What follows belongs to an exercise in optimizing a design on an open flow for small area; a production flow would make more cautious choices.
Only simulation tests tie the RTL to the original design; equivalence was not proved.
Not every run is shown, and edits may drop behaviour that the tests do not exercise.

===== flow/run.sh =====
#!/bin/bash
# synth_recipe.tcl (not shown) runs the flow's synth.tcl, then flattens the netlist and writes it again
# the make line also repeats each setting of config.mk as NAME=value (left out here)
make -C /OpenROAD-flow-scripts/flow DESIGN_CONFIG=/design/flow/config.mk WORK_HOME=/design/flow/orfs CLKGATE_MAP_FILE= SYNTH_SCRIPT=/design/flow/synth_recipe.tcl finish

===== flow/config.mk =====
export PLATFORM = sky130hd
export DESIGN_NAME = simple_gemac
export DESIGN_NICKNAME = simple_gemac
export VERILOG_FILES = /design/flow/design.v
export SDC_FILE = /design/flow/constraint.sdc
export NUM_CORES = 4
export LEC_CHECK = 0
export CAP_MARGIN = 20
export CORE_MARGIN = 2
export CORE_UTILIZATION = 40
export PLACE_DENSITY = 0.6
export SLEW_MARGIN = 20

===== flow/constraint.sdc =====
create_clock -name core_clock -period 8.0 [get_ports {clk}]
set_input_delay 1.6000 -clock core_clock [delete_from_list [all_inputs] [get_ports {clk}]]
set_output_delay 1.6000 -clock core_clock [all_outputs]
set_load 0.01 [all_outputs]

===== flow/design.v =====
`timescale 1ns / 1ps
module crc
  (input clk, 
   input reset,
   input clear, 
   input [7:0] data,
   input calc,
   output [31:0] crc_out,
   output match);
   function[31:0]  NextCRC;
      input[7:0]      D;
      input[31:0]     C;
      reg[31:0]       NewCRC;
      begin
	 NewCRC[0]   = C[24]^C[30]^D[1]^D[7];
	 NewCRC[1]   = C[25]^C[31]^D[0]^D[6]^C[24]^C[30]^D[1]^D[7];
	 NewCRC[2]   = C[26]^D[5]^C[25]^C[31]^D[0]^D[6]^C[24]^C[30]^D[1]^D[7];
	 NewCRC[3]   = C[27]^D[4]^C[26]^D[5]^C[25]^C[31]^D[0]^D[6];
	 NewCRC[4]   = C[28]^D[3]^C[27]^D[4]^C[26]^D[5]^C[24]^C[30]^D[1]^D[7];
	 NewCRC[5]   = C[29]^D[2]^C[28]^D[3]^C[27]^D[4]^C[25]^C[31]^D[0]^D[6]^C[24]^C[30]^D[1]^D[7];
	 NewCRC[6]   = C[30]^D[1]^C[29]^D[2]^C[28]^D[3]^C[26]^D[5]^C[25]^C[31]^D[0]^D[6];
	 NewCRC[7]   = C[31]^D[0]^C[29]^D[2]^C[27]^D[4]^C[26]^D[5]^C[24]^D[7];
	 NewCRC[8]   = C[0]^C[28]^D[3]^C[27]^D[4]^C[25]^D[6]^C[24]^D[7];
	 NewCRC[9]   = C[1]^C[29]^D[2]^C[28]^D[3]^C[26]^D[5]^C[25]^D[6];
	 NewCRC[10]  = C[2]^C[29]^D[2]^C[27]^D[4]^C[26]^D[5]^C[24]^D[7];
	 NewCRC[11]  = C[3]^C[28]^D[3]^C[27]^D[4]^C[25]^D[6]^C[24]^D[7];
	 NewCRC[12]  = C[4]^C[29]^D[2]^C[28]^D[3]^C[26]^D[5]^C[25]^D[6]^C[24]^C[30]^D[1]^D[7];
	 NewCRC[13]  = C[5]^C[30]^D[1]^C[29]^D[2]^C[27]^D[4]^C[26]^D[5]^C[25]^C[31]^D[0]^D[6];
	 NewCRC[14]  = C[6]^C[31]^D[0]^C[30]^D[1]^C[28]^D[3]^C[27]^D[4]^C[26]^D[5];
	 NewCRC[15]  = C[7]^C[31]^D[0]^C[29]^D[2]^C[28]^D[3]^C[27]^D[4];
	 NewCRC[16]  = C[8]^C[29]^D[2]^C[28]^D[3]^C[24]^D[7];
	 NewCRC[17]  = C[9]^C[30]^D[1]^C[29]^D[2]^C[25]^D[6];
	 NewCRC[18]  = C[10]^C[31]^D[0]^C[30]^D[1]^C[26]^D[5];
	 NewCRC[19]  = C[11]^C[31]^D[0]^C[27]^D[4];
	 NewCRC[20]  = C[12]^C[28]^D[3];
	 NewCRC[21]  = C[13]^C[29]^D[2];
	 NewCRC[22]  = C[14]^C[24]^D[7];
	 NewCRC[23]  = C[15]^C[25]^D[6]^C[24]^C[30]^D[1]^D[7];
	 NewCRC[24]  = C[16]^C[26]^D[5]^C[25]^C[31]^D[0]^D[6];
	 NewCRC[25]  = C[17]^C[27]^D[4]^C[26]^D[5];
	 NewCRC[26]  = C[18]^C[28]^D[3]^C[27]^D[4]^C[24]^C[30]^D[1]^D[7];
	 NewCRC[27]  = C[19]^C[29]^D[2]^C[28]^D[3]^C[25]^C[31]^D[0]^D[6];
	 NewCRC[28]  = C[20]^C[30]^D[1]^C[29]^D[2]^C[26]^D[5];
	 NewCRC[29]  = C[21]^C[31]^D[0]^C[30]^D[1]^C[27]^D[4];
	 NewCRC[30]  = C[22]^C[31]^D[0]^C[28]^D[3];
	 NewCRC[31]  = C[23]^C[29]^D[2];
	 NextCRC     = NewCRC;
      end
   endfunction
   reg [31:0] crc_reg;
   always @ (posedge clk)
     if (reset | clear)
       crc_reg 	    <= 32'hffffffff;
     else if (calc)
       crc_reg 	    <= NextCRC(data,crc_reg);
   assign crc_out    = ~{crc_reg[24],crc_reg[25],crc_reg[26],crc_reg[27],crc_reg[28],crc_reg[29],crc_reg[30],crc_reg[31],
		      crc_reg[16],crc_reg[17],crc_reg[18],crc_reg[19],crc_reg[20],crc_reg[21],crc_reg[22],crc_reg[23],
		      crc_reg[8],crc_reg[9],crc_reg[10],crc_reg[11],crc_reg[12],crc_reg[13],crc_reg[14],crc_reg[15],
		      crc_reg[0],crc_reg[1],crc_reg[2],crc_reg[3],crc_reg[4],crc_reg[5],crc_reg[6],crc_reg[7] };
   assign match  = (crc_reg == 32'hc704_dd7b);
endmodule
`timescale 1ns / 1ps
module address_filter
  (input clk,
   input reset,
   input go,
   input [7:0] data,
   input [47:0] address,
   output match,
   output done);
   reg [2:0] af_state;
   always @(posedge clk)
     if(reset)
       af_state     <= 0;
     else
       if(go)
	 af_state <= (data == address[47:40]) ? 3'd1 : 3'd7;
       else
	 case(af_state)
	   1 : af_state <= (data == address[39:32]) ? 3'd2 : 3'd7;
	   2 : af_state <= (data == address[31:24]) ? 3'd3 : 3'd7;
	   3 : af_state <= (data == address[23:16]) ? 3'd4 : 3'd7;
	   4 : af_state <= (data == address[15:8])  ? 3'd5 : 3'd7;
	   5 : af_state <= (data == address[7:0]) ? 3'd6 : 3'd7;
	   6, 7 : af_state <= 0;
	 endcase  
   assign match  = (af_state==6);
   assign done 	 = (af_state==6)|(af_state==7);
endmodule
`timescale 1ns / 1ps
module reset_sync
  (input clk,
   input reset_in,
   output reg reset_out);
   reg 	      reset_int;
   always @(posedge clk or posedge reset_in)
     if(reset_in)
       {reset_out,reset_int} <= 2'b11;
     else
       {reset_out,reset_int} <= {reset_int,1'b0};
endmodule
`timescale 1ns / 1ps
module flow_ctrl_tx 
(input        rst,
   input        tx_clk,
   input        tx_pause_en,
   input [15:0] pause_quanta,
   input        pause_quanta_val,
   output       pause_apply,
   input        paused);
   reg [15+6:0] pause_quanta_counter;
   reg 		pqval_d1, pqval_d2;		
   always @(posedge tx_clk) pqval_d1 <= pause_quanta_val;
   always @(posedge tx_clk) pqval_d2 <= pqval_d1;
   always @ (posedge tx_clk or posedge rst)
     if (rst)
       pause_quanta_counter <= 0;
     else if (pqval_d1 & ~pqval_d2)
       pause_quanta_counter <= {pause_quanta, 6'b0}; 
     else if((pause_quanta_counter!=0) & paused)
       pause_quanta_counter <= pause_quanta_counter - 1'b1;
   assign	pause_apply = tx_pause_en & (pause_quanta_counter != 0);
endmodule
`timescale 1ns / 1ps
module delay_line
  #(parameter WIDTH=32)
   (input clk,
    input [3:0] delay,
    input [WIDTH-1:0] din,
    output [WIDTH-1:0] dout);
   reg [WIDTH-1:0] srl [0:15];
   integer 	   k;
   always @(posedge clk)
     begin
	srl[0] <= din;
	for (k=1;k<16;k=k+1)
	  srl[k] <= srl[k-1];
     end
   assign dout = srl[delay];
endmodule
`timescale 1ns / 1ps
module simple_gemac_tx
  (input clk125, input reset,
   output GMII_GTX_CLK, output reg GMII_TX_EN, output reg GMII_TX_ER, output reg [7:0] GMII_TXD,
   output tx_clk, input [7:0] tx_data, input tx_valid, input tx_error, output tx_ack,
   input [7:0] ifg, input [47:0] mac_addr,
   input pause_req, input [15:0] pause_time,
   input pause_apply, output reg paused,
	output [7:0] debug
   );
   reg tx_en_pre, tx_er_pre;
   reg [7:0] txd_pre;
   assign GMII_GTX_CLK 	= clk125;
   assign tx_clk 	= clk125;
	(* fsm_encoding = "user" *)
   reg [7:0] tx_state;
   reg [7:0] ifg_ctr;
   reg [15:0] frame_len_ctr;
   reg [7:0] pause_ctr, pause_dat;
   wire in_ifg 		     = (ifg_ctr != 0);
   wire [31:0] crc_out;
   localparam TX_IDLE 	     = 0;
   localparam TX_PREAMBLE    = 1;
   localparam TX_SOF_DEL     = TX_PREAMBLE + 7;  
   localparam TX_FIRSTBYTE   = TX_SOF_DEL + 1;  
   localparam TX_IN_FRAME    = TX_FIRSTBYTE + 1;  
   localparam TX_IN_FRAME_2  = TX_IN_FRAME + 1;  
   localparam TX_PAD 	     = TX_IN_FRAME_2 + 1;  
   localparam TX_CRC_0 	     = 16;
   localparam TX_CRC_1 	     = TX_CRC_0 + 1;  
   localparam TX_CRC_2 	     = TX_CRC_0 + 2;  
   localparam TX_CRC_3 	     = TX_CRC_0 + 3;  
   localparam TX_ERROR 	     = 32;
   localparam TX_PAUSE 	     = 55;
   localparam TX_PAUSE_SOF   = TX_PAUSE + 7;  
   localparam TX_PAUSE_FIRST = TX_PAUSE_SOF + 1;  
   localparam TX_PAUSE_END   = TX_PAUSE_SOF + 18;  
   localparam MIN_FRAME_LEN  = 64 + 8 - 4;  
   localparam MAX_FRAME_LEN  = 8192;        
   always @(posedge tx_clk)
     if(reset |(tx_state == TX_IDLE))
       frame_len_ctr 	    <= 0;
     else
       frame_len_ctr 	    <= frame_len_ctr + 1'b1;
   reg send_pause;
   reg [15:0] pause_time_held;
   always @(posedge tx_clk)
     if(reset)
       send_pause      <= 1'b0;
     else if(pause_req)
       send_pause      <= 1'b1;
     else if(tx_state == TX_PAUSE)
       send_pause      <= 1'b0;
   always @(posedge tx_clk)
     if(pause_req)
       pause_time_held <= pause_time;
   always @(posedge tx_clk)
     if(reset)
       tx_state        <= TX_IDLE;
     else 
       case(tx_state)
	 TX_IDLE :
	   if(~in_ifg)
	     if(send_pause)
	       tx_state <= TX_PAUSE;
	     else if(tx_valid & ~pause_apply)
	       tx_state <= TX_PREAMBLE;
	 TX_FIRSTBYTE :
	   if(tx_error)
	     tx_state <= TX_ERROR;    
	   else if(~tx_valid)
	     tx_state <= TX_PAD;
	   else
	     tx_state <= TX_IN_FRAME;
	 TX_IN_FRAME :
	   if(tx_error)
	     tx_state <= TX_ERROR;    
	   else if(~tx_valid)
	     tx_state <= TX_PAD;
	   else if(frame_len_ctr == MIN_FRAME_LEN - 1)
	     tx_state <= TX_IN_FRAME_2;
	 TX_IN_FRAME_2 :
	   if(tx_error)
	     tx_state <= TX_ERROR;    
	   else if(~tx_valid)
	     tx_state <= TX_CRC_0;
	 TX_PAD :
	   if(frame_len_ctr == MIN_FRAME_LEN)
	     tx_state <= TX_CRC_0;
	 TX_CRC_3 :
	   tx_state <= TX_IDLE;
	 TX_ERROR :
	   tx_state <= TX_IDLE;
	 TX_PAUSE_END :
	   tx_state <= TX_PAD;
	 default :
	   tx_state <= tx_state + 1'b1;
       endcase  
   always @(posedge tx_clk)
     if(reset)
       begin
	  tx_en_pre <= 0;
	  tx_er_pre <= 0;
	  txd_pre   <= 0;
       end
     else
       casex(tx_state)
	 TX_IDLE :
	   begin
	      tx_en_pre <= 0;
	      tx_er_pre <= 0;
	      txd_pre <= 0;
	   end
	 TX_PREAMBLE, TX_PAUSE :
	   begin
	      txd_pre 	 <= 8'h55;
	      tx_en_pre <= 1;
	   end
	 TX_SOF_DEL, TX_PAUSE_SOF :
	   txd_pre <= 8'hD5;
	 TX_FIRSTBYTE, TX_IN_FRAME, TX_IN_FRAME_2 :
	   txd_pre <= tx_valid ? tx_data : 1'b0;
	 TX_ERROR :
	   begin
	      tx_er_pre <= 1;
	      txd_pre 	 <= 0;
	   end
	 TX_CRC_3 :
	   tx_en_pre <= 0;
	 TX_PAD :
	   txd_pre <= 0;
	 TX_PAUSE_FIRST, 8'b01xx_xxxx :   
	   txd_pre <= pause_dat;
       endcase  
   localparam SGE_FLOW_CTRL_ADDR  = 48'h01_80_C2_00_00_01;
   always @(posedge tx_clk)
     case(tx_state)
       TX_PAUSE_SOF :
	 pause_dat    <= SGE_FLOW_CTRL_ADDR[47:40];   
       TX_PAUSE_SOF + 1:
	 pause_dat    <= SGE_FLOW_CTRL_ADDR[39:32];
       TX_PAUSE_SOF + 2:
	 pause_dat    <= SGE_FLOW_CTRL_ADDR[31:24];
       TX_PAUSE_SOF + 3:
	 pause_dat    <= SGE_FLOW_CTRL_ADDR[23:16];
       TX_PAUSE_SOF + 4:
	 pause_dat    <= SGE_FLOW_CTRL_ADDR[15:8];
       TX_PAUSE_SOF + 5:
	 pause_dat    <= SGE_FLOW_CTRL_ADDR[7:0];
       TX_PAUSE_SOF + 6:
	 pause_dat    <= mac_addr[47:40];
       TX_PAUSE_SOF + 7:
	 pause_dat    <= mac_addr[39:32];
       TX_PAUSE_SOF + 8:
	 pause_dat    <= mac_addr[31:24];
       TX_PAUSE_SOF + 9:
	 pause_dat    <= mac_addr[23:16];
       TX_PAUSE_SOF + 10:
	 pause_dat    <= mac_addr[15:8];
       TX_PAUSE_SOF + 11:
	 pause_dat <= mac_addr[7:0];
       TX_PAUSE_SOF + 12:
	 pause_dat <= 8'h88;    
       TX_PAUSE_SOF + 13:
	 pause_dat <= 8'h08;
       TX_PAUSE_SOF + 14:
	 pause_dat <= 8'h00;    
       TX_PAUSE_SOF + 15:
	 pause_dat <= 8'h01;
       TX_PAUSE_SOF + 16:
	 pause_dat <= pause_time_held[15:8];
       TX_PAUSE_SOF + 17:
	 pause_dat <= pause_time_held[7:0];
     endcase  
   wire start_ifg   = (tx_state == TX_CRC_3);
   always @(posedge tx_clk)
     if(reset)
       ifg_ctr 	   <= 100;
     else if(start_ifg)
       ifg_ctr 	   <= ifg;
     else if(ifg_ctr != 0)
       ifg_ctr 	   <= ifg_ctr - 1'b1;
   wire clear_crc   = (tx_state == TX_IDLE);
   wire calc_crc    = 
	(tx_state==TX_IN_FRAME) |
	(tx_state==TX_IN_FRAME_2) |
	(tx_state==TX_PAD) |
	(tx_state[6]);
   crc crc(.clk(tx_clk), .reset(reset), .clear(clear_crc),
	    .data(txd_pre), .calc(calc_crc), .crc_out(crc_out));
   assign tx_ack    = (tx_state == TX_FIRSTBYTE);
   always @(posedge tx_clk) 
     begin
	GMII_TX_EN <= tx_en_pre;
	GMII_TX_ER <= tx_er_pre;
	case(tx_state)
	  TX_CRC_0 :
	    GMII_TXD <= crc_out[31:24];
	  TX_CRC_1 :
	    GMII_TXD <= crc_out[23:16];
	  TX_CRC_2 :
	    GMII_TXD <= crc_out[15:8];
	  TX_CRC_3 :
	    GMII_TXD <= crc_out[7:0];
	  default :
	    GMII_TXD <= txd_pre;
	endcase  
     end
   always @(posedge tx_clk)
     if(reset)
       paused 	     <= 0;
     else if(~pause_apply)
       paused 	     <= 0;
     else if(tx_state == TX_IDLE)
       paused 	     <= 1;
	assign debug = tx_state;
endmodule  
`timescale 1ns / 1ps
module simple_gemac_rx (
  input reset,
   input GMII_RX_CLK, input GMII_RX_DV, input GMII_RX_ER, input [7:0] GMII_RXD,
   output rx_clk, output [7:0] rx_data, output reg rx_valid, output rx_error, output reg rx_ack,
   input [47:0] ucast_addr, input [47:0] mcast_addr, 
   input pass_ucast, input pass_mcast, input pass_bcast, input pass_pause, input pass_all,
   output reg [15:0] pause_quanta_rcvd, output pause_rcvd,
   output [31:0] debug );
   localparam RX_IDLE 		  = 0;
   localparam RX_PREAMBLE 	  = 1;
   localparam RX_FRAME 		  = 2;
   localparam RX_GOODFRAME 	  = 3;
   localparam RX_DO_PAUSE 	  = 4;
   localparam RX_ERROR 		  = 5;
   localparam RX_DROP 		  = 6;
   localparam RX_PAUSE 		  = 16;
   localparam RX_PAUSE_CHK88 	  = RX_PAUSE + 5;
   localparam RX_PAUSE_CHK08 	  = RX_PAUSE_CHK88 + 1;
   localparam RX_PAUSE_CHK00 	  = RX_PAUSE_CHK08 + 1;
   localparam RX_PAUSE_CHK01 	  = RX_PAUSE_CHK00 + 1;
   localparam RX_PAUSE_STORE_MSB  = RX_PAUSE_CHK01 + 1;
   localparam RX_PAUSE_STORE_LSB  = RX_PAUSE_STORE_MSB + 1;
   localparam RX_PAUSE_WAIT_CRC   = RX_PAUSE_STORE_LSB + 1;
   reg [7:0] 	     rxd_d1;
   reg rx_dv_d1, rx_er_d1;
   assign rx_clk     = GMII_RX_CLK;
   always @(posedge rx_clk)
     begin
	rx_dv_d1    <= GMII_RX_DV;
	rx_er_d1    <= GMII_RX_ER;
	rxd_d1 	    <= GMII_RXD;
     end
   reg [7:0] rx_state;
   wire [7:0] rxd_del;
   wire rx_dv_del, rx_er_del;
   reg go_filt;
   wire match_crc;
   wire clear_crc 	 = rx_state == RX_IDLE;
   wire calc_crc 	 = (rx_state == RX_FRAME) | rx_state[7:4]==4'h1;
   localparam DELAY  = 4'd6;
   delay_line #(.WIDTH(10)) rx_delay
     (.clk(rx_clk), .delay(DELAY), .din({rx_dv_d1,rx_er_d1,rxd_d1}),.dout({rx_dv_del,rx_er_del,rxd_del}));
   always @(posedge rx_clk)
     if(reset)
       rx_ack 	   <= 0;
     else
       rx_ack <= (rx_state == RX_GOODFRAME);
   wire is_ucast, is_bcast, is_mcast, is_pause;
   wire keep_packet  = (pass_ucast & is_ucast) | (pass_mcast & is_mcast) | 
	(pass_bcast & is_bcast) | (pass_pause & is_pause) | pass_all;
   assign rx_data   = rxd_del;
   assign rx_error  = (rx_state == RX_ERROR);
   always @(posedge rx_clk)
     if(reset)
       rx_valid <= 0;
     else if(keep_packet)
       rx_valid <= 1;
     else if((rx_state == RX_IDLE)|(rx_state == RX_ERROR))
       rx_valid <= 0;
   address_filter af_ucast (.clk(rx_clk), .reset(reset), .go(go_filt), .data(rxd_d1),
			    .address(ucast_addr), .match(is_ucast), .done());
   address_filter af_mcast (.clk(rx_clk), .reset(reset), .go(go_filt), .data(rxd_d1),
			    .address(mcast_addr), .match(is_mcast), .done());
   address_filter af_bcast (.clk(rx_clk), .reset(reset), .go(go_filt), .data(rxd_d1),
			    .address(48'hFFFF_FFFF_FFFF), .match(is_bcast), .done());
   address_filter af_pause (.clk(rx_clk), .reset(reset), .go(go_filt), .data(rxd_d1),
			    .address(48'h0180_c200_0001), .match(is_pause), .done());
   always @(posedge rx_clk)
     go_filt 			 <= (rx_state==RX_PREAMBLE) & (rxd_d1 == 8'hD5);
   reg [15:0] pkt_len_ctr;
   always @(posedge rx_clk)
     if(reset |(rx_state == RX_IDLE))
       pkt_len_ctr 	<= 0;
     else
       pkt_len_ctr 	<= pkt_len_ctr + 1'b1;
   localparam MIN_PAUSE_LEN = 71;   
   wire pkt_long_enough  = (pkt_len_ctr >= MIN_PAUSE_LEN);
   always @(posedge rx_clk)
     if(reset)
       rx_state 	<= RX_IDLE;
     else
       if(rx_er_d1)  
	 rx_state 	<= RX_ERROR;
       else
	 case(rx_state)
	   RX_IDLE :
	     if(rx_dv_d1)
	       if(rxd_d1 == 8'h55)
		 rx_state   <= RX_PREAMBLE;
	       else
		 rx_state   <= RX_ERROR;
	   RX_PREAMBLE :
	     if(~rx_dv_d1)
	       rx_state   <= RX_ERROR;
	     else if(rxd_d1 == 8'hD5)
	       rx_state   <= RX_FRAME;
	     else if(rxd_d1 != 8'h55)
	       rx_state   <= RX_ERROR;
	   RX_FRAME :
	     if(is_pause)
	       rx_state <= RX_PAUSE;
	     else if(~rx_dv_d1)
	       if(match_crc)
		 rx_state <= RX_GOODFRAME;
	       else
		 rx_state <= RX_ERROR;
	   RX_PAUSE_CHK88 :
	     if(rxd_d1 != 8'h88)
	       rx_state <= RX_DROP;
	     else
	       rx_state <= RX_PAUSE_CHK08;
	   RX_PAUSE_CHK08 :
	     if(rxd_d1 != 8'h08)
	       rx_state <= RX_DROP;
	     else
	       rx_state <= RX_PAUSE_CHK00;
	   RX_PAUSE_CHK00 :
	     if(rxd_d1 != 8'h00)
	       rx_state <= RX_DROP;
	     else
	       rx_state <= RX_PAUSE_CHK01;
	   RX_PAUSE_CHK01 :
	     if(rxd_d1 != 8'h01)
	       rx_state <= RX_DROP;
	     else
	       rx_state <= RX_PAUSE_STORE_MSB;
	   RX_PAUSE_WAIT_CRC :
	     if(pkt_long_enough)
	       if(match_crc)
		 rx_state <= RX_DO_PAUSE;
	       else
		 rx_state <= RX_DROP;
	   RX_DO_PAUSE :
	     rx_state <= RX_IDLE;
	   RX_GOODFRAME :
	     rx_state <= RX_IDLE;
	   RX_DROP, RX_ERROR :
	     if(~rx_dv_d1)
	       rx_state <= RX_IDLE;
	   default
	     rx_state <= rx_state + 1'b1;
	 endcase  
   assign pause_rcvd = (rx_state == RX_DO_PAUSE);
   crc crc_check(.clk(rx_clk),.reset(reset),.clear(clear_crc),
		 .data(rxd_d1),.calc(calc_crc),.crc_out(),.match(match_crc));
   always @(posedge rx_clk)
     if(reset)
       pause_quanta_rcvd <= 0;
     else if(rx_state == RX_PAUSE_STORE_MSB)
       pause_quanta_rcvd[15:8] <= rxd_d1;
     else if(rx_state == RX_PAUSE_STORE_LSB)
       pause_quanta_rcvd[7:0] <= rxd_d1;
   assign debug = rx_state;
endmodule
`timescale 1ns / 1ps
module simple_gemac(
   input clk, input reset,
   output GMII_TX_EN, output GMII_TX_ER, output [7:0] GMII_TXD,
   input GMII_RX_DV, input GMII_RX_ER, input [7:0] GMII_RXD,
   input pause_req, input [15:0] pause_time_req, input pause_respect_en,
   input [47:0] ucast_addr, input [47:0] mcast_addr,
   input pass_ucast, input pass_mcast, input pass_bcast, input pass_pause, input pass_all,
   output [7:0] rx_data, output rx_valid, output rx_error, output rx_ack,
   input [7:0] tx_data, input tx_valid, input tx_error, output tx_ack
    );
   localparam SGE_IFG 		     = 8'd12;   
   wire rst_rxclk, rst_txclk;   
   reset_sync reset_sync_tx (.clk(clk),.reset_in(reset),.reset_out(rst_txclk));
   reset_sync reset_sync_rx (.clk(clk),.reset_in(reset),.reset_out(rst_rxclk));
   wire [15:0] pause_quanta_rcvd;
   wire        pause_rcvd, pause_apply, paused;
   simple_gemac_tx simple_gemac_tx
     (.clk125(clk),.reset(rst_txclk),
      .GMII_GTX_CLK(), .GMII_TX_EN(GMII_TX_EN),
      .GMII_TX_ER(GMII_TX_ER), .GMII_TXD(GMII_TXD),
      .tx_clk(), .tx_data(tx_data), .tx_valid(tx_valid), .tx_error(tx_error), .tx_ack(tx_ack),
      .ifg(SGE_IFG), .mac_addr(ucast_addr),
      .pause_req(pause_req), .pause_time(pause_time_req),   
      .pause_apply(pause_apply), .paused(paused),   
      .debug()
      );
   simple_gemac_rx simple_gemac_rx
     (.reset(rst_rxclk),
      .GMII_RX_CLK(clk), .GMII_RX_DV(GMII_RX_DV), 
      .GMII_RX_ER(GMII_RX_ER), .GMII_RXD(GMII_RXD),
      .rx_clk(), .rx_data(rx_data), .rx_valid(rx_valid), .rx_error(rx_error), .rx_ack(rx_ack),
      .ucast_addr(ucast_addr), .mcast_addr(mcast_addr),
      .pass_ucast(pass_ucast), .pass_mcast(pass_mcast), .pass_bcast(pass_bcast), 
      .pass_pause(pass_pause), .pass_all(pass_all),
      .pause_quanta_rcvd(pause_quanta_rcvd), .pause_rcvd(pause_rcvd),
      .debug()
      );
   flow_ctrl_tx flow_ctrl_tx
     (.rst(rst_txclk), .tx_clk(clk),
      .tx_pause_en(pause_respect_en),
      .pause_quanta(pause_quanta_rcvd),  
      .pause_quanta_val(pause_rcvd),
      .pause_apply(pause_apply),
      .paused(paused)
      );
endmodule

==> key figures, run 1 <==
Clocking
  – Clock Tree Buf Depth: 3
  – Num CTS Buffers: 35
  – Clock Tree Root: clkbuf_16
  – Clock Sink Count: 289
  – CTS Hold Bufs: 0

Timing
  – Final hold viol count: 0
  – Final min period: 4.15 ns
  – Slew HR: 0.315

Route
  – DR DRC count: 0
  – DRT Pass-1 Iters: 5
  – DR vias: 11800

Place
  – GP Congestion: 0.873

Cells and area
  – Final Net Count: 1832
  – Max FFs per register: 56
  – Area grow syn2layout: 22.1%
  – Antenna cells: 0
  – Final non-filler cell area: 17300 µm²

GRT
  – Wire length of the first global-routing pass: 63800 µm
  – Number of global-route vias before repair: 11400

Yosys
  – Ys flop type: dfxtp_1
  – Syn_area_per_cell: 9.17 µm²
  – Area leader, netlist: dfxtp_1
  – Yosys reg bits: 289
  – Post-synthesis async set-or-reset flop share: 0.0830

Floorplan
  – Die width: 192 µm
  – Die Ht: 192 µm
  – Die area: 37000 µm²
  – Top-Level Pins: 163

Outcome
  – Outcome: timing/DRC/antenna clean

Critical path
  – Critical Path AT: 2.55 ns
  – Worst Path Buf+Inv: 2
-- run 1: synth_stat cells, types with 13 or more instances --
| master | number |
|---|---|
| buf_1 | 13 |
| clkbuf_1 | 69 |
| o22ai_1 | 23 |
| o21ai_1 | 41 |
| inv_1 | 23 |
| xnor2_1 | 181 |
| dfxtp_1 | 241 |
| nand2_1 | 128 |
| nand3_1 | 48 |
| nor2_1 | 125 |
| or3_1 | 14 |
| ha_1 | 14 |
| edfxtp_1 | 24 |
| a22oi_1 | 19 |
| o21ai_0 | 20 |
| dfrtp_1 | 22 |
| nor4_1 | 29 |
| nor3_1 | 48 |
| and3_1 | 16 |
| o211ai_1 | 26 |
| a21oi_1 | 77 |
| nand4_1 | 25 |
| xor2_1 | 120 |
-- run 1: worst paths after layout --
check,start,slack [ns],to,depth (start not counted)
max in group asynchronous,reset,6.58,reset_sync_rx.reset_out,2
min in group asynchronous,reset_sync_rx.reset_out,0.82,flow_ctrl_tx.pause_quanta_counter[16],3
max,simple_gemac_tx.tx_state[1],3.85,tx_ack,4
max reg2reg,simple_gemac_tx.tx_state[0],4.66,simple_gemac_tx.GMII_TXD[4],8
min,simple_gemac_rx.rx_delay.srl[2][7],0.31,simple_gemac_rx.rx_delay.srl[3][7],0
min reg2reg,simple_gemac_rx.rx_delay.srl[2][7],0.31,simple_gemac_rx.rx_delay.srl[3][7],0
-- run 1: layout make-up --
class                           count  area (µm²)  area share
Clock buffer                       51        1010      0.0583
Clock inverter                     12         130     0.00751
Inverter                           23        86.3     0.00499
Multi-Input combinational cell   1149        7620       0.440
Sequential cell                   289        6150       0.355
Tap cell                          455         569      0.0329
Timing Repair Buffer              179        1750       0.101
-- run 1: through the flow --
step	std cells
2_1_floorplan	1547
3_3_place_gp	2095
3_5_place_dp	2095
4_1_cts	2158
5_1_grt	2158
6_report	2158
-- run 1: kinds of logic after synthesis --
kind of cell | count (synthesis) | synth area share
adders and majority gates | 14 | 0.0124
and+or+nand+nor | 519 | 0.188
other | 1 | 0.000264
xor gates and xnor gates | 303 | 0.188
AOI/OAI and AO/OA | 298 | 0.139
DFF | 289 | 0.434
buffers and inverters | 109 | 0.0292
muxes | 14 | 0.0101
-- run 1: cell usage in the layout (no fill, tap or decap), drive strengths merged, types with 24 or more instances in the layout --
master and n:
a21oi 77, xnor2 182, clkdlybuf4s50 162, nor2 125, clkbuf 51, nor3 48, nand4 25, nor4 30
dfxtp 241, o211ai 26, o21ai 62, edfxtp 24, xor2 121, nand3 49, inv 28, nand2 128
-- run 1: layer usage --
| metal | vias to the layer above | wire [µm] | GRT usage |
|---|---|---|---|
| met4 | 4 | 930 | 0.0602 |
| li1 | 5736 | - | - |
| met3 | 60 | 2610 | 0.0455 |
| met5 | - | 18 | 0 |
| met2 | 347 | 17300 | 0.327 |
| met1 | 5694 | 19400 | 0.323 |
Run 1, supply network:
(2 px per µm) Pins as bars on the die edge.
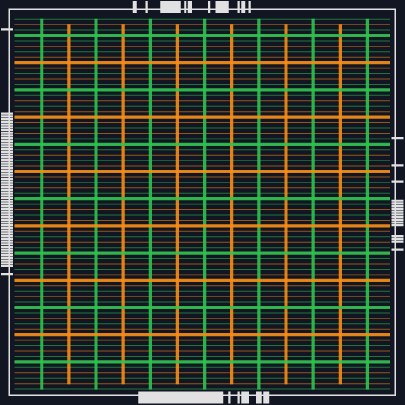
Key: VSS = green; VDD = orange
The core has 68 rows. 69 met1 rails follow the rows. 13 straps on met4.

Run 1, cell classes on the final placement:
(3 px per µm) Fill, decap, tap and diode cells in grey.
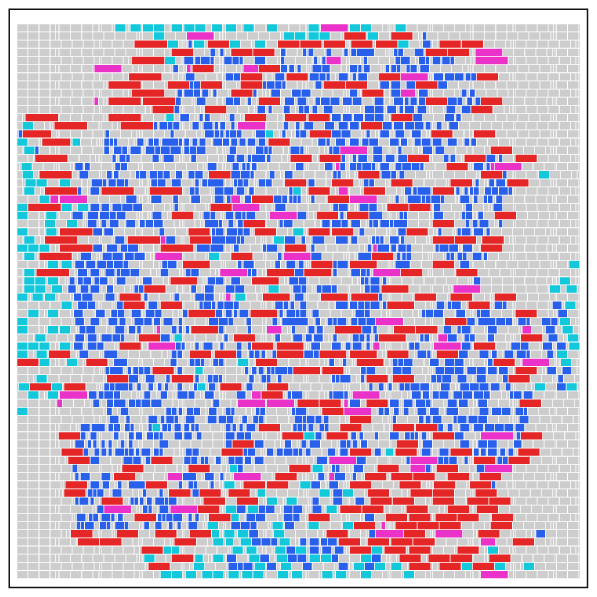
Key: clock drivers and dummy loads = magenta [cells 63, share of their area 6.8%]; remaining buffers and delay cells = cyan [cells 179, share of their area 10%]; combinational and other logic = blue [cells 1172, share of their area 46%]; sequential cells = red [cells 289, share of their area 37%]
row count: 68
core area: 34700 µm²
final core utilization: 0.499
fraction of area in registers: 0.355

Run 1, clock distribution:
(3 px per µm)
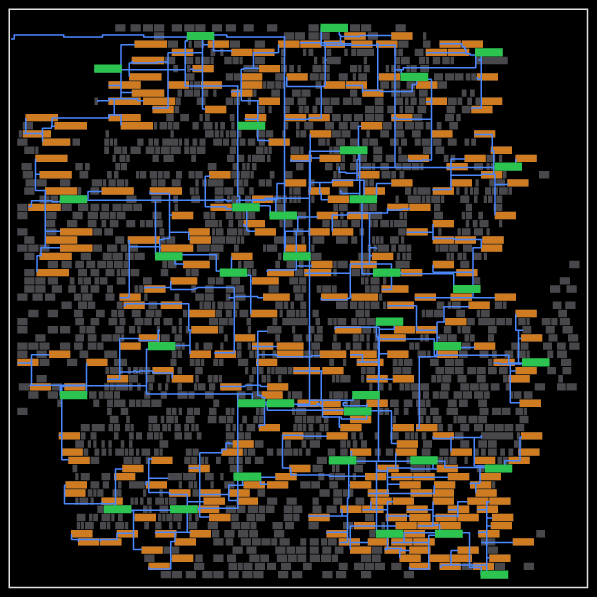
Key: flip-flops = orange [count 289]; clock wires = blue [length 3900 µm]; clock drivers = green [count 35]
Position of the flops: all over the die.
later-pin clock latency in the skew report: 0.52 ns

## Run 2: files that changed since run 1, shown whole
==> flow/design.v <==
`timescale 1ns / 1ps
module simple_gemac(
   input clk, input reset,
   output reg GMII_TX_EN, output reg GMII_TX_ER, output reg [7:0] GMII_TXD,
   input GMII_RX_DV, input GMII_RX_ER, input [7:0] GMII_RXD,
   input pause_req, input [15:0] pause_time_req, input pause_respect_en,
   input [47:0] ucast_addr, input [47:0] mcast_addr,
   input pass_ucast, input pass_mcast, input pass_bcast, input pass_pause, input pass_all,
   output [7:0] rx_data, output reg rx_valid, output rx_error, output reg rx_ack,
   input [7:0] tx_data, input tx_valid, input tx_error, output tx_ack
    );
   function [31:0] NextCRC;
      input [7:0]  D;
      input [31:0] C;
      reg [31:0]   N;
      begin
	 N[0]   = C[24]^C[30]^D[1]^D[7];
	 N[1]   = C[25]^C[31]^D[0]^D[6]^C[24]^C[30]^D[1]^D[7];
	 N[2]   = C[26]^D[5]^C[25]^C[31]^D[0]^D[6]^C[24]^C[30]^D[1]^D[7];
	 N[3]   = C[27]^D[4]^C[26]^D[5]^C[25]^C[31]^D[0]^D[6];
	 N[4]   = C[28]^D[3]^C[27]^D[4]^C[26]^D[5]^C[24]^C[30]^D[1]^D[7];
	 N[5]   = C[29]^D[2]^C[28]^D[3]^C[27]^D[4]^C[25]^C[31]^D[0]^D[6]^C[24]^C[30]^D[1]^D[7];
	 N[6]   = C[30]^D[1]^C[29]^D[2]^C[28]^D[3]^C[26]^D[5]^C[25]^C[31]^D[0]^D[6];
	 N[7]   = C[31]^D[0]^C[29]^D[2]^C[27]^D[4]^C[26]^D[5]^C[24]^D[7];
	 N[8]   = C[0]^C[28]^D[3]^C[27]^D[4]^C[25]^D[6]^C[24]^D[7];
	 N[9]   = C[1]^C[29]^D[2]^C[28]^D[3]^C[26]^D[5]^C[25]^D[6];
	 N[10]  = C[2]^C[29]^D[2]^C[27]^D[4]^C[26]^D[5]^C[24]^D[7];
	 N[11]  = C[3]^C[28]^D[3]^C[27]^D[4]^C[25]^D[6]^C[24]^D[7];
	 N[12]  = C[4]^C[29]^D[2]^C[28]^D[3]^C[26]^D[5]^C[25]^D[6]^C[24]^C[30]^D[1]^D[7];
	 N[13]  = C[5]^C[30]^D[1]^C[29]^D[2]^C[27]^D[4]^C[26]^D[5]^C[25]^C[31]^D[0]^D[6];
	 N[14]  = C[6]^C[31]^D[0]^C[30]^D[1]^C[28]^D[3]^C[27]^D[4]^C[26]^D[5];
	 N[15]  = C[7]^C[31]^D[0]^C[29]^D[2]^C[28]^D[3]^C[27]^D[4];
	 N[16]  = C[8]^C[29]^D[2]^C[28]^D[3]^C[24]^D[7];
	 N[17]  = C[9]^C[30]^D[1]^C[29]^D[2]^C[25]^D[6];
	 N[18]  = C[10]^C[31]^D[0]^C[30]^D[1]^C[26]^D[5];
	 N[19]  = C[11]^C[31]^D[0]^C[27]^D[4];
	 N[20]  = C[12]^C[28]^D[3];
	 N[21]  = C[13]^C[29]^D[2];
	 N[22]  = C[14]^C[24]^D[7];
	 N[23]  = C[15]^C[25]^D[6]^C[24]^C[30]^D[1]^D[7];
	 N[24]  = C[16]^C[26]^D[5]^C[25]^C[31]^D[0]^D[6];
	 N[25]  = C[17]^C[27]^D[4]^C[26]^D[5];
	 N[26]  = C[18]^C[28]^D[3]^C[27]^D[4]^C[24]^C[30]^D[1]^D[7];
	 N[27]  = C[19]^C[29]^D[2]^C[28]^D[3]^C[25]^C[31]^D[0]^D[6];
	 N[28]  = C[20]^C[30]^D[1]^C[29]^D[2]^C[26]^D[5];
	 N[29]  = C[21]^C[31]^D[0]^C[30]^D[1]^C[27]^D[4];
	 N[30]  = C[22]^C[31]^D[0]^C[28]^D[3];
	 N[31]  = C[23]^C[29]^D[2];
	 NextCRC = N;
      end
   endfunction
   reg rst, rst_int;
   always @(posedge clk or posedge reset)
     if(reset)
       {rst,rst_int} <= 2'b11;
     else
       {rst,rst_int} <= {rst_int,1'b0};
   localparam RX_IDLE 		  = 5'd0;
   localparam RX_PREAMBLE 	  = 5'd1;
   localparam RX_FRAME 		  = 5'd2;
   localparam RX_GOODFRAME 	  = 5'd3;
   localparam RX_DO_PAUSE 	  = 5'd4;
   localparam RX_ERROR 		  = 5'd5;
   localparam RX_DROP 		  = 5'd6;
   localparam RX_PAUSE 		  = 5'd16;
   localparam RX_PAUSE_CHK88 	  = 5'd21;
   localparam RX_PAUSE_CHK08 	  = 5'd22;
   localparam RX_PAUSE_CHK00 	  = 5'd23;
   localparam RX_PAUSE_CHK01 	  = 5'd24;
   localparam RX_PAUSE_STORE_MSB  = 5'd25;
   localparam RX_PAUSE_STORE_LSB  = 5'd26;
   localparam RX_PAUSE_WAIT_CRC   = 5'd27;
   reg [7:0] rxd_d1;
   reg 	     rx_dv_d1, rx_er_d1;
   always @(posedge clk)
     begin
	rx_dv_d1 <= GMII_RX_DV;
	rx_er_d1 <= GMII_RX_ER;
	rxd_d1 	 <= GMII_RXD;
     end
   reg [7:0] rx_dl0, rx_dl1, rx_dl2, rx_dl3, rx_dl4, rx_dl5, rx_dl6;
   always @(posedge clk)
     begin
	rx_dl0 <= rxd_d1;
	rx_dl1 <= rx_dl0;
	rx_dl2 <= rx_dl1;
	rx_dl3 <= rx_dl2;
	rx_dl4 <= rx_dl3;
	rx_dl5 <= rx_dl4;
	rx_dl6 <= rx_dl5;
     end
   assign rx_data = rx_dl6;
   reg [4:0] rx_state;
   wire rx_idle = (rx_state == RX_IDLE);
   assign rx_error = (rx_state == RX_ERROR);
   wire rx_calc = (rx_state == RX_FRAME) | rx_state[4];
   reg go_filt;
   always @(posedge clk)
     go_filt <= (rx_state == RX_PREAMBLE) & (rxd_d1 == 8'hD5);
   reg [2:0] af_pos;      
   reg af_u, af_m, af_b, af_p;
   always @(posedge clk)
     if(rst)
       af_pos <= 3'd0;
     else if(go_filt)
       af_pos <= 3'd1;
     else if((af_pos != 3'd0) & (af_pos != 3'd6))
       af_pos <= af_pos + 3'd1;
     else
       af_pos <= 3'd0;
   wire [2:0] af_idx = go_filt ? 3'd0 : af_pos;
   reg [7:0] u_byte, m_byte, p_byte;
   always @*
     case(af_idx)
       3'd0 : begin u_byte = ucast_addr[47:40]; m_byte = mcast_addr[47:40]; p_byte = 8'h01; end
       3'd1 : begin u_byte = ucast_addr[39:32]; m_byte = mcast_addr[39:32]; p_byte = 8'h80; end
       3'd2 : begin u_byte = ucast_addr[31:24]; m_byte = mcast_addr[31:24]; p_byte = 8'hC2; end
       3'd3 : begin u_byte = ucast_addr[23:16]; m_byte = mcast_addr[23:16]; p_byte = 8'h00; end
       3'd4 : begin u_byte = ucast_addr[15:8];  m_byte = mcast_addr[15:8];  p_byte = 8'h00; end
       default : begin u_byte = ucast_addr[7:0]; m_byte = mcast_addr[7:0]; p_byte = 8'h01; end
     endcase
   wire af_cont = go_filt;
   always @(posedge clk)
     begin
	af_u <= (go_filt | af_u) & (rxd_d1 == u_byte);
	af_m <= (go_filt | af_m) & (rxd_d1 == m_byte);
	af_b <= (go_filt | af_b) & (rxd_d1 == 8'hFF);
	af_p <= (go_filt | af_p) & (rxd_d1 == p_byte);
     end
   wire af_done = (af_pos == 3'd6);
   wire is_pause = af_done & af_p;
   wire keep_packet = pass_all | (af_done & ((pass_ucast & af_u) | (pass_mcast & af_m) |
					     (pass_bcast & af_b) | (pass_pause & af_p)));
   always @(posedge clk)
     if(rst)
       rx_ack <= 1'b0;
     else
       rx_ack <= (rx_state == RX_GOODFRAME);
   always @(posedge clk)
     if(rst)
       rx_valid <= 1'b0;
     else if(keep_packet)
       rx_valid <= 1'b1;
     else if(rx_idle | rx_error)
       rx_valid <= 1'b0;
   reg [15:0] pkt_len_ctr;
   always @(posedge clk)
     if(rx_idle)
       pkt_len_ctr <= 16'd0;
     else
       pkt_len_ctr <= pkt_len_ctr + 16'd1;
   wire pkt_long_enough = (pkt_len_ctr >= 16'd71);
   reg [31:0] rx_crc;
   always @(posedge clk)
     if(rx_calc)
       rx_crc <= NextCRC(rxd_d1, rx_crc);
     else
       rx_crc <= 32'hffffffff;
   wire match_crc = (rx_crc == 32'hc704_dd7b);
   always @(posedge clk)
     if(rst)
       rx_state <= RX_IDLE;
     else if(rx_er_d1)
       rx_state <= RX_ERROR;
     else
       case(rx_state)
	 RX_IDLE :
	   if(rx_dv_d1)
	     if(rxd_d1 == 8'h55)
	       rx_state <= RX_PREAMBLE;
	     else
	       rx_state <= RX_ERROR;
	 RX_PREAMBLE :
	   if(~rx_dv_d1)
	     rx_state <= RX_ERROR;
	   else if(rxd_d1 == 8'hD5)
	     rx_state <= RX_FRAME;
	   else if(rxd_d1 != 8'h55)
	     rx_state <= RX_ERROR;
	 RX_FRAME :
	   if(is_pause)
	     rx_state <= RX_PAUSE;
	   else if(~rx_dv_d1)
	     if(match_crc)
	       rx_state <= RX_GOODFRAME;
	     else
	       rx_state <= RX_ERROR;
	 RX_PAUSE_CHK88 :
	   rx_state <= (rxd_d1 != 8'h88) ? RX_DROP : RX_PAUSE_CHK08;
	 RX_PAUSE_CHK08 :
	   rx_state <= (rxd_d1 != 8'h08) ? RX_DROP : RX_PAUSE_CHK00;
	 RX_PAUSE_CHK00 :
	   rx_state <= (rxd_d1 != 8'h00) ? RX_DROP : RX_PAUSE_CHK01;
	 RX_PAUSE_CHK01 :
	   rx_state <= (rxd_d1 != 8'h01) ? RX_DROP : RX_PAUSE_STORE_MSB;
	 RX_PAUSE_WAIT_CRC :
	   if(pkt_long_enough)
	     rx_state <= match_crc ? RX_DO_PAUSE : RX_DROP;
	 RX_DO_PAUSE, RX_GOODFRAME :
	   rx_state <= RX_IDLE;
	 RX_DROP, RX_ERROR :
	   if(~rx_dv_d1)
	     rx_state <= RX_IDLE;
	 default :
	   rx_state <= rx_state + 5'd1;
       endcase
   reg [15:0] pause_quanta_rcvd;
   always @(posedge clk)
     if(rx_state == RX_PAUSE_STORE_MSB)
       pause_quanta_rcvd[15:8] <= rxd_d1;
     else if(rx_state == RX_PAUSE_STORE_LSB)
       pause_quanta_rcvd[7:0] <= rxd_d1;
   reg pqval_d1;
   always @(posedge clk)
     pqval_d1 <= (rx_state == RX_DO_PAUSE);    
   reg [21:0] pause_quanta_counter;
   reg 	      paused;
   wire       pause_cnt_nz = (pause_quanta_counter != 22'd0);
   always @(posedge clk or posedge rst)
     if(rst)
       pause_quanta_counter <= 22'd0;
     else if(pqval_d1)
       pause_quanta_counter <= {pause_quanta_rcvd, 6'b0};
     else if(pause_cnt_nz & paused)
       pause_quanta_counter <= pause_quanta_counter - 22'd1;
   wire pause_apply = pause_respect_en & pause_cnt_nz;
   localparam TX_IDLE  = 4'd0;
   localparam TX_HDR   = 4'd1;     
   localparam TX_FIRST = 4'd2;
   localparam TX_INF   = 4'd3;
   localparam TX_INF2  = 4'd4;
   localparam TX_PAD   = 4'd5;
   localparam TX_ERR   = 4'd6;
   localparam TX_PHDR  = 4'd7;     
   localparam TX_CRC0  = 4'd12;
   localparam TX_CRC1  = 4'd13;
   localparam TX_CRC2  = 4'd14;
   localparam TX_CRC3  = 4'd15;
   reg [3:0] tx_state;
   reg [6:0] tx_ctr;
   wire      tx_idle = (tx_state == TX_IDLE);
   wire      tx_in_crc = (tx_state[3:2] == 2'b11);
   wire      tx_ctr_z = (tx_ctr == 7'd0);
   reg 	     send_pause;
   reg [15:0] pause_time_held;
   reg [7:0]  pause_dat;
   reg 	      tx_en_pre, tx_er_pre;
   reg [7:0]  txd_pre;
   reg [31:0] tx_crc;
   always @(posedge clk)
     if(rst)
       send_pause <= 1'b0;
     else if(pause_req)
       send_pause <= 1'b1;
     else if((tx_state == TX_PHDR) & tx_ctr_z)
       send_pause <= 1'b0;
   always @(posedge clk)
     if(pause_req)
       pause_time_held <= pause_time_req;
   always @(posedge clk)
     if(rst)
       begin
	  tx_state <= TX_IDLE;
	  tx_ctr   <= 7'd28;          
       end
     else
       begin
	  case(tx_state)
	    TX_CRC3 : tx_ctr <= 7'd116;   
	    TX_ERR  : tx_ctr <= 7'd0;
	    TX_IDLE : if(~tx_ctr_z) tx_ctr <= tx_ctr + 7'd1;
	    default : tx_ctr <= tx_ctr + 7'd1;
	  endcase
	  case(tx_state)
	    TX_IDLE :
	      if(tx_ctr_z)
		if(send_pause)
		  tx_state <= TX_PHDR;
		else if(tx_valid & ~pause_apply)
		  tx_state <= TX_HDR;
	    TX_HDR :
	      if(tx_ctr == 7'd7)
		tx_state <= TX_FIRST;
	    TX_FIRST :
	      if(tx_error)
		tx_state <= TX_ERR;
	      else if(~tx_valid)
		tx_state <= TX_PAD;
	      else
		tx_state <= TX_INF;
	    TX_INF :
	      if(tx_error)
		tx_state <= TX_ERR;
	      else if(~tx_valid)
		tx_state <= TX_PAD;
	      else if(tx_ctr == 7'd67)
		tx_state <= TX_INF2;
	    TX_INF2 :
	      if(tx_error)
		tx_state <= TX_ERR;
	      else if(~tx_valid)
		tx_state <= TX_CRC0;
	    TX_PAD :
	      if(tx_ctr == 7'd68)
		tx_state <= TX_CRC0;
	    TX_PHDR :
	      if(tx_ctr == 7'd25)
		tx_state <= TX_PAD;
	    TX_ERR, TX_CRC3 :
	      tx_state <= TX_IDLE;
	    TX_CRC0, TX_CRC1, TX_CRC2 :
	      tx_state <= tx_state + 4'd1;
	    default :
	      tx_state <= TX_IDLE;
	  endcase
       end
   always @(posedge clk)
     case(tx_ctr)
       7'd7  : pause_dat <= 8'h01;
       7'd8  : pause_dat <= 8'h80;
       7'd9  : pause_dat <= 8'hC2;
       7'd10 : pause_dat <= 8'h00;
       7'd11 : pause_dat <= 8'h00;
       7'd12 : pause_dat <= 8'h01;
       7'd13 : pause_dat <= ucast_addr[47:40];
       7'd14 : pause_dat <= ucast_addr[39:32];
       7'd15 : pause_dat <= ucast_addr[31:24];
       7'd16 : pause_dat <= ucast_addr[23:16];
       7'd17 : pause_dat <= ucast_addr[15:8];
       7'd18 : pause_dat <= ucast_addr[7:0];
       7'd19 : pause_dat <= 8'h88;
       7'd20 : pause_dat <= 8'h08;
       7'd21 : pause_dat <= 8'h00;
       7'd22 : pause_dat <= 8'h01;
       7'd23 : pause_dat <= pause_time_held[15:8];
       7'd24 : pause_dat <= pause_time_held[7:0];
     endcase
   wire tx_data_st = (tx_state == TX_FIRST) | (tx_state == TX_INF) | (tx_state == TX_INF2);
   always @(posedge clk)
     if(rst)
       begin
	  tx_en_pre <= 1'b0;
	  tx_er_pre <= 1'b0;
	  txd_pre   <= 8'h00;
       end
     else
       begin
	  tx_en_pre <= ~tx_idle & (tx_state != TX_CRC3);
	  tx_er_pre <= (tx_state == TX_ERR);
	  if((tx_state == TX_HDR) | (tx_state == TX_PHDR))
	    txd_pre <= (tx_ctr < 7'd7) ? 8'h55 : (tx_ctr == 7'd7) ? 8'hD5 : pause_dat;
	  else if(tx_data_st & tx_valid)
	    txd_pre <= tx_data;
	  else
	    txd_pre <= 8'h00;
       end
   wire tx_calc = (tx_state == TX_INF) | (tx_state == TX_INF2) | (tx_state == TX_PAD) |
		  ((tx_state == TX_PHDR) & (tx_ctr >= 7'd9));
   always @(posedge clk)
     if(tx_calc)
       tx_crc <= NextCRC(txd_pre, tx_crc);
     else if(~tx_in_crc)
       tx_crc <= 32'hffffffff;
   assign tx_ack = (tx_state == TX_FIRST);
   always @(posedge clk)
     begin
	GMII_TX_EN <= tx_en_pre;
	GMII_TX_ER <= tx_er_pre;
	case(tx_state)
	  TX_CRC0 : GMII_TXD <= ~{tx_crc[24],tx_crc[25],tx_crc[26],tx_crc[27],tx_crc[28],tx_crc[29],tx_crc[30],tx_crc[31]};
	  TX_CRC1 : GMII_TXD <= ~{tx_crc[16],tx_crc[17],tx_crc[18],tx_crc[19],tx_crc[20],tx_crc[21],tx_crc[22],tx_crc[23]};
	  TX_CRC2 : GMII_TXD <= ~{tx_crc[8],tx_crc[9],tx_crc[10],tx_crc[11],tx_crc[12],tx_crc[13],tx_crc[14],tx_crc[15]};
	  TX_CRC3 : GMII_TXD <= ~{tx_crc[0],tx_crc[1],tx_crc[2],tx_crc[3],tx_crc[4],tx_crc[5],tx_crc[6],tx_crc[7]};
	  default : GMII_TXD <= txd_pre;
	endcase
     end
   always @(posedge clk)
     paused <= pause_apply & (paused | tx_idle);
endmodule
==> flow/config.mk <==
export PLATFORM = sky130hd
export DESIGN_NAME = simple_gemac
export DESIGN_NICKNAME = simple_gemac
export VERILOG_FILES = /design/flow/design.v
export SDC_FILE = /design/flow/constraint.sdc
export NUM_CORES = 4
export LEC_CHECK = 0
export ABC_AREA = 1
export CAP_MARGIN = 20
export CORE_MARGIN = 2
export CORE_UTILIZATION = 40
export CTS_BUF_LIST = sky130_fd_sc_hd__clkbuf_2
export PLACE_DENSITY = 0.6
export SLEW_MARGIN = 20
==> run 2 against run 1 <==
Fmax rose by 1.1%. Critical path depth did not move. Core utilization fell by 0.92 points. Critical path type unchanged.
==> key figures, run 2 <==
Clocking
  – Clock Tree Root: clkbuf_2
  – Clock Tree Buf Depth: 3 (unchanged)
  – CTS Hold Bufs: 0 (unchanged)
  – Clock Sink Count: 259 (-10%)

Yosys
  – Post-synthesis async set-or-reset flop share: 0.0927 (+0.00962)
  – Count leader, synth: nand2_1
  – Area leader, netlist: dfxtp_1
  – Main combinational cell family by area after synthesis: simple AND/OR/NAND/NOR gates
  – Syn_area_per_cell: 8.17 µm² (-11%)
  – Ys flop type: dfxtp_1
  – Simple-gate area share of the yosys netlist: 0.250 (+0.0626)
  – Post-synthesis compound-gate area fraction: 0.0936 (-0.0450)
  – Post-synthesis mux area share: 0 (-0.0101)

Critical path
  – Worst-case reg-to-reg path depth: 7 (-1)
  – Critical Path AT: 2.50 ns (-0.05 ns)

Route
  – DRT Pass-1 Iters: 5 (unchanged)
  – Met2 wire len: 19300 µm (+11%)
  – Met1 wire length: 18600 µm (-4.1%)
  – DR DRC count: 0 (unchanged)
  – Top Layer Used: met4
  – Met3 wire length: 2700 µm (+3.1%)

Cells and area
  – Most common cell after layout, fill and taps aside: nand2_1
  – Final non-filler cell area: 16400 µm² (-5.4%)
  – Final Net Count: 2029 (+11%)
  – Commonest cells after routing, fill and taps aside: 346 x nand2_1, 171 x nor2_1, 165 x inv_1
  – Area grow syn2layout: 20.8%

Timing
  – Slew HR: 0.244 (-0.0708)
  – Final hold viol count: 0 (unchanged)

Floorplan
  – Top-Level Pins: 163 (unchanged)
  – Die width: 188 µm (-2.2%)
  – Die area: 35400 µm² (-4.3%)

GRT
  – Number of global-route vias before repair: 11900 (+4.0%)
  – Wire length of the first global-routing pass: 65400 µm (+2.4%)

Place
  – GP Congestion: 0.954 (+9.3%)

Min path
  – Hold Path Stages: 0 (unchanged)

Outcome
  – Outcome: timing/DRC/antenna clean
run 2: changes by cell type in the layout (fill, tap and decap cells not counted), sizes merged, moves of 48 or more:
| cell | change |
|---|---|
| xnor2 | -103 |
| nand2 | +223 |
| inv | +142 |
| nand3 | +64 |
| nor2 | +48 |
| clkbuf | +65 |
| dfxtp | -78 |
| edfxtp | +48 |
run 2: kinds of logic (layout without fill, tap and decap cells):
| group | after synthesis | in the layout |
|---|---|---|
| AOI/OAI and AO/OA | 208 | 208 |
| xor gates and xnor gates | 186 | 186 |
| adders and majority gates | 18 | 18 |
| buffers and inverters | 211 | 482 |
| DFF | 259 | 259 |
| other | 1 | 4 |
| and+or+nand+nor | 777 | 777 |
run 2: cell type report:
class | count | area, µm²
Sequential cell | 259 | 6030
Multi-Input combinational cell | 1190 | 6700
Tap cell | 448 | 561
Fill cell | 3288 | 17100
Clock inverter | 21 | 148
Inverter | 171 | 642
Antenna cell | 3 | 7.51
Timing Repair Buffer | 174 | 1710
Clock buffer | 116 | 581
run 2: stage by stage:
stage	setup slack (ns)	instances	hold slack, ns
global route	3.67	2382	0.309
finish	3.90	2382	0.315
CTS	3.81	2379	0.313
detailed placement	4.85	2242	0.312
floorplan	5.51	1660	0.310
global placement	4.83	2242	0.310
run 2: per-layer routing:
metal	global-route usage	vias to the layer above
met5	0	-
met2	0.384	468
met4	0.0796	0
li1	-	5961
met1	0.313	5698
met3	0.0488	81
run 2: worst max-delay path, stage by stage, from the launching register on:
cell and delay [ns]:
dfxtp_1 0.38, nor2_1 0.30, nand2_1 0.17, inv_1 0.16, clkdlybuf4s50_1 0.57
run 2: final timing paths:
kind / start / endpoint / slack, ns
setup / recovery: tx_state[2] / tx_ack / 3.90
hold / removal: rx_dl0[1] / rx_dl1[1] / 0.32
setup reg to reg: tx_state[2] / GMII_TXD[5] / 4.89
hold reg to reg: rx_dl0[1] / rx_dl1[1] / 0.32
max in group asynchronous: rst / pause_quanta_counter[16] / 6.87
min in group asynchronous: rst / pause_quanta_counter[9] / 0.82
Run 2, clock distribution:
(4 px per µm)
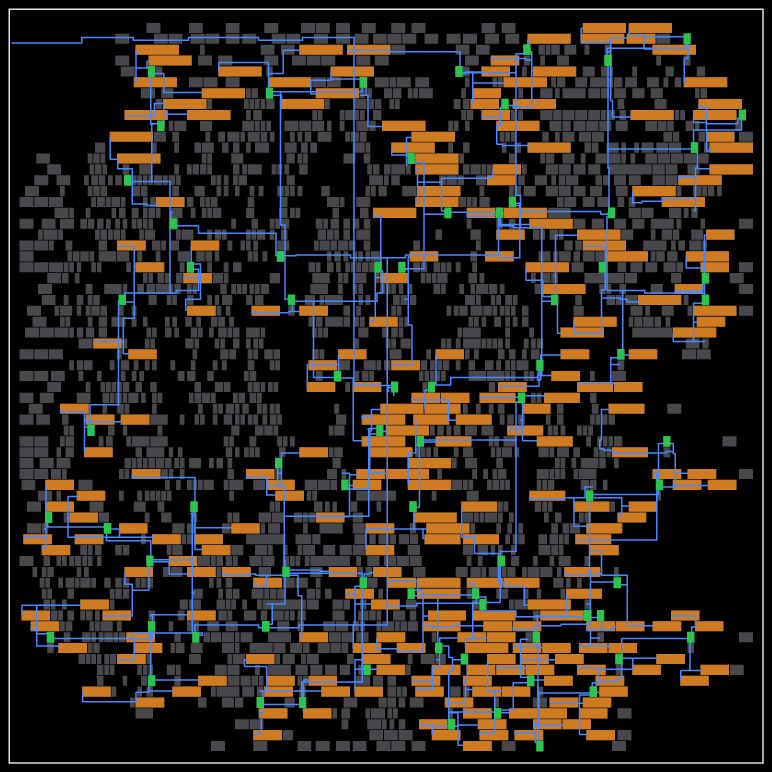
Key: clock drivers = green [count 74]; flip-flops = orange [count 259]; clock wires = blue [length 4070 µm]
Position of the flops: all over the die. There are 75 routed clock nets.
later-pin clock latency in the skew report: 0.94 ns

Run 2, path with the least slack:
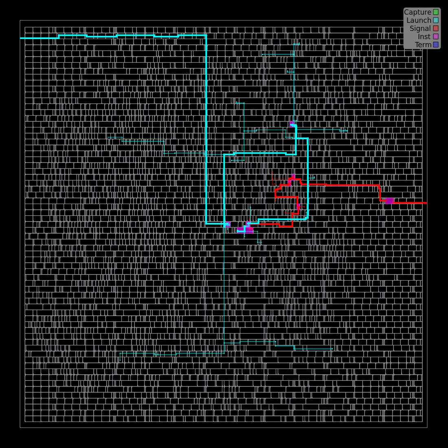
final core utilization: 0.490
setup_tns: 0 ns
final worst slack: 3.90 ns

Run 2, supply network:
(2 px per µm) Pins as bars on the die edge.
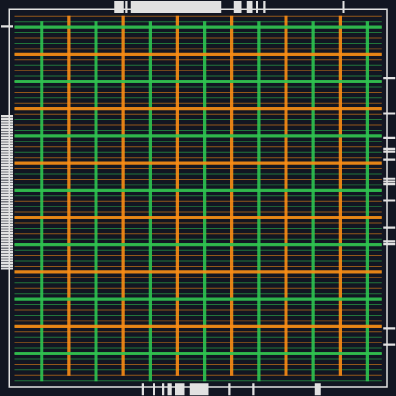
Key: VDD = orange; VSS = green
13 straps on met5. 68 met1 rails follow the rows.
core area: 33400 µm²

Run 2, routed metal, one colour a layer:
(2 px per µm)
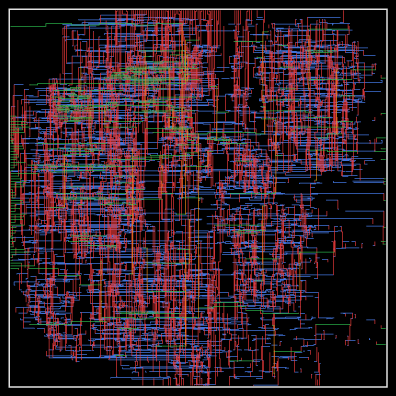
Key: metal 2 = red [wire length 19300 µm]; metal 4 = orange [wire length 875 µm]; metal 3 = green [wire length 2700 µm]; metal 1 = blue [wire length 18600 µm]
final wirelength: 41500 µm
wire per inst: 17.4 µm
DR vias: 12200

--- run 3 (diff from run 2) ---
--- a/flow/config.mk
+++ b/flow/config.mk
@@ -5,10 +5,8 @@
 export SDC_FILE = /design/flow/constraint.sdc
 export NUM_CORES = 4
 export LEC_CHECK = 0
-export ABC_AREA = 1
 export CAP_MARGIN = 20
 export CORE_MARGIN = 2
 export CORE_UTILIZATION = 40
-export CTS_BUF_LIST = sky130_fd_sc_hd__clkbuf_2
 export PLACE_DENSITY = 0.6
 export SLEW_MARGIN = 20
==> run 3 against run 2 <==
Still clean. Area after synthesis shrank 5.6%. Cell area is 4.0% lower. Flip-flop and latch count stayed put. Register-to-register slack gained 0.28 ns. Critical endpoint unchanged. Highest routed layer unchanged.
==> key figures, run 3 <==
Yosys
  – Syn_area_per_cell: 9.69 µm² (+19%)
  – Area leader, netlist: dfxtp_1
  – Post-synthesis async set-or-reset flop share: 0.0927 (unchanged)
  – Ys flop type: dfxtp_1

Route
  – DR vias: 10300 (-16%)
  – Final wirelength: 34300 µm (-17%)
  – DR DRC count: 0 (unchanged)

Outcome
  – Outcome: timing/DRC/antenna clean

Timing
  – Setup_tns: 0 ns (unchanged)
  – Slew HR: 0.333 (+0.0884)

Cells and area
  – Antenna cells: 0 (-3)
  – Area grow syn2layout: 22.9%
  – Final Net Count: 1617 (-20%)
  – Commonest cells after routing, fill and taps aside: 162 x dfxtp_1, 162 x clkdlybuf4s50_1, 128 x nand2_1

Clocking
  – Clock Sink Count: 259 (unchanged)
  – Later-pin clock latency in the skew report: 0.56 ns (-0.38 ns)
  – Clock Tree Buf Depth: 3 (unchanged)
  – CTS Hold Bufs: 0 (unchanged)

Place
  – GP Congestion: 0.901 (-5.6%)

Critical path
  – Critical Path AT: 2.41 ns (-0.09 ns)

Floorplan
  – Die width: 183 µm (-2.8%)
-- run 3: critical path, stage by stage (launching register included) --
cell and delay, ns:
dfxtp_1 0.35, inv_1 0.12, ha_1 0.60, and2_1 0.24
clkdlybuf4s50_1 0.54
-- run 3: worst paths after layout --
| check | start | cells after the start | slack, ns | to |
|---|---|---|---|---|
| worst max-delay path | tx_state[0] | 4 | 3.99 | tx_ack |
| worst min-delay path | rx_dl0[2] | 0 | 0.32 | rx_dl1[2] |
| worst max register to register | rxd_d1[7] | 5 | 5.17 | rx_crc[4] |
| worst min register to register | rx_dl0[2] | 0 | 0.32 | rx_dl1[2] |
| max in group asynchronous | reset | 2 | 6.60 | rst_int |
| min in group asynchronous | rst | 2 | 0.70 | pause_quanta_counter[18] |
-- run 3: layout make-up --
| type | instances | area [µm²] |
|---|---|---|
| Clock buffer | 40 | 807 |
| Clock inverter | 14 | 153 |
| Fill cell | 2958 | 15800 |
| Inverter | 38 | 143 |
| Multi-Input combinational cell | 952 | 6350 |
| Sequential cell | 259 | 6030 |
| Tap cell | 402 | 503 |
| Timing Repair Buffer | 178 | 1740 |
-- run 3: kinds of logic (layout without fill, tap and decap cells) --
| family | Yosys count | count (layout) | synth area share |
|---|---|---|---|
| other | 1 | 1 | 0.000293 |
| buffers and inverters | 110 | 270 | 0.0336 |
| xor gates and xnor gates | 194 | 194 | 0.136 |
| AOI/OAI and AO/OA | 263 | 263 | 0.139 |
| adders and majority gates | 18 | 18 | 0.0176 |
| and+or+nand+nor | 457 | 457 | 0.187 |
| DFF | 259 | 259 | 0.471 |
| muxes | 19 | 19 | 0.0159 |
-- run 3: per-stage QoR --
| step | cell area (µm²) | instances | setup slack, ns | hold slack [ns] | utilization |
|---|---|---|---|---|---|
| 6_report | 15700 | 1883 | 3.99 | 0.322 | 0.498 |
| 5_1_grt | 15700 | 1883 | 3.86 | 0.330 | 0.498 |
| 4_1_cts | 15700 | 1883 | 3.97 | 0.324 | 0.498 |
| 3_5_place_dp | 14800 | 1829 | 4.49 | 0.312 | 0.468 |
| 3_3_place_gp | 14800 | 1829 | 4.53 | 0.310 | 0.468 |
| 2_1_floorplan | 12800 | 1321 | 5.19 | 0.310 | - |
-- run 3: metal layers --
layer	up-vias	share of wire	GRT usage
met5	-	0	0
met4	0	0.019	0.0490
met3	56	0.076	0.0381
met2	393	0.45	0.317
met1	4837	0.45	0.287
li1	4979	-	-
Run 3, routed metal, one colour a layer:
(2 px per µm)
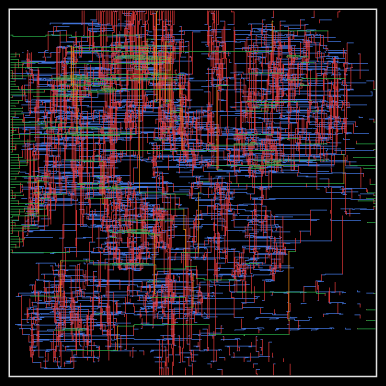
Key: metal 4 = orange [wire length 655 µm]; metal 2 = red [wire length 15400 µm]; metal 3 = green [wire length 2620 µm]; metal 1 = blue [wire length 15600 µm]

Run 3, supply network:
(2 px per µm) Pins as bars on the die edge.
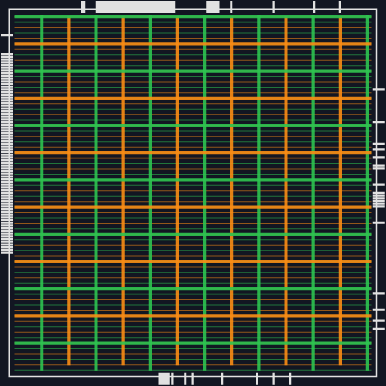
Key: VSS = green; VDD = orange
The core has 65 rows. 163 signal pins sit on the boundary. 13 straps on met5. 13 straps on met4. 66 met1 rails follow the rows.
Die Ht: 183 µm
core area: 31600 µm²

Run 3, cell classes on the final placement:
(4 px per µm) Fill, decap, tap and diode cells in grey.
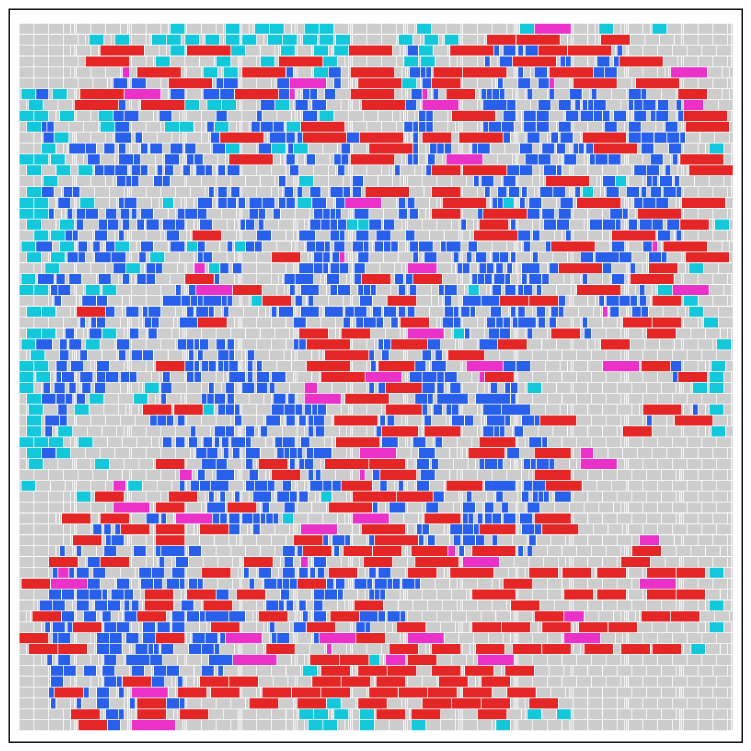
Key: clock drivers and dummy loads = magenta [cells 54, share of their area 6.3%]; sequential cells = red [cells 259, share of their area 40%]; combinational and other logic = blue [cells 990, share of their area 43%]; remaining buffers and delay cells = cyan [cells 178, share of their area 11%]
final non-filler cell area: 15700 µm²
fraction of area in registers: 0.383
row count: 65
final core utilization: 0.498

Run 3, path with the least slack:
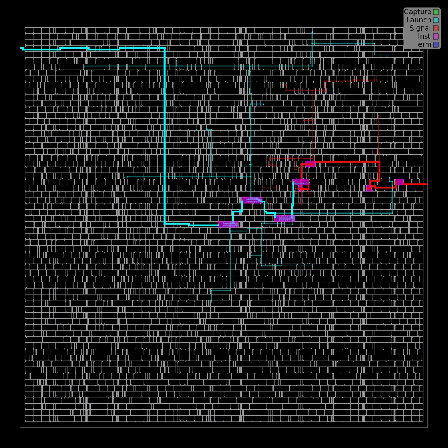
final worst slack: 3.99 ns
final std cells w/o fill: 1883
Final min period: 4.01 ns

## Run 4: files that changed since run 3, shown whole
removed: flow/run.sh
==> flow/design.v <==
`timescale 1ns / 1ps
module crc32_next
  (input [7:0] T,
   input [23:0] C,
   output [31:0] N);
   wire x0 = T[2] ^ T[7];
   wire x1 = T[0] ^ T[6];
   wire x2 = T[1] ^ T[4];
   wire x3 = T[5] ^ x2;
   wire x4 = T[0] ^ T[3];
   wire x5 = T[3] ^ T[7];
   wire x6 = T[1] ^ x0;
   wire x7 = T[6] ^ x0;
   wire x8 = T[3] ^ T[4];
   wire x9 = T[5] ^ T[6];
   wire x10 = T[3] ^ x6;
   wire x11 = x1 ^ x8;
   wire x12 = T[2] ^ x3;
   wire x13 = x2 ^ x4;
   wire x14 = T[4] ^ T[5];
   wire x15 = T[5] ^ x4;
   wire x16 = T[1] ^ x1;
   assign N[0] = x1;
   assign N[1] = T[7] ^ x16;
   assign N[2] = x1 ^ x6;
   assign N[3] = x10;
   assign N[4] = T[2] ^ x11;
   assign N[5] = x1 ^ x3 ^ x5;
   assign N[6] = x3 ^ x7;
   assign N[7] = x0 ^ x15;
   assign N[8] = C[0] ^ x13;
   assign N[9] = C[1] ^ x12;
   assign N[10] = C[2] ^ T[2] ^ x15;
   assign N[11] = C[3] ^ x13;
   assign N[12] = C[4] ^ x1 ^ x12;
   assign N[13] = C[5] ^ x10 ^ x9;
   assign N[14] = C[6] ^ x7 ^ x8;
   assign N[15] = C[7] ^ x14 ^ x5;
   assign N[16] = C[8] ^ T[0] ^ x14;
   assign N[17] = C[9] ^ T[1] ^ x9;
   assign N[18] = C[10] ^ x7;
   assign N[19] = C[11] ^ x5;
   assign N[20] = C[12] ^ T[4];
   assign N[21] = C[13] ^ T[5];
   assign N[22] = C[14] ^ T[0];
   assign N[23] = C[15] ^ x16;
   assign N[24] = C[16] ^ x6;
   assign N[25] = C[17] ^ T[2] ^ T[3];
   assign N[26] = C[18] ^ x11;
   assign N[27] = C[19] ^ T[7] ^ x3;
   assign N[28] = C[20] ^ T[2] ^ x9;
   assign N[29] = C[21] ^ T[6] ^ x5;
   assign N[30] = C[22] ^ T[4] ^ T[7];
   assign N[31] = C[23] ^ T[5];
endmodule
`timescale 1ns / 1ps
module simple_gemac(
   input clk, input reset,
   output reg GMII_TX_EN, output reg GMII_TX_ER, output reg [7:0] GMII_TXD,
   input GMII_RX_DV, input GMII_RX_ER, input [7:0] GMII_RXD,
   input pause_req, input [15:0] pause_time_req, input pause_respect_en,
   input [47:0] ucast_addr, input [47:0] mcast_addr,
   input pass_ucast, input pass_mcast, input pass_bcast, input pass_pause, input pass_all,
   output [7:0] rx_data, output reg rx_valid, output rx_error, output reg rx_ack,
   input [7:0] tx_data, input tx_valid, input tx_error, output tx_ack
    );
   reg rst, rst_int;
   always @(posedge clk or posedge reset)
     if(reset)
       {rst,rst_int} <= 2'b11;
     else
       {rst,rst_int} <= {rst_int,1'b0};
   localparam RX_IDLE 		  = 5'd0;
   localparam RX_PREAMBLE 	  = 5'd1;
   localparam RX_FRAME 		  = 5'd2;
   localparam RX_GOODFRAME 	  = 5'd3;
   localparam RX_DO_PAUSE 	  = 5'd4;
   localparam RX_ERROR 		  = 5'd5;
   localparam RX_DROP 		  = 5'd6;
   localparam RX_PAUSE 		  = 5'd16;
   localparam RX_PAUSE_CHK88 	  = 5'd21;
   localparam RX_PAUSE_CHK08 	  = 5'd22;
   localparam RX_PAUSE_CHK00 	  = 5'd23;
   localparam RX_PAUSE_CHK01 	  = 5'd24;
   localparam RX_PAUSE_STORE_MSB  = 5'd25;
   localparam RX_PAUSE_STORE_LSB  = 5'd26;
   localparam RX_PAUSE_WAIT_CRC   = 5'd27;
   reg [7:0] rxd_d1;
   reg 	     rx_dv_d1, rx_er_d1;
   always @(posedge clk)
     begin
	rx_dv_d1 <= GMII_RX_DV;
	rx_er_d1 <= GMII_RX_ER;
	rxd_d1 	 <= GMII_RXD;
     end
   reg [7:0] rx_dl0, rx_dl1, rx_dl2, rx_dl3, rx_dl4, rx_dl5, rx_dl6;
   always @(posedge clk)
     begin
	rx_dl0 <= rxd_d1;
	rx_dl1 <= rx_dl0;
	rx_dl2 <= rx_dl1;
	rx_dl3 <= rx_dl2;
	rx_dl4 <= rx_dl3;
	rx_dl5 <= rx_dl4;
	rx_dl6 <= rx_dl5;
     end
   assign rx_data = rx_dl6;
   reg [4:0] rx_state;
   wire rx_idle = (rx_state == RX_IDLE);
   assign rx_error = (rx_state == RX_ERROR);
   wire rx_calc = (rx_state == RX_FRAME) | rx_state[4];
   reg go_filt;
   always @(posedge clk)
     go_filt <= (rx_state == RX_PREAMBLE) & (rxd_d1 == 8'hD5);
   reg [2:0] af_pos;      
   reg af_u, af_m, af_b, af_p;
   always @(posedge clk)
     if(rst)
       af_pos <= 3'd0;
     else if(go_filt)
       af_pos <= 3'd1;
     else if((af_pos != 3'd0) & (af_pos != 3'd6))
       af_pos <= af_pos + 3'd1;
     else
       af_pos <= 3'd0;
   wire [2:0] af_idx = go_filt ? 3'd0 : af_pos;
   reg [7:0] u_byte, m_byte, p_byte;
   always @*
     case(af_idx)
       3'd0 : begin u_byte = ucast_addr[47:40]; m_byte = mcast_addr[47:40]; p_byte = 8'h01; end
       3'd1 : begin u_byte = ucast_addr[39:32]; m_byte = mcast_addr[39:32]; p_byte = 8'h80; end
       3'd2 : begin u_byte = ucast_addr[31:24]; m_byte = mcast_addr[31:24]; p_byte = 8'hC2; end
       3'd3 : begin u_byte = ucast_addr[23:16]; m_byte = mcast_addr[23:16]; p_byte = 8'h00; end
       3'd4 : begin u_byte = ucast_addr[15:8];  m_byte = mcast_addr[15:8];  p_byte = 8'h00; end
       default : begin u_byte = ucast_addr[7:0]; m_byte = mcast_addr[7:0]; p_byte = 8'h01; end
     endcase
   wire af_cont = go_filt;
   always @(posedge clk)
     begin
	af_u <= (go_filt | af_u) & (rxd_d1 == u_byte);
	af_m <= (go_filt | af_m) & (rxd_d1 == m_byte);
	af_b <= (go_filt | af_b) & (rxd_d1 == 8'hFF);
	af_p <= (go_filt | af_p) & (rxd_d1 == p_byte);
     end
   wire af_done = (af_pos == 3'd6);
   wire is_pause = af_done & af_p;
   wire keep_packet = pass_all | (af_done & ((pass_ucast & af_u) | (pass_mcast & af_m) |
					     (pass_bcast & af_b) | (pass_pause & af_p)));
   always @(posedge clk)
     if(rst)
       rx_ack <= 1'b0;
     else
       rx_ack <= (rx_state == RX_GOODFRAME);
   always @(posedge clk)
     if(rst)
       rx_valid <= 1'b0;
     else if(keep_packet)
       rx_valid <= 1'b1;
     else if(rx_idle | rx_error)
       rx_valid <= 1'b0;
   reg [15:0] pkt_len_ctr;
   always @(posedge clk)
     if(rx_idle)
       pkt_len_ctr <= 16'd0;
     else
       pkt_len_ctr <= pkt_len_ctr + 16'd1;
   wire pkt_long_enough = (pkt_len_ctr >= 16'd71);
   reg [31:0] rx_crc;
   wire [31:0] rx_crc_next;
   crc32_next rx_crc32
     (.T(rx_crc[31:24] ^ {rxd_d1[0],rxd_d1[1],rxd_d1[2],rxd_d1[3],rxd_d1[4],rxd_d1[5],rxd_d1[6],rxd_d1[7]}),
      .C(rx_crc[23:0]), .N(rx_crc_next));
   always @(posedge clk)
     if(rx_calc)
       rx_crc <= rx_crc_next;
     else
       rx_crc <= 32'hffffffff;
   wire match_crc = (rx_crc == 32'hc704_dd7b);
   always @(posedge clk)
     if(rst)
       rx_state <= RX_IDLE;
     else if(rx_er_d1)
       rx_state <= RX_ERROR;
     else
       case(rx_state)
	 RX_IDLE :
	   if(rx_dv_d1)
	     if(rxd_d1 == 8'h55)
	       rx_state <= RX_PREAMBLE;
	     else
	       rx_state <= RX_ERROR;
	 RX_PREAMBLE :
	   if(~rx_dv_d1)
	     rx_state <= RX_ERROR;
	   else if(rxd_d1 == 8'hD5)
	     rx_state <= RX_FRAME;
	   else if(rxd_d1 != 8'h55)
	     rx_state <= RX_ERROR;
	 RX_FRAME :
	   if(is_pause)
	     rx_state <= RX_PAUSE;
	   else if(~rx_dv_d1)
	     if(match_crc)
	       rx_state <= RX_GOODFRAME;
	     else
	       rx_state <= RX_ERROR;
	 RX_PAUSE_CHK88 :
	   rx_state <= (rxd_d1 != 8'h88) ? RX_DROP : RX_PAUSE_CHK08;
	 RX_PAUSE_CHK08 :
	   rx_state <= (rxd_d1 != 8'h08) ? RX_DROP : RX_PAUSE_CHK00;
	 RX_PAUSE_CHK00 :
	   rx_state <= (rxd_d1 != 8'h00) ? RX_DROP : RX_PAUSE_CHK01;
	 RX_PAUSE_CHK01 :
	   rx_state <= (rxd_d1 != 8'h01) ? RX_DROP : RX_PAUSE_STORE_MSB;
	 RX_PAUSE_WAIT_CRC :
	   if(pkt_long_enough)
	     rx_state <= match_crc ? RX_DO_PAUSE : RX_DROP;
	 RX_DO_PAUSE, RX_GOODFRAME :
	   rx_state <= RX_IDLE;
	 RX_DROP, RX_ERROR :
	   if(~rx_dv_d1)
	     rx_state <= RX_IDLE;
	 default :
	   rx_state <= rx_state + 5'd1;
       endcase
   reg [15:0] pause_quanta_rcvd;
   always @(posedge clk)
     if(rx_state == RX_PAUSE_STORE_MSB)
       pause_quanta_rcvd[15:8] <= rxd_d1;
     else if(rx_state == RX_PAUSE_STORE_LSB)
       pause_quanta_rcvd[7:0] <= rxd_d1;
   reg pqval_d1;
   always @(posedge clk)
     pqval_d1 <= (rx_state == RX_DO_PAUSE);    
   reg [21:0] pause_quanta_counter;
   reg 	      paused;
   wire       pause_cnt_nz = (pause_quanta_counter != 22'd0);
   always @(posedge clk or posedge rst)
     if(rst)
       pause_quanta_counter <= 22'd0;
     else if(pqval_d1)
       pause_quanta_counter <= {pause_quanta_rcvd, 6'b0};
     else if(pause_cnt_nz & paused)
       pause_quanta_counter <= pause_quanta_counter - 22'd1;
   wire pause_apply = pause_respect_en & pause_cnt_nz;
   localparam TX_IDLE  = 4'd0;
   localparam TX_HDR   = 4'd1;     
   localparam TX_FIRST = 4'd2;
   localparam TX_INF   = 4'd3;
   localparam TX_INF2  = 4'd4;
   localparam TX_PAD   = 4'd5;
   localparam TX_ERR   = 4'd6;
   localparam TX_PHDR  = 4'd7;     
   localparam TX_CRC0  = 4'd12;
   localparam TX_CRC1  = 4'd13;
   localparam TX_CRC2  = 4'd14;
   localparam TX_CRC3  = 4'd15;
   reg [3:0] tx_state;
   reg [6:0] tx_ctr;
   wire      tx_idle = (tx_state == TX_IDLE);
   wire      tx_in_crc = (tx_state[3:2] == 2'b11);
   wire      tx_ctr_z = (tx_ctr == 7'd0);
   reg 	     send_pause;
   reg [15:0] pause_time_held;
   reg [7:0]  pause_dat;
   reg 	      tx_en_pre, tx_er_pre;
   reg [7:0]  txd_pre;
   reg [31:0] tx_crc;
   always @(posedge clk)
     if(rst)
       send_pause <= 1'b0;
     else if(pause_req)
       send_pause <= 1'b1;
     else if((tx_state == TX_PHDR) & tx_ctr_z)
       send_pause <= 1'b0;
   always @(posedge clk)
     if(pause_req)
       pause_time_held <= pause_time_req;
   always @(posedge clk)
     if(rst)
       begin
	  tx_state <= TX_IDLE;
	  tx_ctr   <= 7'd28;          
       end
     else
       begin
	  case(tx_state)
	    TX_CRC3 : tx_ctr <= 7'd116;   
	    TX_ERR  : tx_ctr <= 7'd0;
	    TX_IDLE : if(~tx_ctr_z) tx_ctr <= tx_ctr + 7'd1;
	    default : tx_ctr <= tx_ctr + 7'd1;
	  endcase
	  case(tx_state)
	    TX_IDLE :
	      if(tx_ctr_z)
		if(send_pause)
		  tx_state <= TX_PHDR;
		else if(tx_valid & ~pause_apply)
		  tx_state <= TX_HDR;
	    TX_HDR :
	      if(tx_ctr == 7'd7)
		tx_state <= TX_FIRST;
	    TX_FIRST :
	      if(tx_error)
		tx_state <= TX_ERR;
	      else if(~tx_valid)
		tx_state <= TX_PAD;
	      else
		tx_state <= TX_INF;
	    TX_INF :
	      if(tx_error)
		tx_state <= TX_ERR;
	      else if(~tx_valid)
		tx_state <= TX_PAD;
	      else if(tx_ctr == 7'd67)
		tx_state <= TX_INF2;
	    TX_INF2 :
	      if(tx_error)
		tx_state <= TX_ERR;
	      else if(~tx_valid)
		tx_state <= TX_CRC0;
	    TX_PAD :
	      if(tx_ctr == 7'd68)
		tx_state <= TX_CRC0;
	    TX_PHDR :
	      if(tx_ctr == 7'd25)
		tx_state <= TX_PAD;
	    TX_ERR, TX_CRC3 :
	      tx_state <= TX_IDLE;
	    TX_CRC0, TX_CRC1, TX_CRC2 :
	      tx_state <= tx_state + 4'd1;
	    default :
	      tx_state <= TX_IDLE;
	  endcase
       end
   always @(posedge clk)
     case(tx_ctr)
       7'd7  : pause_dat <= 8'h01;
       7'd8  : pause_dat <= 8'h80;
       7'd9  : pause_dat <= 8'hC2;
       7'd10 : pause_dat <= 8'h00;
       7'd11 : pause_dat <= 8'h00;
       7'd12 : pause_dat <= 8'h01;
       7'd13 : pause_dat <= ucast_addr[47:40];
       7'd14 : pause_dat <= ucast_addr[39:32];
       7'd15 : pause_dat <= ucast_addr[31:24];
       7'd16 : pause_dat <= ucast_addr[23:16];
       7'd17 : pause_dat <= ucast_addr[15:8];
       7'd18 : pause_dat <= ucast_addr[7:0];
       7'd19 : pause_dat <= 8'h88;
       7'd20 : pause_dat <= 8'h08;
       7'd21 : pause_dat <= 8'h00;
       7'd22 : pause_dat <= 8'h01;
       7'd23 : pause_dat <= pause_time_held[15:8];
       7'd24 : pause_dat <= pause_time_held[7:0];
     endcase
   wire tx_data_st = (tx_state == TX_FIRST) | (tx_state == TX_INF) | (tx_state == TX_INF2);
   wire tx_fcs_next = ((tx_state == TX_INF2) & ~tx_error & ~tx_valid) |
		      ((tx_state == TX_PAD) & (tx_ctr == 7'd68)) |
		      (tx_state == TX_CRC0) | (tx_state == TX_CRC1) | (tx_state == TX_CRC2);
   wire [31:0] tx_crc_next;
   always @(posedge clk)
     if(rst)
       begin
	  tx_en_pre <= 1'b0;
	  tx_er_pre <= 1'b0;
	  txd_pre   <= 8'h00;
       end
     else
       begin
	  tx_en_pre <= ~tx_idle & (tx_state != TX_CRC3);
	  tx_er_pre <= (tx_state == TX_ERR);
	  if((tx_state == TX_HDR) | (tx_state == TX_PHDR))
	    txd_pre <= (tx_ctr < 7'd7) ? 8'h55 : (tx_ctr == 7'd7) ? 8'hD5 : pause_dat;
	  else if(tx_fcs_next)
	    txd_pre <= ~{tx_crc_next[24],tx_crc_next[25],tx_crc_next[26],tx_crc_next[27],
			 tx_crc_next[28],tx_crc_next[29],tx_crc_next[30],tx_crc_next[31]};
	  else if(tx_data_st & tx_valid)
	    txd_pre <= tx_data;
	  else
	    txd_pre <= 8'h00;
       end
   wire tx_calc = (tx_state == TX_INF) | (tx_state == TX_INF2) | (tx_state == TX_PAD) |
		  ((tx_state == TX_PHDR) & (tx_ctr >= 7'd9)) | tx_in_crc;
   crc32_next tx_crc32
     (.T((tx_crc[31:24] ^ {txd_pre[0],txd_pre[1],txd_pre[2],txd_pre[3],txd_pre[4],txd_pre[5],txd_pre[6],txd_pre[7]}) & {8{~tx_in_crc}}),
      .C(tx_crc[23:0]), .N(tx_crc_next));
   always @(posedge clk)
     if(tx_calc)
       tx_crc <= tx_crc_next;
     else
       tx_crc <= 32'hffffffff;
   assign tx_ack = (tx_state == TX_FIRST);
   always @(posedge clk)
     begin
	GMII_TX_EN <= tx_en_pre;
	GMII_TX_ER <= tx_er_pre;
	GMII_TXD   <= txd_pre;
     end
   always @(posedge clk)
     paused <= pause_apply & (paused | tx_idle);
endmodule
==> flow/flow/run.sh <==
#!/bin/bash
# Own layout flow: the standard flow, with
#  - the combinational logic of the standard synthesis re-mapped by ABC for area
#    (registers kept exactly as the standard synthesis made them),
#  - small port buffers (every port still gets its own buffer),
#  - a clock tree of smaller buffers and no dummy loads.
set -euo pipefail
cd "$(dirname "$0")/.."
W=$PWD
R=$W/orfs/results/$FLOW_PLATFORM/simple_gemac/base

export BUFFER_PORTS_ARGS="-buffer_cell sky130_fd_sc_hd__buf_1"
export CTS_ARGS="-sink_clustering_enable -repair_clock_nets -buf_list sky130_fd_sc_hd__clkbuf_8 -root_buf sky130_fd_sc_hd__clkbuf_8 -dont_use_dummy_load"

bash standard.sh synth > $W/flow_synth.log 2>&1
cp $R/1_2_yosys.v $W/1_2_yosys.standard.v
bash flow/resynth.ys.sh $W/1_2_yosys.standard.v $W/1_2_yosys.resynth.v $W/flow/deepsyn.abc $W/flow_resynth.log
cp $W/1_2_yosys.resynth.v $R/1_2_yosys.v
touch $R/1_2_yosys.v
bash standard.sh finish > $W/flow_finish.log 2>&1
==> flow/flow/deepsyn.abc <==
strash
&get -n
&deepsyn -T 60
&put
dch -f
amap
topo
==> flow/flow/resynth.ys.sh <==
#!/bin/bash
# resynth.ys.sh IN.v OUT.v ABC_SCRIPT LOG
# Re-maps the combinational cells of the standard synthesis's netlist with ABC.
# Flip-flops (and tie cells) stay as they are: same instances, names and cell types.
set -euo pipefail
IN=$1; OUT=$2; SCR=$3; LOG=$4
LIB=$FLOW_HOME/platforms/sky130hd/lib/sky130_fd_sc_hd__tt_025C_1v80.lib
DU=""
for c in $(sed -n '/DONT_USE_CELLS/,/^$/p' $FLOW_HOME/platforms/sky130hd/config.mk | grep -o 'sky130_fd_sc_hd__[a-z0-9_]*'); do DU="$DU -dont_use $c"; done
yosys -l $LOG -p "
read_liberty -ignore_miss_func $LIB
blackbox sky130_fd_sc_hd__df* sky130_fd_sc_hd__edf* sky130_fd_sc_hd__sdf* sky130_fd_sc_hd__dl* sky130_fd_sc_hd__sedf* sky130_fd_sc_hd__conb*
read_verilog $IN
hierarchy -top $FLOW_TOP
flatten
opt -purge
abc -liberty $LIB $DU -script $SCR
opt_clean -purge
hilomap -singleton -hicell sky130_fd_sc_hd__conb_1 HI -locell sky130_fd_sc_hd__conb_1 LO
splitnets
opt_clean -purge
stat -liberty $LIB
write_verilog -noattr -nohex -nodec -selected $OUT
" > /dev/null
==> flow/standard.sh <==
#!/bin/bash
# synth_recipe.tcl (not shown) runs the flow's synth.tcl, then flattens the netlist and writes it again
# the make line also repeats each setting of config.mk as NAME=value (left out here)
make -C /OpenROAD-flow-scripts/flow DESIGN_CONFIG=/design/flow/config.mk WORK_HOME=/design/flow/orfs CLKGATE_MAP_FILE= SYNTH_SCRIPT=/design/flow/synth_recipe.tcl "${@:-finish}"
==> run 4 against run 3 <==
Still clean on timing, DRC and antenna. First-iteration DRC count up 6.0%. Non-clock buffer count down 12. Register-to-register slack worse by 1.9 ns. Setup slack worse by 0.68 ns. Die area down 16%. Wire length up 0.64%. Via count down 1.4%. Clock skew up 0.022 ns. Critical endpoint is now pause_quanta_counter[21]. Largest cell class is now registers.
==> key figures, run 4 <==
Yosys
  – Post-synth net total: 1391
  – Syn_area_per_cell: 8.60 µm² (-11%)

Critical path
  – Critical R2R Capture: pause_quanta_counter[21]
  – CP startpoint: pause_quanta_counter[3]
  – Worst-case reg-to-reg path depth: 32 (+27)
  – CP most frequent cell: nor2_1
  – Critical Path AT: 5.13 ns (+2.72 ns)
  – R2R setup slack: 3.31 ns (-1.86 ns)
  – Crit-path slowest cell: or3_1
  – Reg2reg start: pause_quanta_counter[3]
  – Delay of the slowest critical-path stage: 0.38 ns (-0.22 ns)

Floorplan
  – Row count: 60 (-7.7%)

Clocking
  – Clock Sink Count: 259 (unchanged)
  – Clock Tree Buf Depth: 3 (unchanged)

Timing
  – Final min period: 4.69 ns (+0.679 ns)
  – Slew HR: 0.304 (-0.0289)
  – Setup_tns: 0 ns (unchanged)

GRT
  – Met1 Use GR: 0.337 (+0.0499)
  – Gr usage total: 0.242
  – Gr busiest metal: met2
  – GR Util met3: 0.0510 (+0.0129)
  – Grt met2 use: 0.372 (+0.0551)

Min path
  – Hold Path Origin: rx_dl4[3]
  – Hold Path Stages: 0 (unchanged)
  – Hold EP: rx_dl5[3]

Cells and area
  – Final Net Count: 1603 (-0.87%)
  – Commonest cells after routing, fill and taps aside: 228 x nor2_1, 195 x dfxtp_1, 181 x clkinv_1
  – Area grow syn2layout: 15.5%

Place
  – Placed cell count: 1757 (-3.9%)

Route
  – DR vias: 10100 (-1.4%)
  – DRT Pass-1 Iters: 5
  – Final wirelength: 34500 µm (+0.64%)
  – 1st-iter DRT viols: 953
  – DR DRC count: 0 (unchanged)

Outcome
  – Outcome: timing/DRC/antenna clean
run 4: critical path: cells and delay by family, from the launching register on:
family                 cells  cell delay [ns]
AND/OR/NAND/NOR           21             3.07
flip-flops                 1             0.36
buffers and inverters     10             1.03
AO/OA/AOI/OAI              1             0.13
run 4: final cells by class:
| type | instances | area, µm² |
|---|---|---|
| fill | 2640 | 14200 |
| multi-input combinational | 810 | 4370 |
| sequential | 259 | 5710 |
| clock buffer | 44 | 606 |
| inverter | 181 | 679 |
| timing repair buffer | 166 | 638 |
| tap | 341 | 427 |
run 4: worst max path at each step:
stage,endpoint,slack (ns),cells after the start
floorplan,pause_quanta_counter[21],3.86,32
global placement,pause_quanta_counter[21],3.47,32
detailed placement,pause_quanta_counter[21],3.32,32
CTS,pause_quanta_counter[21],3.28,32
global route,pause_quanta_counter[21],2.57,32
finish,pause_quanta_counter[21],3.31,32
run 4: metal layers:
metal	wire length, µm	share of wire
met5	0	0
met2	15200	0.44
met1	15300	0.44
met4	1200	0.035
met3	2770	0.080
run 4: per-stage QoR:
step / area [µm²] / setup WS [ns] / util
floorplan: 10800 / 3.86 / -
global placement: 11800 / 3.47 / 0.443
detailed placement: 11800 / 3.32 / 0.443
CTS: 12400 / 3.28 / 0.466
global route: 12400 / 2.57 / 0.466
finish: 12400 / 3.31 / 0.466
Run 4, clock distribution:
(4 px per µm)
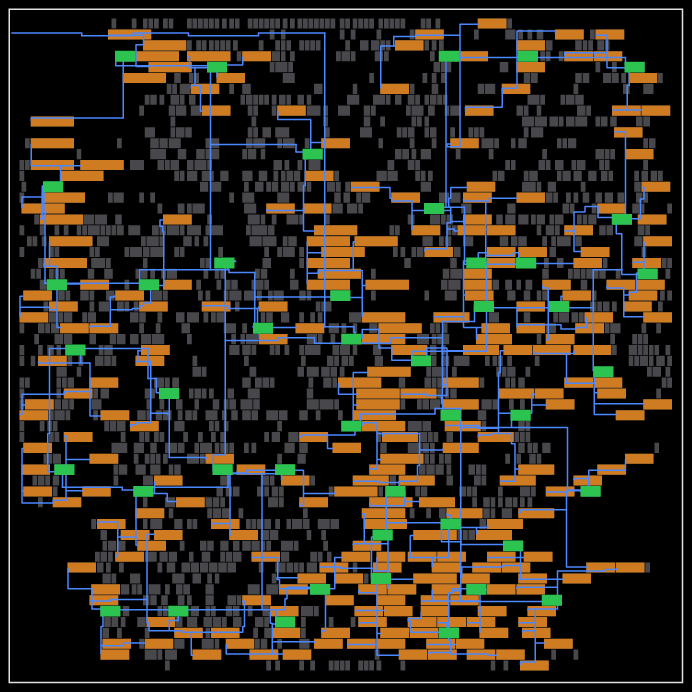
Key: clock drivers = green [count 44]; flip-flops = orange [count 259]; clock wires = blue [length 3430 µm]
Position of the flops: all over the die.
Max Clock Skew: 0.0329 ns
later-pin clock latency in the skew report: 0.55 ns

Run 4, cell classes on the final placement:
(4 px per µm) Fill, decap, tap and diode cells in grey.
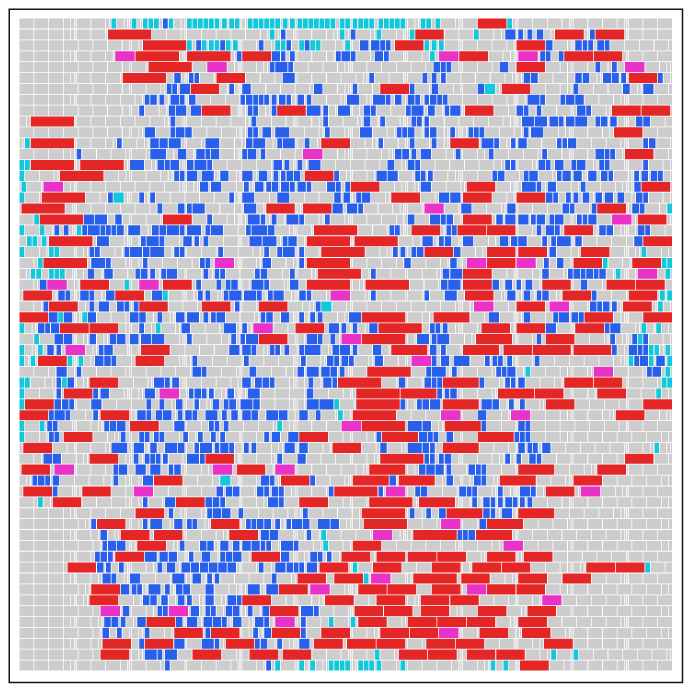
Key: remaining buffers and delay cells = cyan [cells 166, share of their area 5.3%]; sequential cells = red [cells 259, share of their area 48%]; clock drivers = magenta [cells 44, share of their area 5.0%]; combinational and other logic = blue [cells 991, share of their area 42%]

Run 4, supply network:
(2 px per µm) Pins as bars on the die edge.
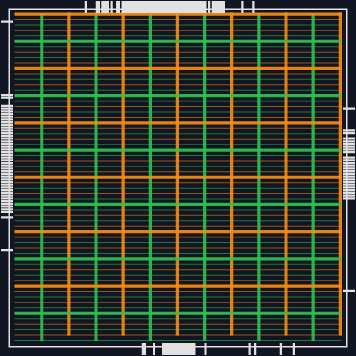
Key: VSS = green; VDD = orange
61 met1 rails follow the rows. 12 straps on met4. The core has 60 rows.
core area: 26700 µm²
die width: 168 µm

Run 4, path with the least slack:
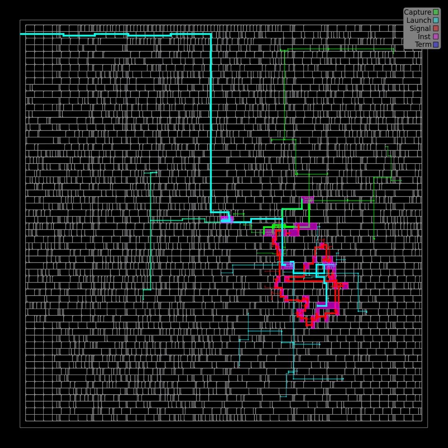
final core utilization: 0.466
final std cells w/o fill: 1801

--- run 5 (diff from run 4) ---
--- a/flow/flow/run.sh
+++ b/flow/flow/run.sh
@@ -10,11 +10,11 @@
 R=$W/orfs/results/$FLOW_PLATFORM/simple_gemac/base
 
 export BUFFER_PORTS_ARGS="-buffer_cell sky130_fd_sc_hd__buf_1"
-export CTS_ARGS="-sink_clustering_enable -repair_clock_nets -buf_list sky130_fd_sc_hd__clkbuf_8 -root_buf sky130_fd_sc_hd__clkbuf_8 -dont_use_dummy_load"
+export CTS_ARGS="-sink_clustering_enable -repair_clock_nets -buf_list sky130_fd_sc_hd__clkbuf_8 -root_buf sky130_fd_sc_hd__clkbuf_8 -dont_use_dummy_load -sink_clustering_size 20 -sink_clustering_max_diameter 50"
 
 bash standard.sh synth > $W/flow_synth.log 2>&1
 cp $R/1_2_yosys.v $W/1_2_yosys.standard.v
-bash flow/resynth.ys.sh $W/1_2_yosys.standard.v $W/1_2_yosys.resynth.v $W/flow/deepsyn.abc $W/flow_resynth.log
+bash flow/resynth.ys.sh $W/1_2_yosys.standard.v $W/1_2_yosys.resynth.v $W/flow/area.abc $W/flow_resynth.log
 cp $W/1_2_yosys.resynth.v $R/1_2_yosys.v
 touch $R/1_2_yosys.v
 bash standard.sh finish > $W/flow_finish.log 2>&1
==> flow/flow/area.abc (new file) <==
strash
&get -n
&deepsyn -T 60
&dch -f
&nf -R 1000
&put
--- a/flow/config.mk
+++ b/flow/config.mk
@@ -7,6 +7,6 @@
 export LEC_CHECK = 0
 export CAP_MARGIN = 20
 export CORE_MARGIN = 2
-export CORE_UTILIZATION = 40
-export PLACE_DENSITY = 0.6
+export CORE_UTILIZATION = 70
+export PLACE_DENSITY = 0.8
 export SLEW_MARGIN = 20
removed: flow/flow/deepsyn.abc
==> run 5 against run 4 <==
Critical path depth down 13. Clock skew is 0.038 ns higher. Still clean. Worst hold slack improved by 0.0049 ns. Register-to-register slack got worse by 0.33 ns. First-iteration DRC count shrank 13%.
==> key figures, run 5 <==
Outcome
  – Outcome: timing/DRC/antenna clean

Clocking
  – Later-pin clock latency in the skew report: 0.54 ns (about the same)
  – CTS tree: done
  – H-tree levels: 1
  – Clock Sink Count: 259 (unchanged)
  – Clock Tree Buf Depth: 3 (unchanged)
  – Clock-pin slew on the worst setup and hold paths: 0.10 ns

Min path
  – Hold Path Stages: 0 (unchanged)
  – Class of the worst hold path: reg -> reg

Cells and area
  – Layout cells sized above 1: 0.0230
  – Final Net Count: 1402 (-13%)
  – Most common cell after layout, fill and taps aside: dfxtp_1
  – Commonest cells after routing, fill and taps aside: 194 x dfxtp_1, 162 x buf_1, 104 x nor2_1
  – Multi-input gate area: 4780 µm² (+9.4%)
  – Area grow syn2layout: 11.1%
  – Reg area: 5710 µm² (about the same)
  – Fill count: 980 (-63%)

Route
  – DRT Pass-1 Iters: 7 (+2)
  – 1st-iter DRT viols: 833 (-13%)
  – Final wirelength: 27600 µm (-20%)
  – DR DRC count: 0 (unchanged)
  – DR vias: 9114 (-9.9%)

Yosys
  – Yosys Warn Count: 1
  – Post-synth net total: 1213 (-13%)
  – Syn_area_per_cell: 9.81 µm² (+14%)
  – Cell area after synthesis: 10500 µm²

Timing
  – Slew Limit Fails: 0
  – Slew HR: 0.352 (+0.0485)
  – Final Cycle Share: 0.627
  – Final min period: 5.02 ns (+0.332 ns)
  – Setup_tns: 0 ns (unchanged)
  – Max Clock Skew: 0.0714 ns (+0.0385 ns)
  – Unrepaired setup endpoints after global routing: false
  – Final Setup Violations: 0
  – Final hold viol count: 0

GRT
  – Initial antenna violation count: 0
  – Gr usage total: 0.345 (+0.103)
  – Largest net degree at the start of global routing: 38

Floorplan
  – Top-Level Pins: 163

Critical path
  – Largest fanout on the critical path: 4
  – Critical Path AT: 5.43 ns (+0.30 ns)
  – Worst-case reg-to-reg path depth: 19 (-41%)

Place
  – Placed Area: 11400 µm² (-3.6%)
  – Post-DP HPWL: 19900 µm
  – Post-Place Setup Slack: 3.13 ns (-0.195 ns)
==> run 5: layout make-up <==
class | instances | share of cell area
clock buffer | 21 | 0.0247
inverter | 10 | 0.00321
multi-input combinational | 803 | 0.409
sequential | 259 | 0.489
tap | 184 | 0.0197
timing repair buffer | 166 | 0.0546
==> run 5: worst max-delay path: stages, from the launching register on <==
cell and delay [ns]:
dfrtp_1 0.43, nor4_1 0.09, nand4_1 0.12, nor2_1 0.05, or3b_1 0.42, nor3_1 0.32, clkinv_1 0.20, or3_1 0.42
nor3_1 0.36, nand2b_1 0.17, nor3_1 0.37, nand2b_1 0.18, nor2_1 0.18, nand2_1 0.15, or3_1 0.42, nor3_1 0.33
nand2b_1 0.17, nor2_1 0.12, nor2_1 0.06, a221o_1 0.33
==> run 5: worst paths after layout <==
check	start	to	slack (ns)
worst max-delay path	pause_quanta_counter[14]	pause_quanta_counter[20]	2.98
worst min-delay path	rx_dl2[7]	rx_dl3[7]	0.32
worst max register to register	pause_quanta_counter[14]	pause_quanta_counter[20]	2.98
worst min register to register	rx_dl2[7]	rx_dl3[7]	0.32
max in group asynchronous	reset	rst	6.92
min in group asynchronous	rst	pause_quanta_counter[9]	0.56
==> run 5: layer usage <==
layer	global-route usage	wire length, µm	share of wire	vias up
li1	-	-	-	4272
met2	0.582	13300	0.48	527
met5	0	0	0	-
met1	0.433	10900	0.39	4217
met4	0.163	1250	0.045	0
met3	0.0590	2220	0.080	98
==> run 5: through the flow <==
stage                     cells   util
after CTS                  1443  0.801
final                      1443  0.801
after global routing       1443  0.801
after floorplan            1072      -
after detailed placement   1422  0.781
after global placement     1422  0.781
Run 5, routed metal, one colour a layer:
(4 px per µm)
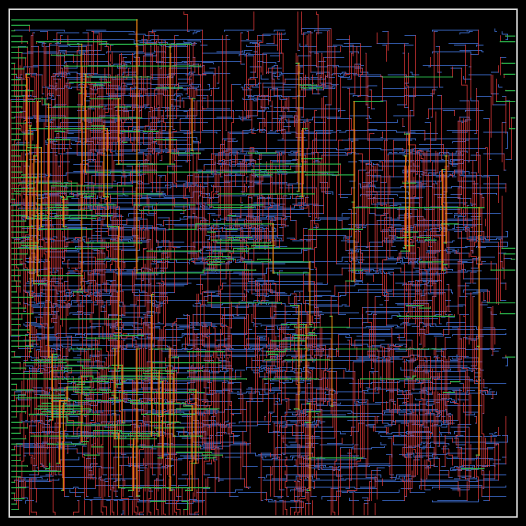
Key: metal 3 = green [wire length 2220 µm]; metal 2 = red [wire length 13300 µm]; metal 1 = blue [wire length 10900 µm]; metal 4 = orange [wire length 1250 µm]

Run 5, supply network:
(3 px per µm) Pins as bars on the die edge.
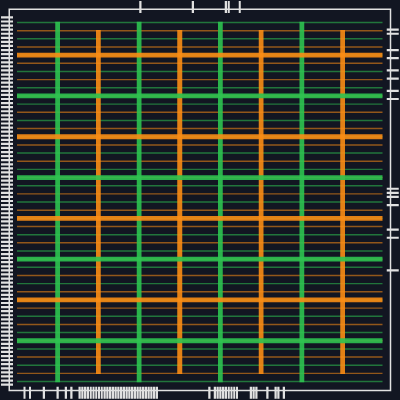
Key: VSS = green; VDD = orange
8 straps on met5. 8 straps on met4. The core has 44 rows. 45 met1 rails follow the rows. 163 signal pins sit on the boundary.
die width: 127 µm
Die Ht: 127 µm

Run 5, path with the least slack:
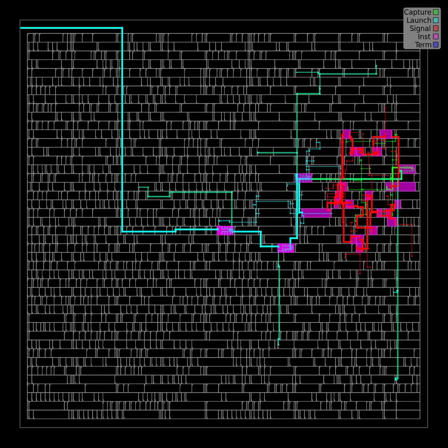
final worst slack: 2.98 ns
final std cells w/o fill: 1443
final core utilization: 0.801

Run 5, cell classes on the final placement:
(6 px per µm) Fill, decap, tap and diode cells in grey.
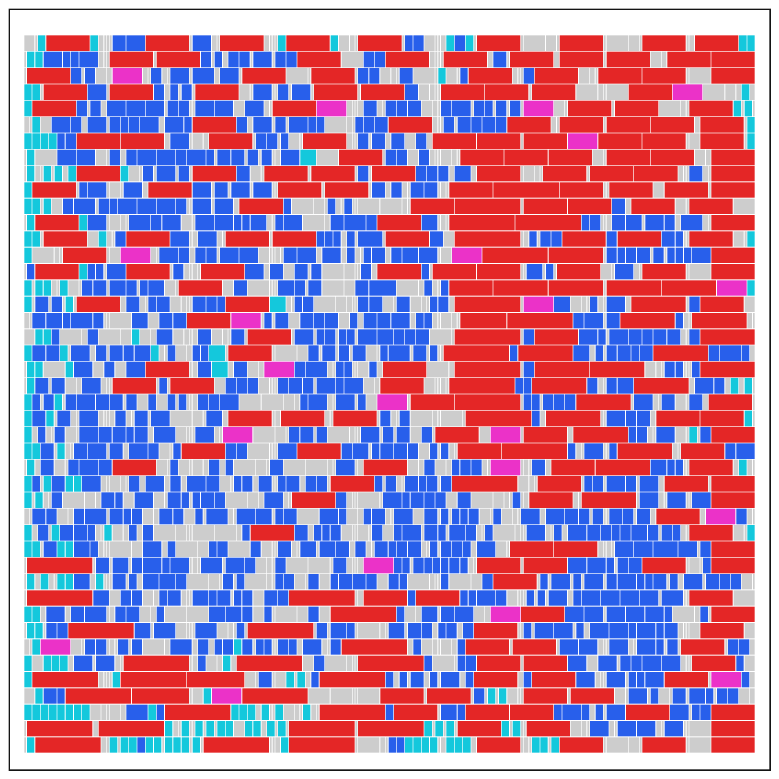
Key: combinational and other logic = blue [cells 813, share of their area 42%]; remaining buffers and delay cells = cyan [cells 166, share of their area 5.6%]; sequential cells = red [cells 259, share of their area 50%]; clock drivers = magenta [cells 21, share of their area 2.5%]
core area: 14600 µm²
row count: 44
fraction of area in registers: 0.489
final non-filler cell area: 11700 µm²

--- run 6 (diff from run 5) ---
--- a/flow/design.v
+++ b/flow/design.v
@@ -232,16 +232,28 @@
    reg pqval_d1;
    always @(posedge clk)
      pqval_d1 <= (rx_state == RX_DO_PAUSE);    
-   reg [21:0] pause_quanta_counter;
+   reg [15:0] pause_hi;
+   reg [5:0]  pause_lo;
    reg 	      paused;
-   wire       pause_cnt_nz = (pause_quanta_counter != 22'd0);
+   wire       pause_lo_z = (pause_lo == 6'd0);
+   wire       pause_cnt_nz = (pause_hi != 16'd0) | ~pause_lo_z;
    always @(posedge clk or posedge rst)
      if(rst)
-       pause_quanta_counter <= 22'd0;
+       begin
+	  pause_hi <= 16'd0;
+	  pause_lo <= 6'd0;
+       end
      else if(pqval_d1)
-       pause_quanta_counter <= {pause_quanta_rcvd, 6'b0};
+       begin
+	  pause_hi <= pause_quanta_rcvd;
+	  pause_lo <= 6'd0;
+       end
      else if(pause_cnt_nz & paused)
-       pause_quanta_counter <= pause_quanta_counter - 22'd1;
+       begin
+	  pause_lo <= {pause_lo[4:0], pause_lo[5] ^ pause_lo[4] ^ (pause_lo[4:0] == 5'd0)};
+	  if(pause_lo_z)
+	    pause_hi <= pause_hi - 16'd1;
+       end
    wire pause_apply = pause_respect_en & pause_cnt_nz;
    localparam TX_IDLE  = 4'd0;
    localparam TX_HDR   = 4'd1;     
@@ -352,7 +364,7 @@
        7'd21 : pause_dat <= 8'h00;
        7'd22 : pause_dat <= 8'h01;
        7'd23 : pause_dat <= pause_time_held[15:8];
-       7'd24 : pause_dat <= pause_time_held[7:0];
+       default : pause_dat <= pause_time_held[7:0];    
      endcase
    wire tx_data_st = (tx_state == TX_FIRST) | (tx_state == TX_INF) | (tx_state == TX_INF2);
    wire tx_fcs_next = ((tx_state == TX_INF2) & ~tx_error & ~tx_valid) |
==> run 6 against run 5 <==
Still clean. Count of clock-buffer cells in the layout up 1. Setup slack better by 1.0 ns. Flip-flop and latch count unchanged. Die area down 1.7%. First-iteration DRC count increased by 45%. Cell count down 0.83%. Non-clock buffer count unchanged. Critical path type unchanged. Critical endpoint is now pause_hi[10]. Largest cell class unchanged. Highest routed layer unchanged.
==> key figures, run 6 <==
Route
  – Met3 wire length: 3160 µm (+42%)
  – DRT Pass-1 Iters: 6 (-1)
  – DR DRC count: 0 (unchanged)
  – 1st-iter DRT viols: 1207 (+45%)
  – Met2 wire len: 14600 µm (+9.4%)
  – Top Layer Used: met4
  – DR vias: 9519 (+4.4%)
  – Final wirelength: 30700 µm (+11%)
  – Met1 wire length: 11300 µm (+4.1%)

Floorplan
  – Row count: 44 (unchanged)
  – Top-Level Pins: 163 (unchanged)

Cells and area
  – Final Net Count: 1389 (-0.93%)
  – Reg area: 5630 µm² (-1.4%)
  – Area grow syn2layout: 11.4%
  – Most common cell after layout, fill and taps aside: dfxtp_1
  – Layout cells sized above 1: 0.0225 (-0.000562)
  – Fill count: 923 (-5.8%)
  – Commonest cells after routing, fill and taps aside: 203 x dfxtp_1, 162 x buf_1, 112 x nand2_1

Critical path
  – Critical Path AT: 4.36 ns (-1.07 ns)
  – R2R setup slack: 4.01 ns (+1.03 ns)
  – Crit-path slowest cell: nor3_1
  – Startpoint types: flip-flop
  – Stages on the worst setup path: 13 (-6)
  – Crit. End Element: flip-flop
  – Worst Path Buf+Inv: 0 (-1)
  – Largest fanout on the critical path: 5 (+1)
  – Delay of the slowest critical-path stage: 0.44 ns (about the same)
  – CP startpoint: pause_lo[1]
  – Delay-heaviest family, CP: simple AND/OR/NAND/NOR gates
  – CP cell instances: nor4_1 > nor2_1 > or2_0 > nor2_1 > nand2_1 > or2_0 > nor4_1 > nand2b_1 > nor3_1 > nand2b_1 > nor3_1 > xnor2_1 > o21ai_0
  – Critical R2R Capture: pause_hi[10]

GRT
  – Gr usage total: 0.381 (+0.0363)
  – Largest net degree at the start of global routing: 31 (-18%)

Timing
  – Final Cycle Share: 0.498 (-0.129)
  – Unrepaired setup endpoints after global routing: false
  – Max Clock Skew: 0.0750 ns (+0.00358 ns)
  – Slew Limit Fails: 0 (unchanged)
  – Slew HR: 0.212 (-0.140)
  – Worst-Margin Slew: 1.17 ns
  – Final Setup Violations: 0 (unchanged)
  – Setup_tns: 0 ns (unchanged)

Yosys
  – Yosys Warn Count: 1 (unchanged)
  – Post-synth net total: 1199 (-1.2%)
  – Cell area after synthesis: 10300 µm² (-1.7%)
  – Syn_area_per_cell: 9.77 µm² (-0.41%)

Clocking
  – Clock Sink Count: 259 (unchanged)
  – H-tree levels: 1 (unchanged)
  – Clock Tree Buf Depth: 3 (unchanged)
  – Later-pin clock latency in the skew report: 0.56 ns (+0.02 ns)
  – CTS tree: done

Min path
  – Hold Path Origin: rx_dl0[5]
  – Class of the worst hold path: reg -> reg

Outcome
  – Outcome: timing/DRC/antenna clean
run 6: worst reg2reg max path, delay by kind of cell (launching register included):
family / cells / cell delay (ns)
simple gates: 11 / 3.12
compound gates: 1 / 0.11
xor+xnor: 1 / 0.17
flops: 1 / 0.42
run 6: metal layers:
metal	vias up	global-route usage
li1	4235	-
met1	4392	0.490
met2	746	0.638
met3	146	0.0569
met4	0	0.178
met5	-	0
run 6: layout make-up:
cell class	instances	area share
multi-input cells	783	0.404
inverters	16	0.00522
diodes	1	0.000217
clock buffers	22	0.0263
well taps	184	0.0200
flip-flops and latches	259	0.489
repair buffers	166	0.0554
run 6: metrics by stage:
stage	hold slack (ns)	cells	utilization	setup slack, ns	cell area, µm²
after floorplan	0.310	1058	-	5.11	10300
after global placement	0.310	1408	0.774	4.86	11200
after detailed placement	0.312	1408	0.774	4.45	11200
after CTS	0.294	1430	0.795	4.26	11500
after global routing	0.291	1430	0.795	3.76	11500
final	0.294	1431	0.795	4.01	11500
run 6: how the worst min path moves through the flow:
stage | to | cells past startpoint
detailed placement | GMII_TX_EN | 0
floorplan | GMII_TX_EN | 0
CTS | rx_dl1[5] | 0
global placement | rx_dl1[5] | 0
global route | rx_dl4[6] | 0
finish | rx_dl1[5] | 0
Run 6, cell classes on the final placement:
(6 px per µm) Fill, decap, tap and diode cells in grey.
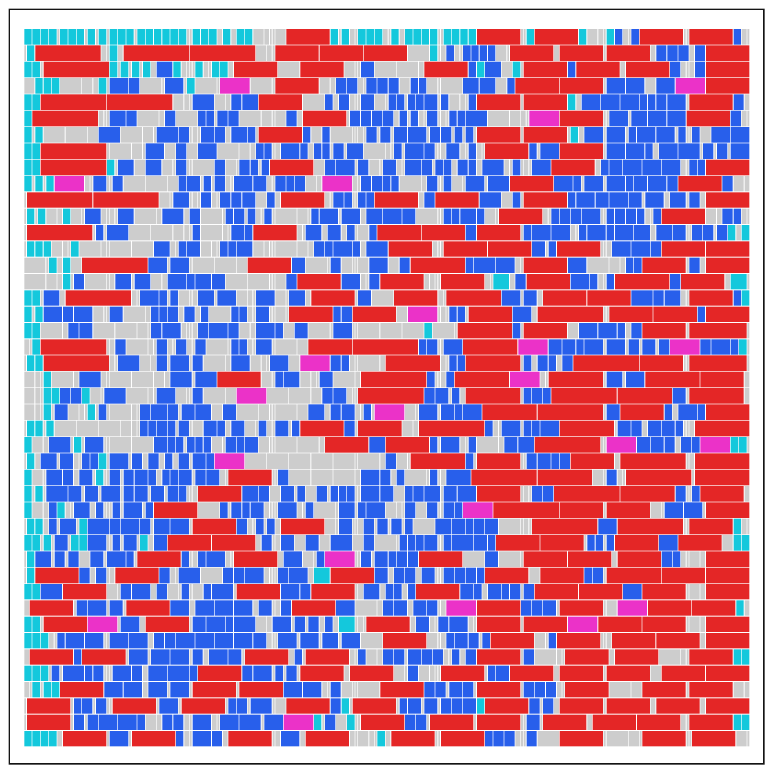
Key: remaining buffers and delay cells = cyan [cells 166, share of their area 5.7%]; sequential cells = red [cells 259, share of their area 50%]; clock drivers = magenta [cells 22, share of their area 2.7%]; combinational and other logic = blue [cells 799, share of their area 42%]

Run 6, routed metal, one colour a layer:
(4 px per µm)
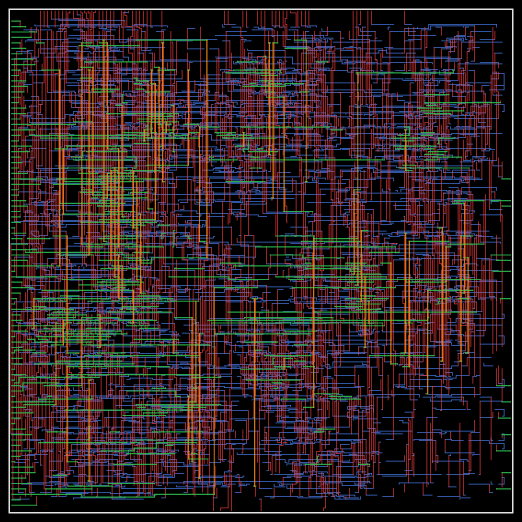
Key: metal 1 = blue [wire length 11300 µm]; metal 2 = red [wire length 14600 µm]; metal 4 = orange [wire length 1640 µm]; metal 3 = green [wire length 3160 µm]

Run 6, supply network:
(3 px per µm) Pins as bars on the die edge.
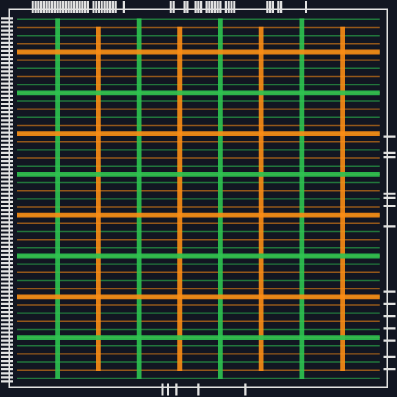
Key: VSS = green; VDD = orange
8 straps on met4. 8 straps on met5. 163 signal pins sit on the boundary. The core has 44 rows. 45 met1 rails follow the rows.
core area: 14500 µm²
Die Ht: 126 µm

Run 6, path with the least slack:
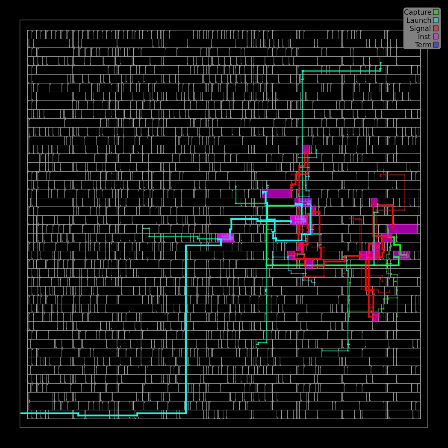
final worst slack: 4.01 ns
final std cells w/o fill: 1431
Final min period: 3.99 ns
final core utilization: 0.795

--- run 7 (diff from run 6) ---
==> flow/flow/run.sh (replaced) <==
#!/bin/bash
# Own layout flow: the standard flow, with
#  - the combinational logic of the standard synthesis re-mapped by ABC for area
#    (registers kept exactly as the standard synthesis made them): a few ABC runs
#    from two starting netlists, keeping the smallest,
#  - small port buffers (every port still gets its own buffer),
#  - a clock tree of clkbuf_8 clusters and no dummy loads.
set -euo pipefail
cd "$(dirname "$0")/.."
W=$PWD
R=$W/orfs/results/$FLOW_PLATFORM/simple_gemac/base

export BUFFER_PORTS_ARGS="-buffer_cell sky130_fd_sc_hd__buf_1"
export CTS_ARGS="-sink_clustering_enable -repair_clock_nets -buf_list sky130_fd_sc_hd__clkbuf_8 -root_buf sky130_fd_sc_hd__clkbuf_8 -dont_use_dummy_load -sink_clustering_size 18 -sink_clustering_max_diameter 70"

# standard synthesis, and a second one with ABC's area script as another starting point
bash standard.sh synth > $W/flow_synth.log 2>&1
sed -e "s#WORK_HOME=[^ ]*#WORK_HOME=$W/orfs_alt#" -e "s#^make #make ABC_AREA=1 #" standard.sh > $W/standard_alt.sh
bash $W/standard_alt.sh synth > $W/flow_synth_alt.log 2>&1 || true
RA=$W/orfs_alt/results/$FLOW_PLATFORM/simple_gemac/base

cp $R/1_2_yosys.v $W/1_2_yosys.standard.v
flops() { grep -E '^\s*sky130_fd_sc_hd__(df|edf|sdf|dl)' "$1" | awk '{print $1, $2}' | sort; }
flops $W/1_2_yosys.standard.v > $W/flops.standard.txt

mkdir -p $W/resynth
i=0
for start in $W/1_2_yosys.standard.v $RA/1_2_yosys.v; do
  [ -f $start ] || continue
  for scr in $W/flow/deepsyn_a.abc $W/flow/deepsyn_b.abc; do
    i=$((i+1))
    bash flow/resynth.ys.sh $start $W/resynth/c$i.v $scr $W/resynth/c$i.log &
  done
done
wait || true

best=$W/1_2_yosys.standard.v
bestarea=1e12
bestarea=${bestarea:-1e12}
for c in $W/resynth/c*.v; do
  [ -f $c ] || continue
  flops $c > ${c%.v}.flops
  if ! cmp -s ${c%.v}.flops $W/flops.standard.txt; then echo "$c: registers differ, skipped"; continue; fi
  a=$(grep -E "Chip area" ${c%.v}.log | tail -1 | awk "{print \$NF}" || true)
  [ -n "$a" ] || continue
  echo "$c: $a"
  if awk -v a="$a" -v b="$bestarea" 'BEGIN{exit !(a<b)}'; then best=$c; bestarea=$a; fi
done > $W/flow_resynth_pick.log
echo "picked $best $bestarea" >> $W/flow_resynth_pick.log

cp $best $R/1_2_yosys.v
touch $R/1_2_yosys.v
bash standard.sh finish > $W/flow_finish.log 2>&1
==> flow/flow/deepsyn_a.abc (new file) <==
strash
&get -n
&deepsyn -T 60
&dch -f
&nf -R 1000
&put
==> flow/flow/deepsyn_b.abc (new file) <==
strash
&get -n
&syn4
&deepsyn -T 60
&dch -f
&nf -R 1000
&put
removed: flow/flow/area.abc
==> run 7 against run 6 <==
Via count shrank 7.5%. Critical path depth is the same. Cell area shrank 0.97%. Non-clock buffer count grew 3. Clock skew shrank 0.035 ns. Critical endpoint is now txd_pre[3].
==> key figures, run 7 <==
Place
  – Placed cell count: 1367 (-2.9%)

Critical path
  – R2R setup slack: 4.10 ns (+0.09 ns)
  – Critical Path AT: 4.31 ns (-0.05 ns)
  – Crit. End Element: flip-flop
  – Critical R2R Capture: txd_pre[3]
  – Largest fanout on the critical path: 28 (+23)
  – Worst Path Buf+Inv: 1 (+1)

Min path
  – Hold Path Stages: 0 (unchanged)
  – Class of the worst hold path: reg -> reg
  – Hold EP: GMII_TX_EN

Timing
  – Final Setup Violations: 0 (unchanged)
  – Slew Limit Fails: 0 (unchanged)
  – Unrepaired setup endpoints after global routing: false
  – Worst hold slack: 0.322 ns (+0.0271 ns)

Cells and area
  – Commonest cells after routing, fill and taps aside: 203 x dfxtp_1, 162 x buf_1, 108 x nand2_1
  – Layout cells sized above 1: 0.0258 (+0.00334)
  – Final Net Count: 1344 (-3.2%)
  – Most common cell after layout, fill and taps aside: dfxtp_1

Outcome
  – Outcome: timing/DRC/antenna clean

Clocking
  – Clock Tree Buf Depth: 3 (unchanged)

Route
  – DRT Pass-1 Iters: 9 (+3)

Floorplan
  – Row count: 44 (unchanged)
  – Top-Level Pins: 163 (unchanged)
## run 7: how the worst max path moves through the flow
| stage | to | start | cells after the start |
|---|---|---|---|
| floorplan | txd_pre[3] | pause_hi[0] | 13 |
| global placement | txd_pre[1] | tx_state[3] | 13 |
| detailed placement | txd_pre[3] | tx_state[3] | 13 |
| CTS | txd_pre[3] | tx_state[3] | 13 |
| global route | txd_pre[1] | tx_state[3] | 13 |
| finish | txd_pre[3] | tx_state[3] | 13 |
## run 7: area by class of cell
| class | count | area (µm²) |
|---|---|---|
| multi-input cells | 739 | 4570 |
| inverters | 16 | 60.1 |
| repair buffers | 169 | 661 |
| fillers | 995 | 3030 |
| flip-flops and latches | 259 | 5630 |
| clock buffers | 18 | 248 |
| diodes | 1 | 2.50 |
| well taps | 184 | 230 |
## run 7: metrics by stage
stage / area, µm² / setup WS, ns
2_1_floorplan: 10200 / 4.77
3_3_place_gp: 11100 / 4.36
3_5_place_dp: 11100 / 4.23
4_1_cts: 11400 / 4.18
5_1_grt: 11400 / 3.63
6_report: 11400 / 4.10
## run 7: routing by layer
metal | global-route usage | vias up | share of wire
li1 | - | 4112 | -
met1 | 0.446 | 4104 | 0.40
met2 | 0.540 | 501 | 0.47
met3 | 0.0481 | 89 | 0.085
met4 | 0.130 | 0 | 0.043
met5 | 0 | - | 0
Run 7, routed metal, one colour a layer:
(4 px per µm)
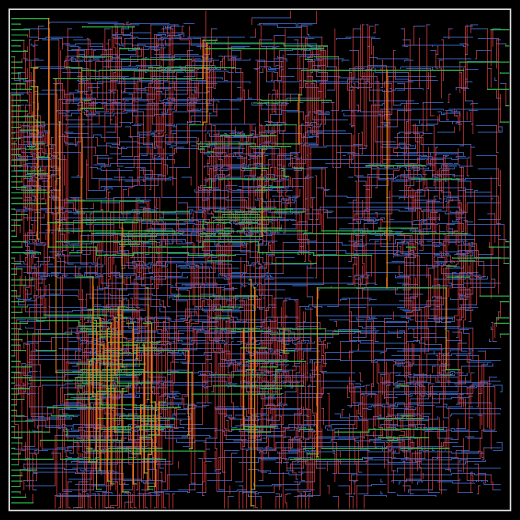
Key: metal 3 = green [wire length 2240 µm]; metal 2 = red [wire length 12400 µm]; metal 4 = orange [wire length 1130 µm]; metal 1 = blue [wire length 10600 µm]
wire per inst: 19.0 µm
gr usage total: 0.329
final wirelength: 26300 µm
DR vias: 8806

Run 7, supply network:
(3 px per µm) Pins as bars on the die edge.
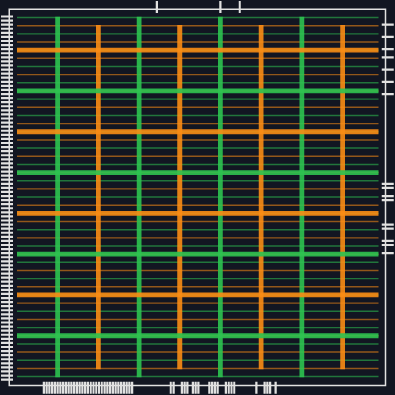
Key: VDD = orange; VSS = green
45 met1 rails follow the rows. 8 straps on met4. 163 signal pins sit on the boundary. The core has 44 rows.

Run 7, path with the least slack:
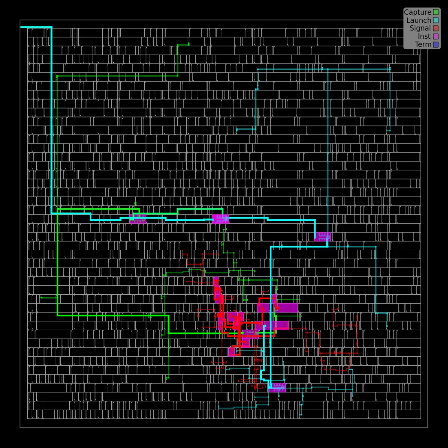
Final min period: 3.90 ns
final worst slack: 4.10 ns
final std cells w/o fill: 1386

Run 7, clock distribution:
(6 px per µm)
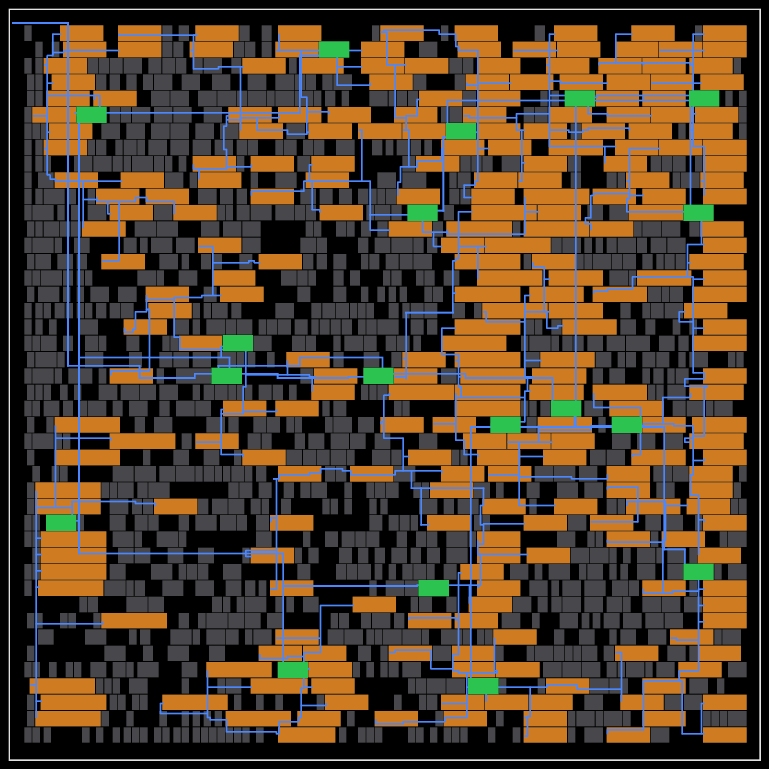
Key: flip-flops = orange [count 259]; clock wires = blue [length 2500 µm]; clock drivers = green [count 18]
There are 19 routed clock nets.
later-pin clock latency in the skew report: 0.54 ns
Max Clock Skew: 0.0397 ns

## re-timing with driven ports
In the flow no input, the clock included, has a driving cell. The finished layouts below were timed again as built, in two steps. Step 1 sets driving cells, clkbuf_16 on the clock port and buf_2 on the other inputs (assumed; they add their load-dependent delay and slew). Step 2 adds t to the input delays and takes it off the output delays; t is the mean of the earliest and latest rising clock arrival at the registers after step 1. Input paths then give back, and output paths get back, about the clock's delay inside the block. Slacks: ideal ports / drivers / drivers and shift; pairs: ideal ports / drivers.
| run | t, ns | setup slack, ns | pins driven straight from the clock port |
|---|---|---|---|
| run 1 | 0.566 | 3.850 / 3.798 / 4.364 | 1 |
| run 2 | 0.948 | 3.895 / 3.842 / 4.790 | 1 |
| run 3 | 0.601 | 3.993 / 3.942 / 4.436 | 1 |
| run 4 | 0.579 | 3.314 / 3.314 / 3.314 | 1 |
| run 5 | 0.546 | 2.983 / 2.983 / 2.983 | 1 |
| run 6 | 0.558 | 4.012 / 4.012 / 4.012 | 1 |
| run 7 | 0.556 | 4.102 / 4.102 / 4.102 | 1 |
After both steps setup and hold are still met in every run listed.
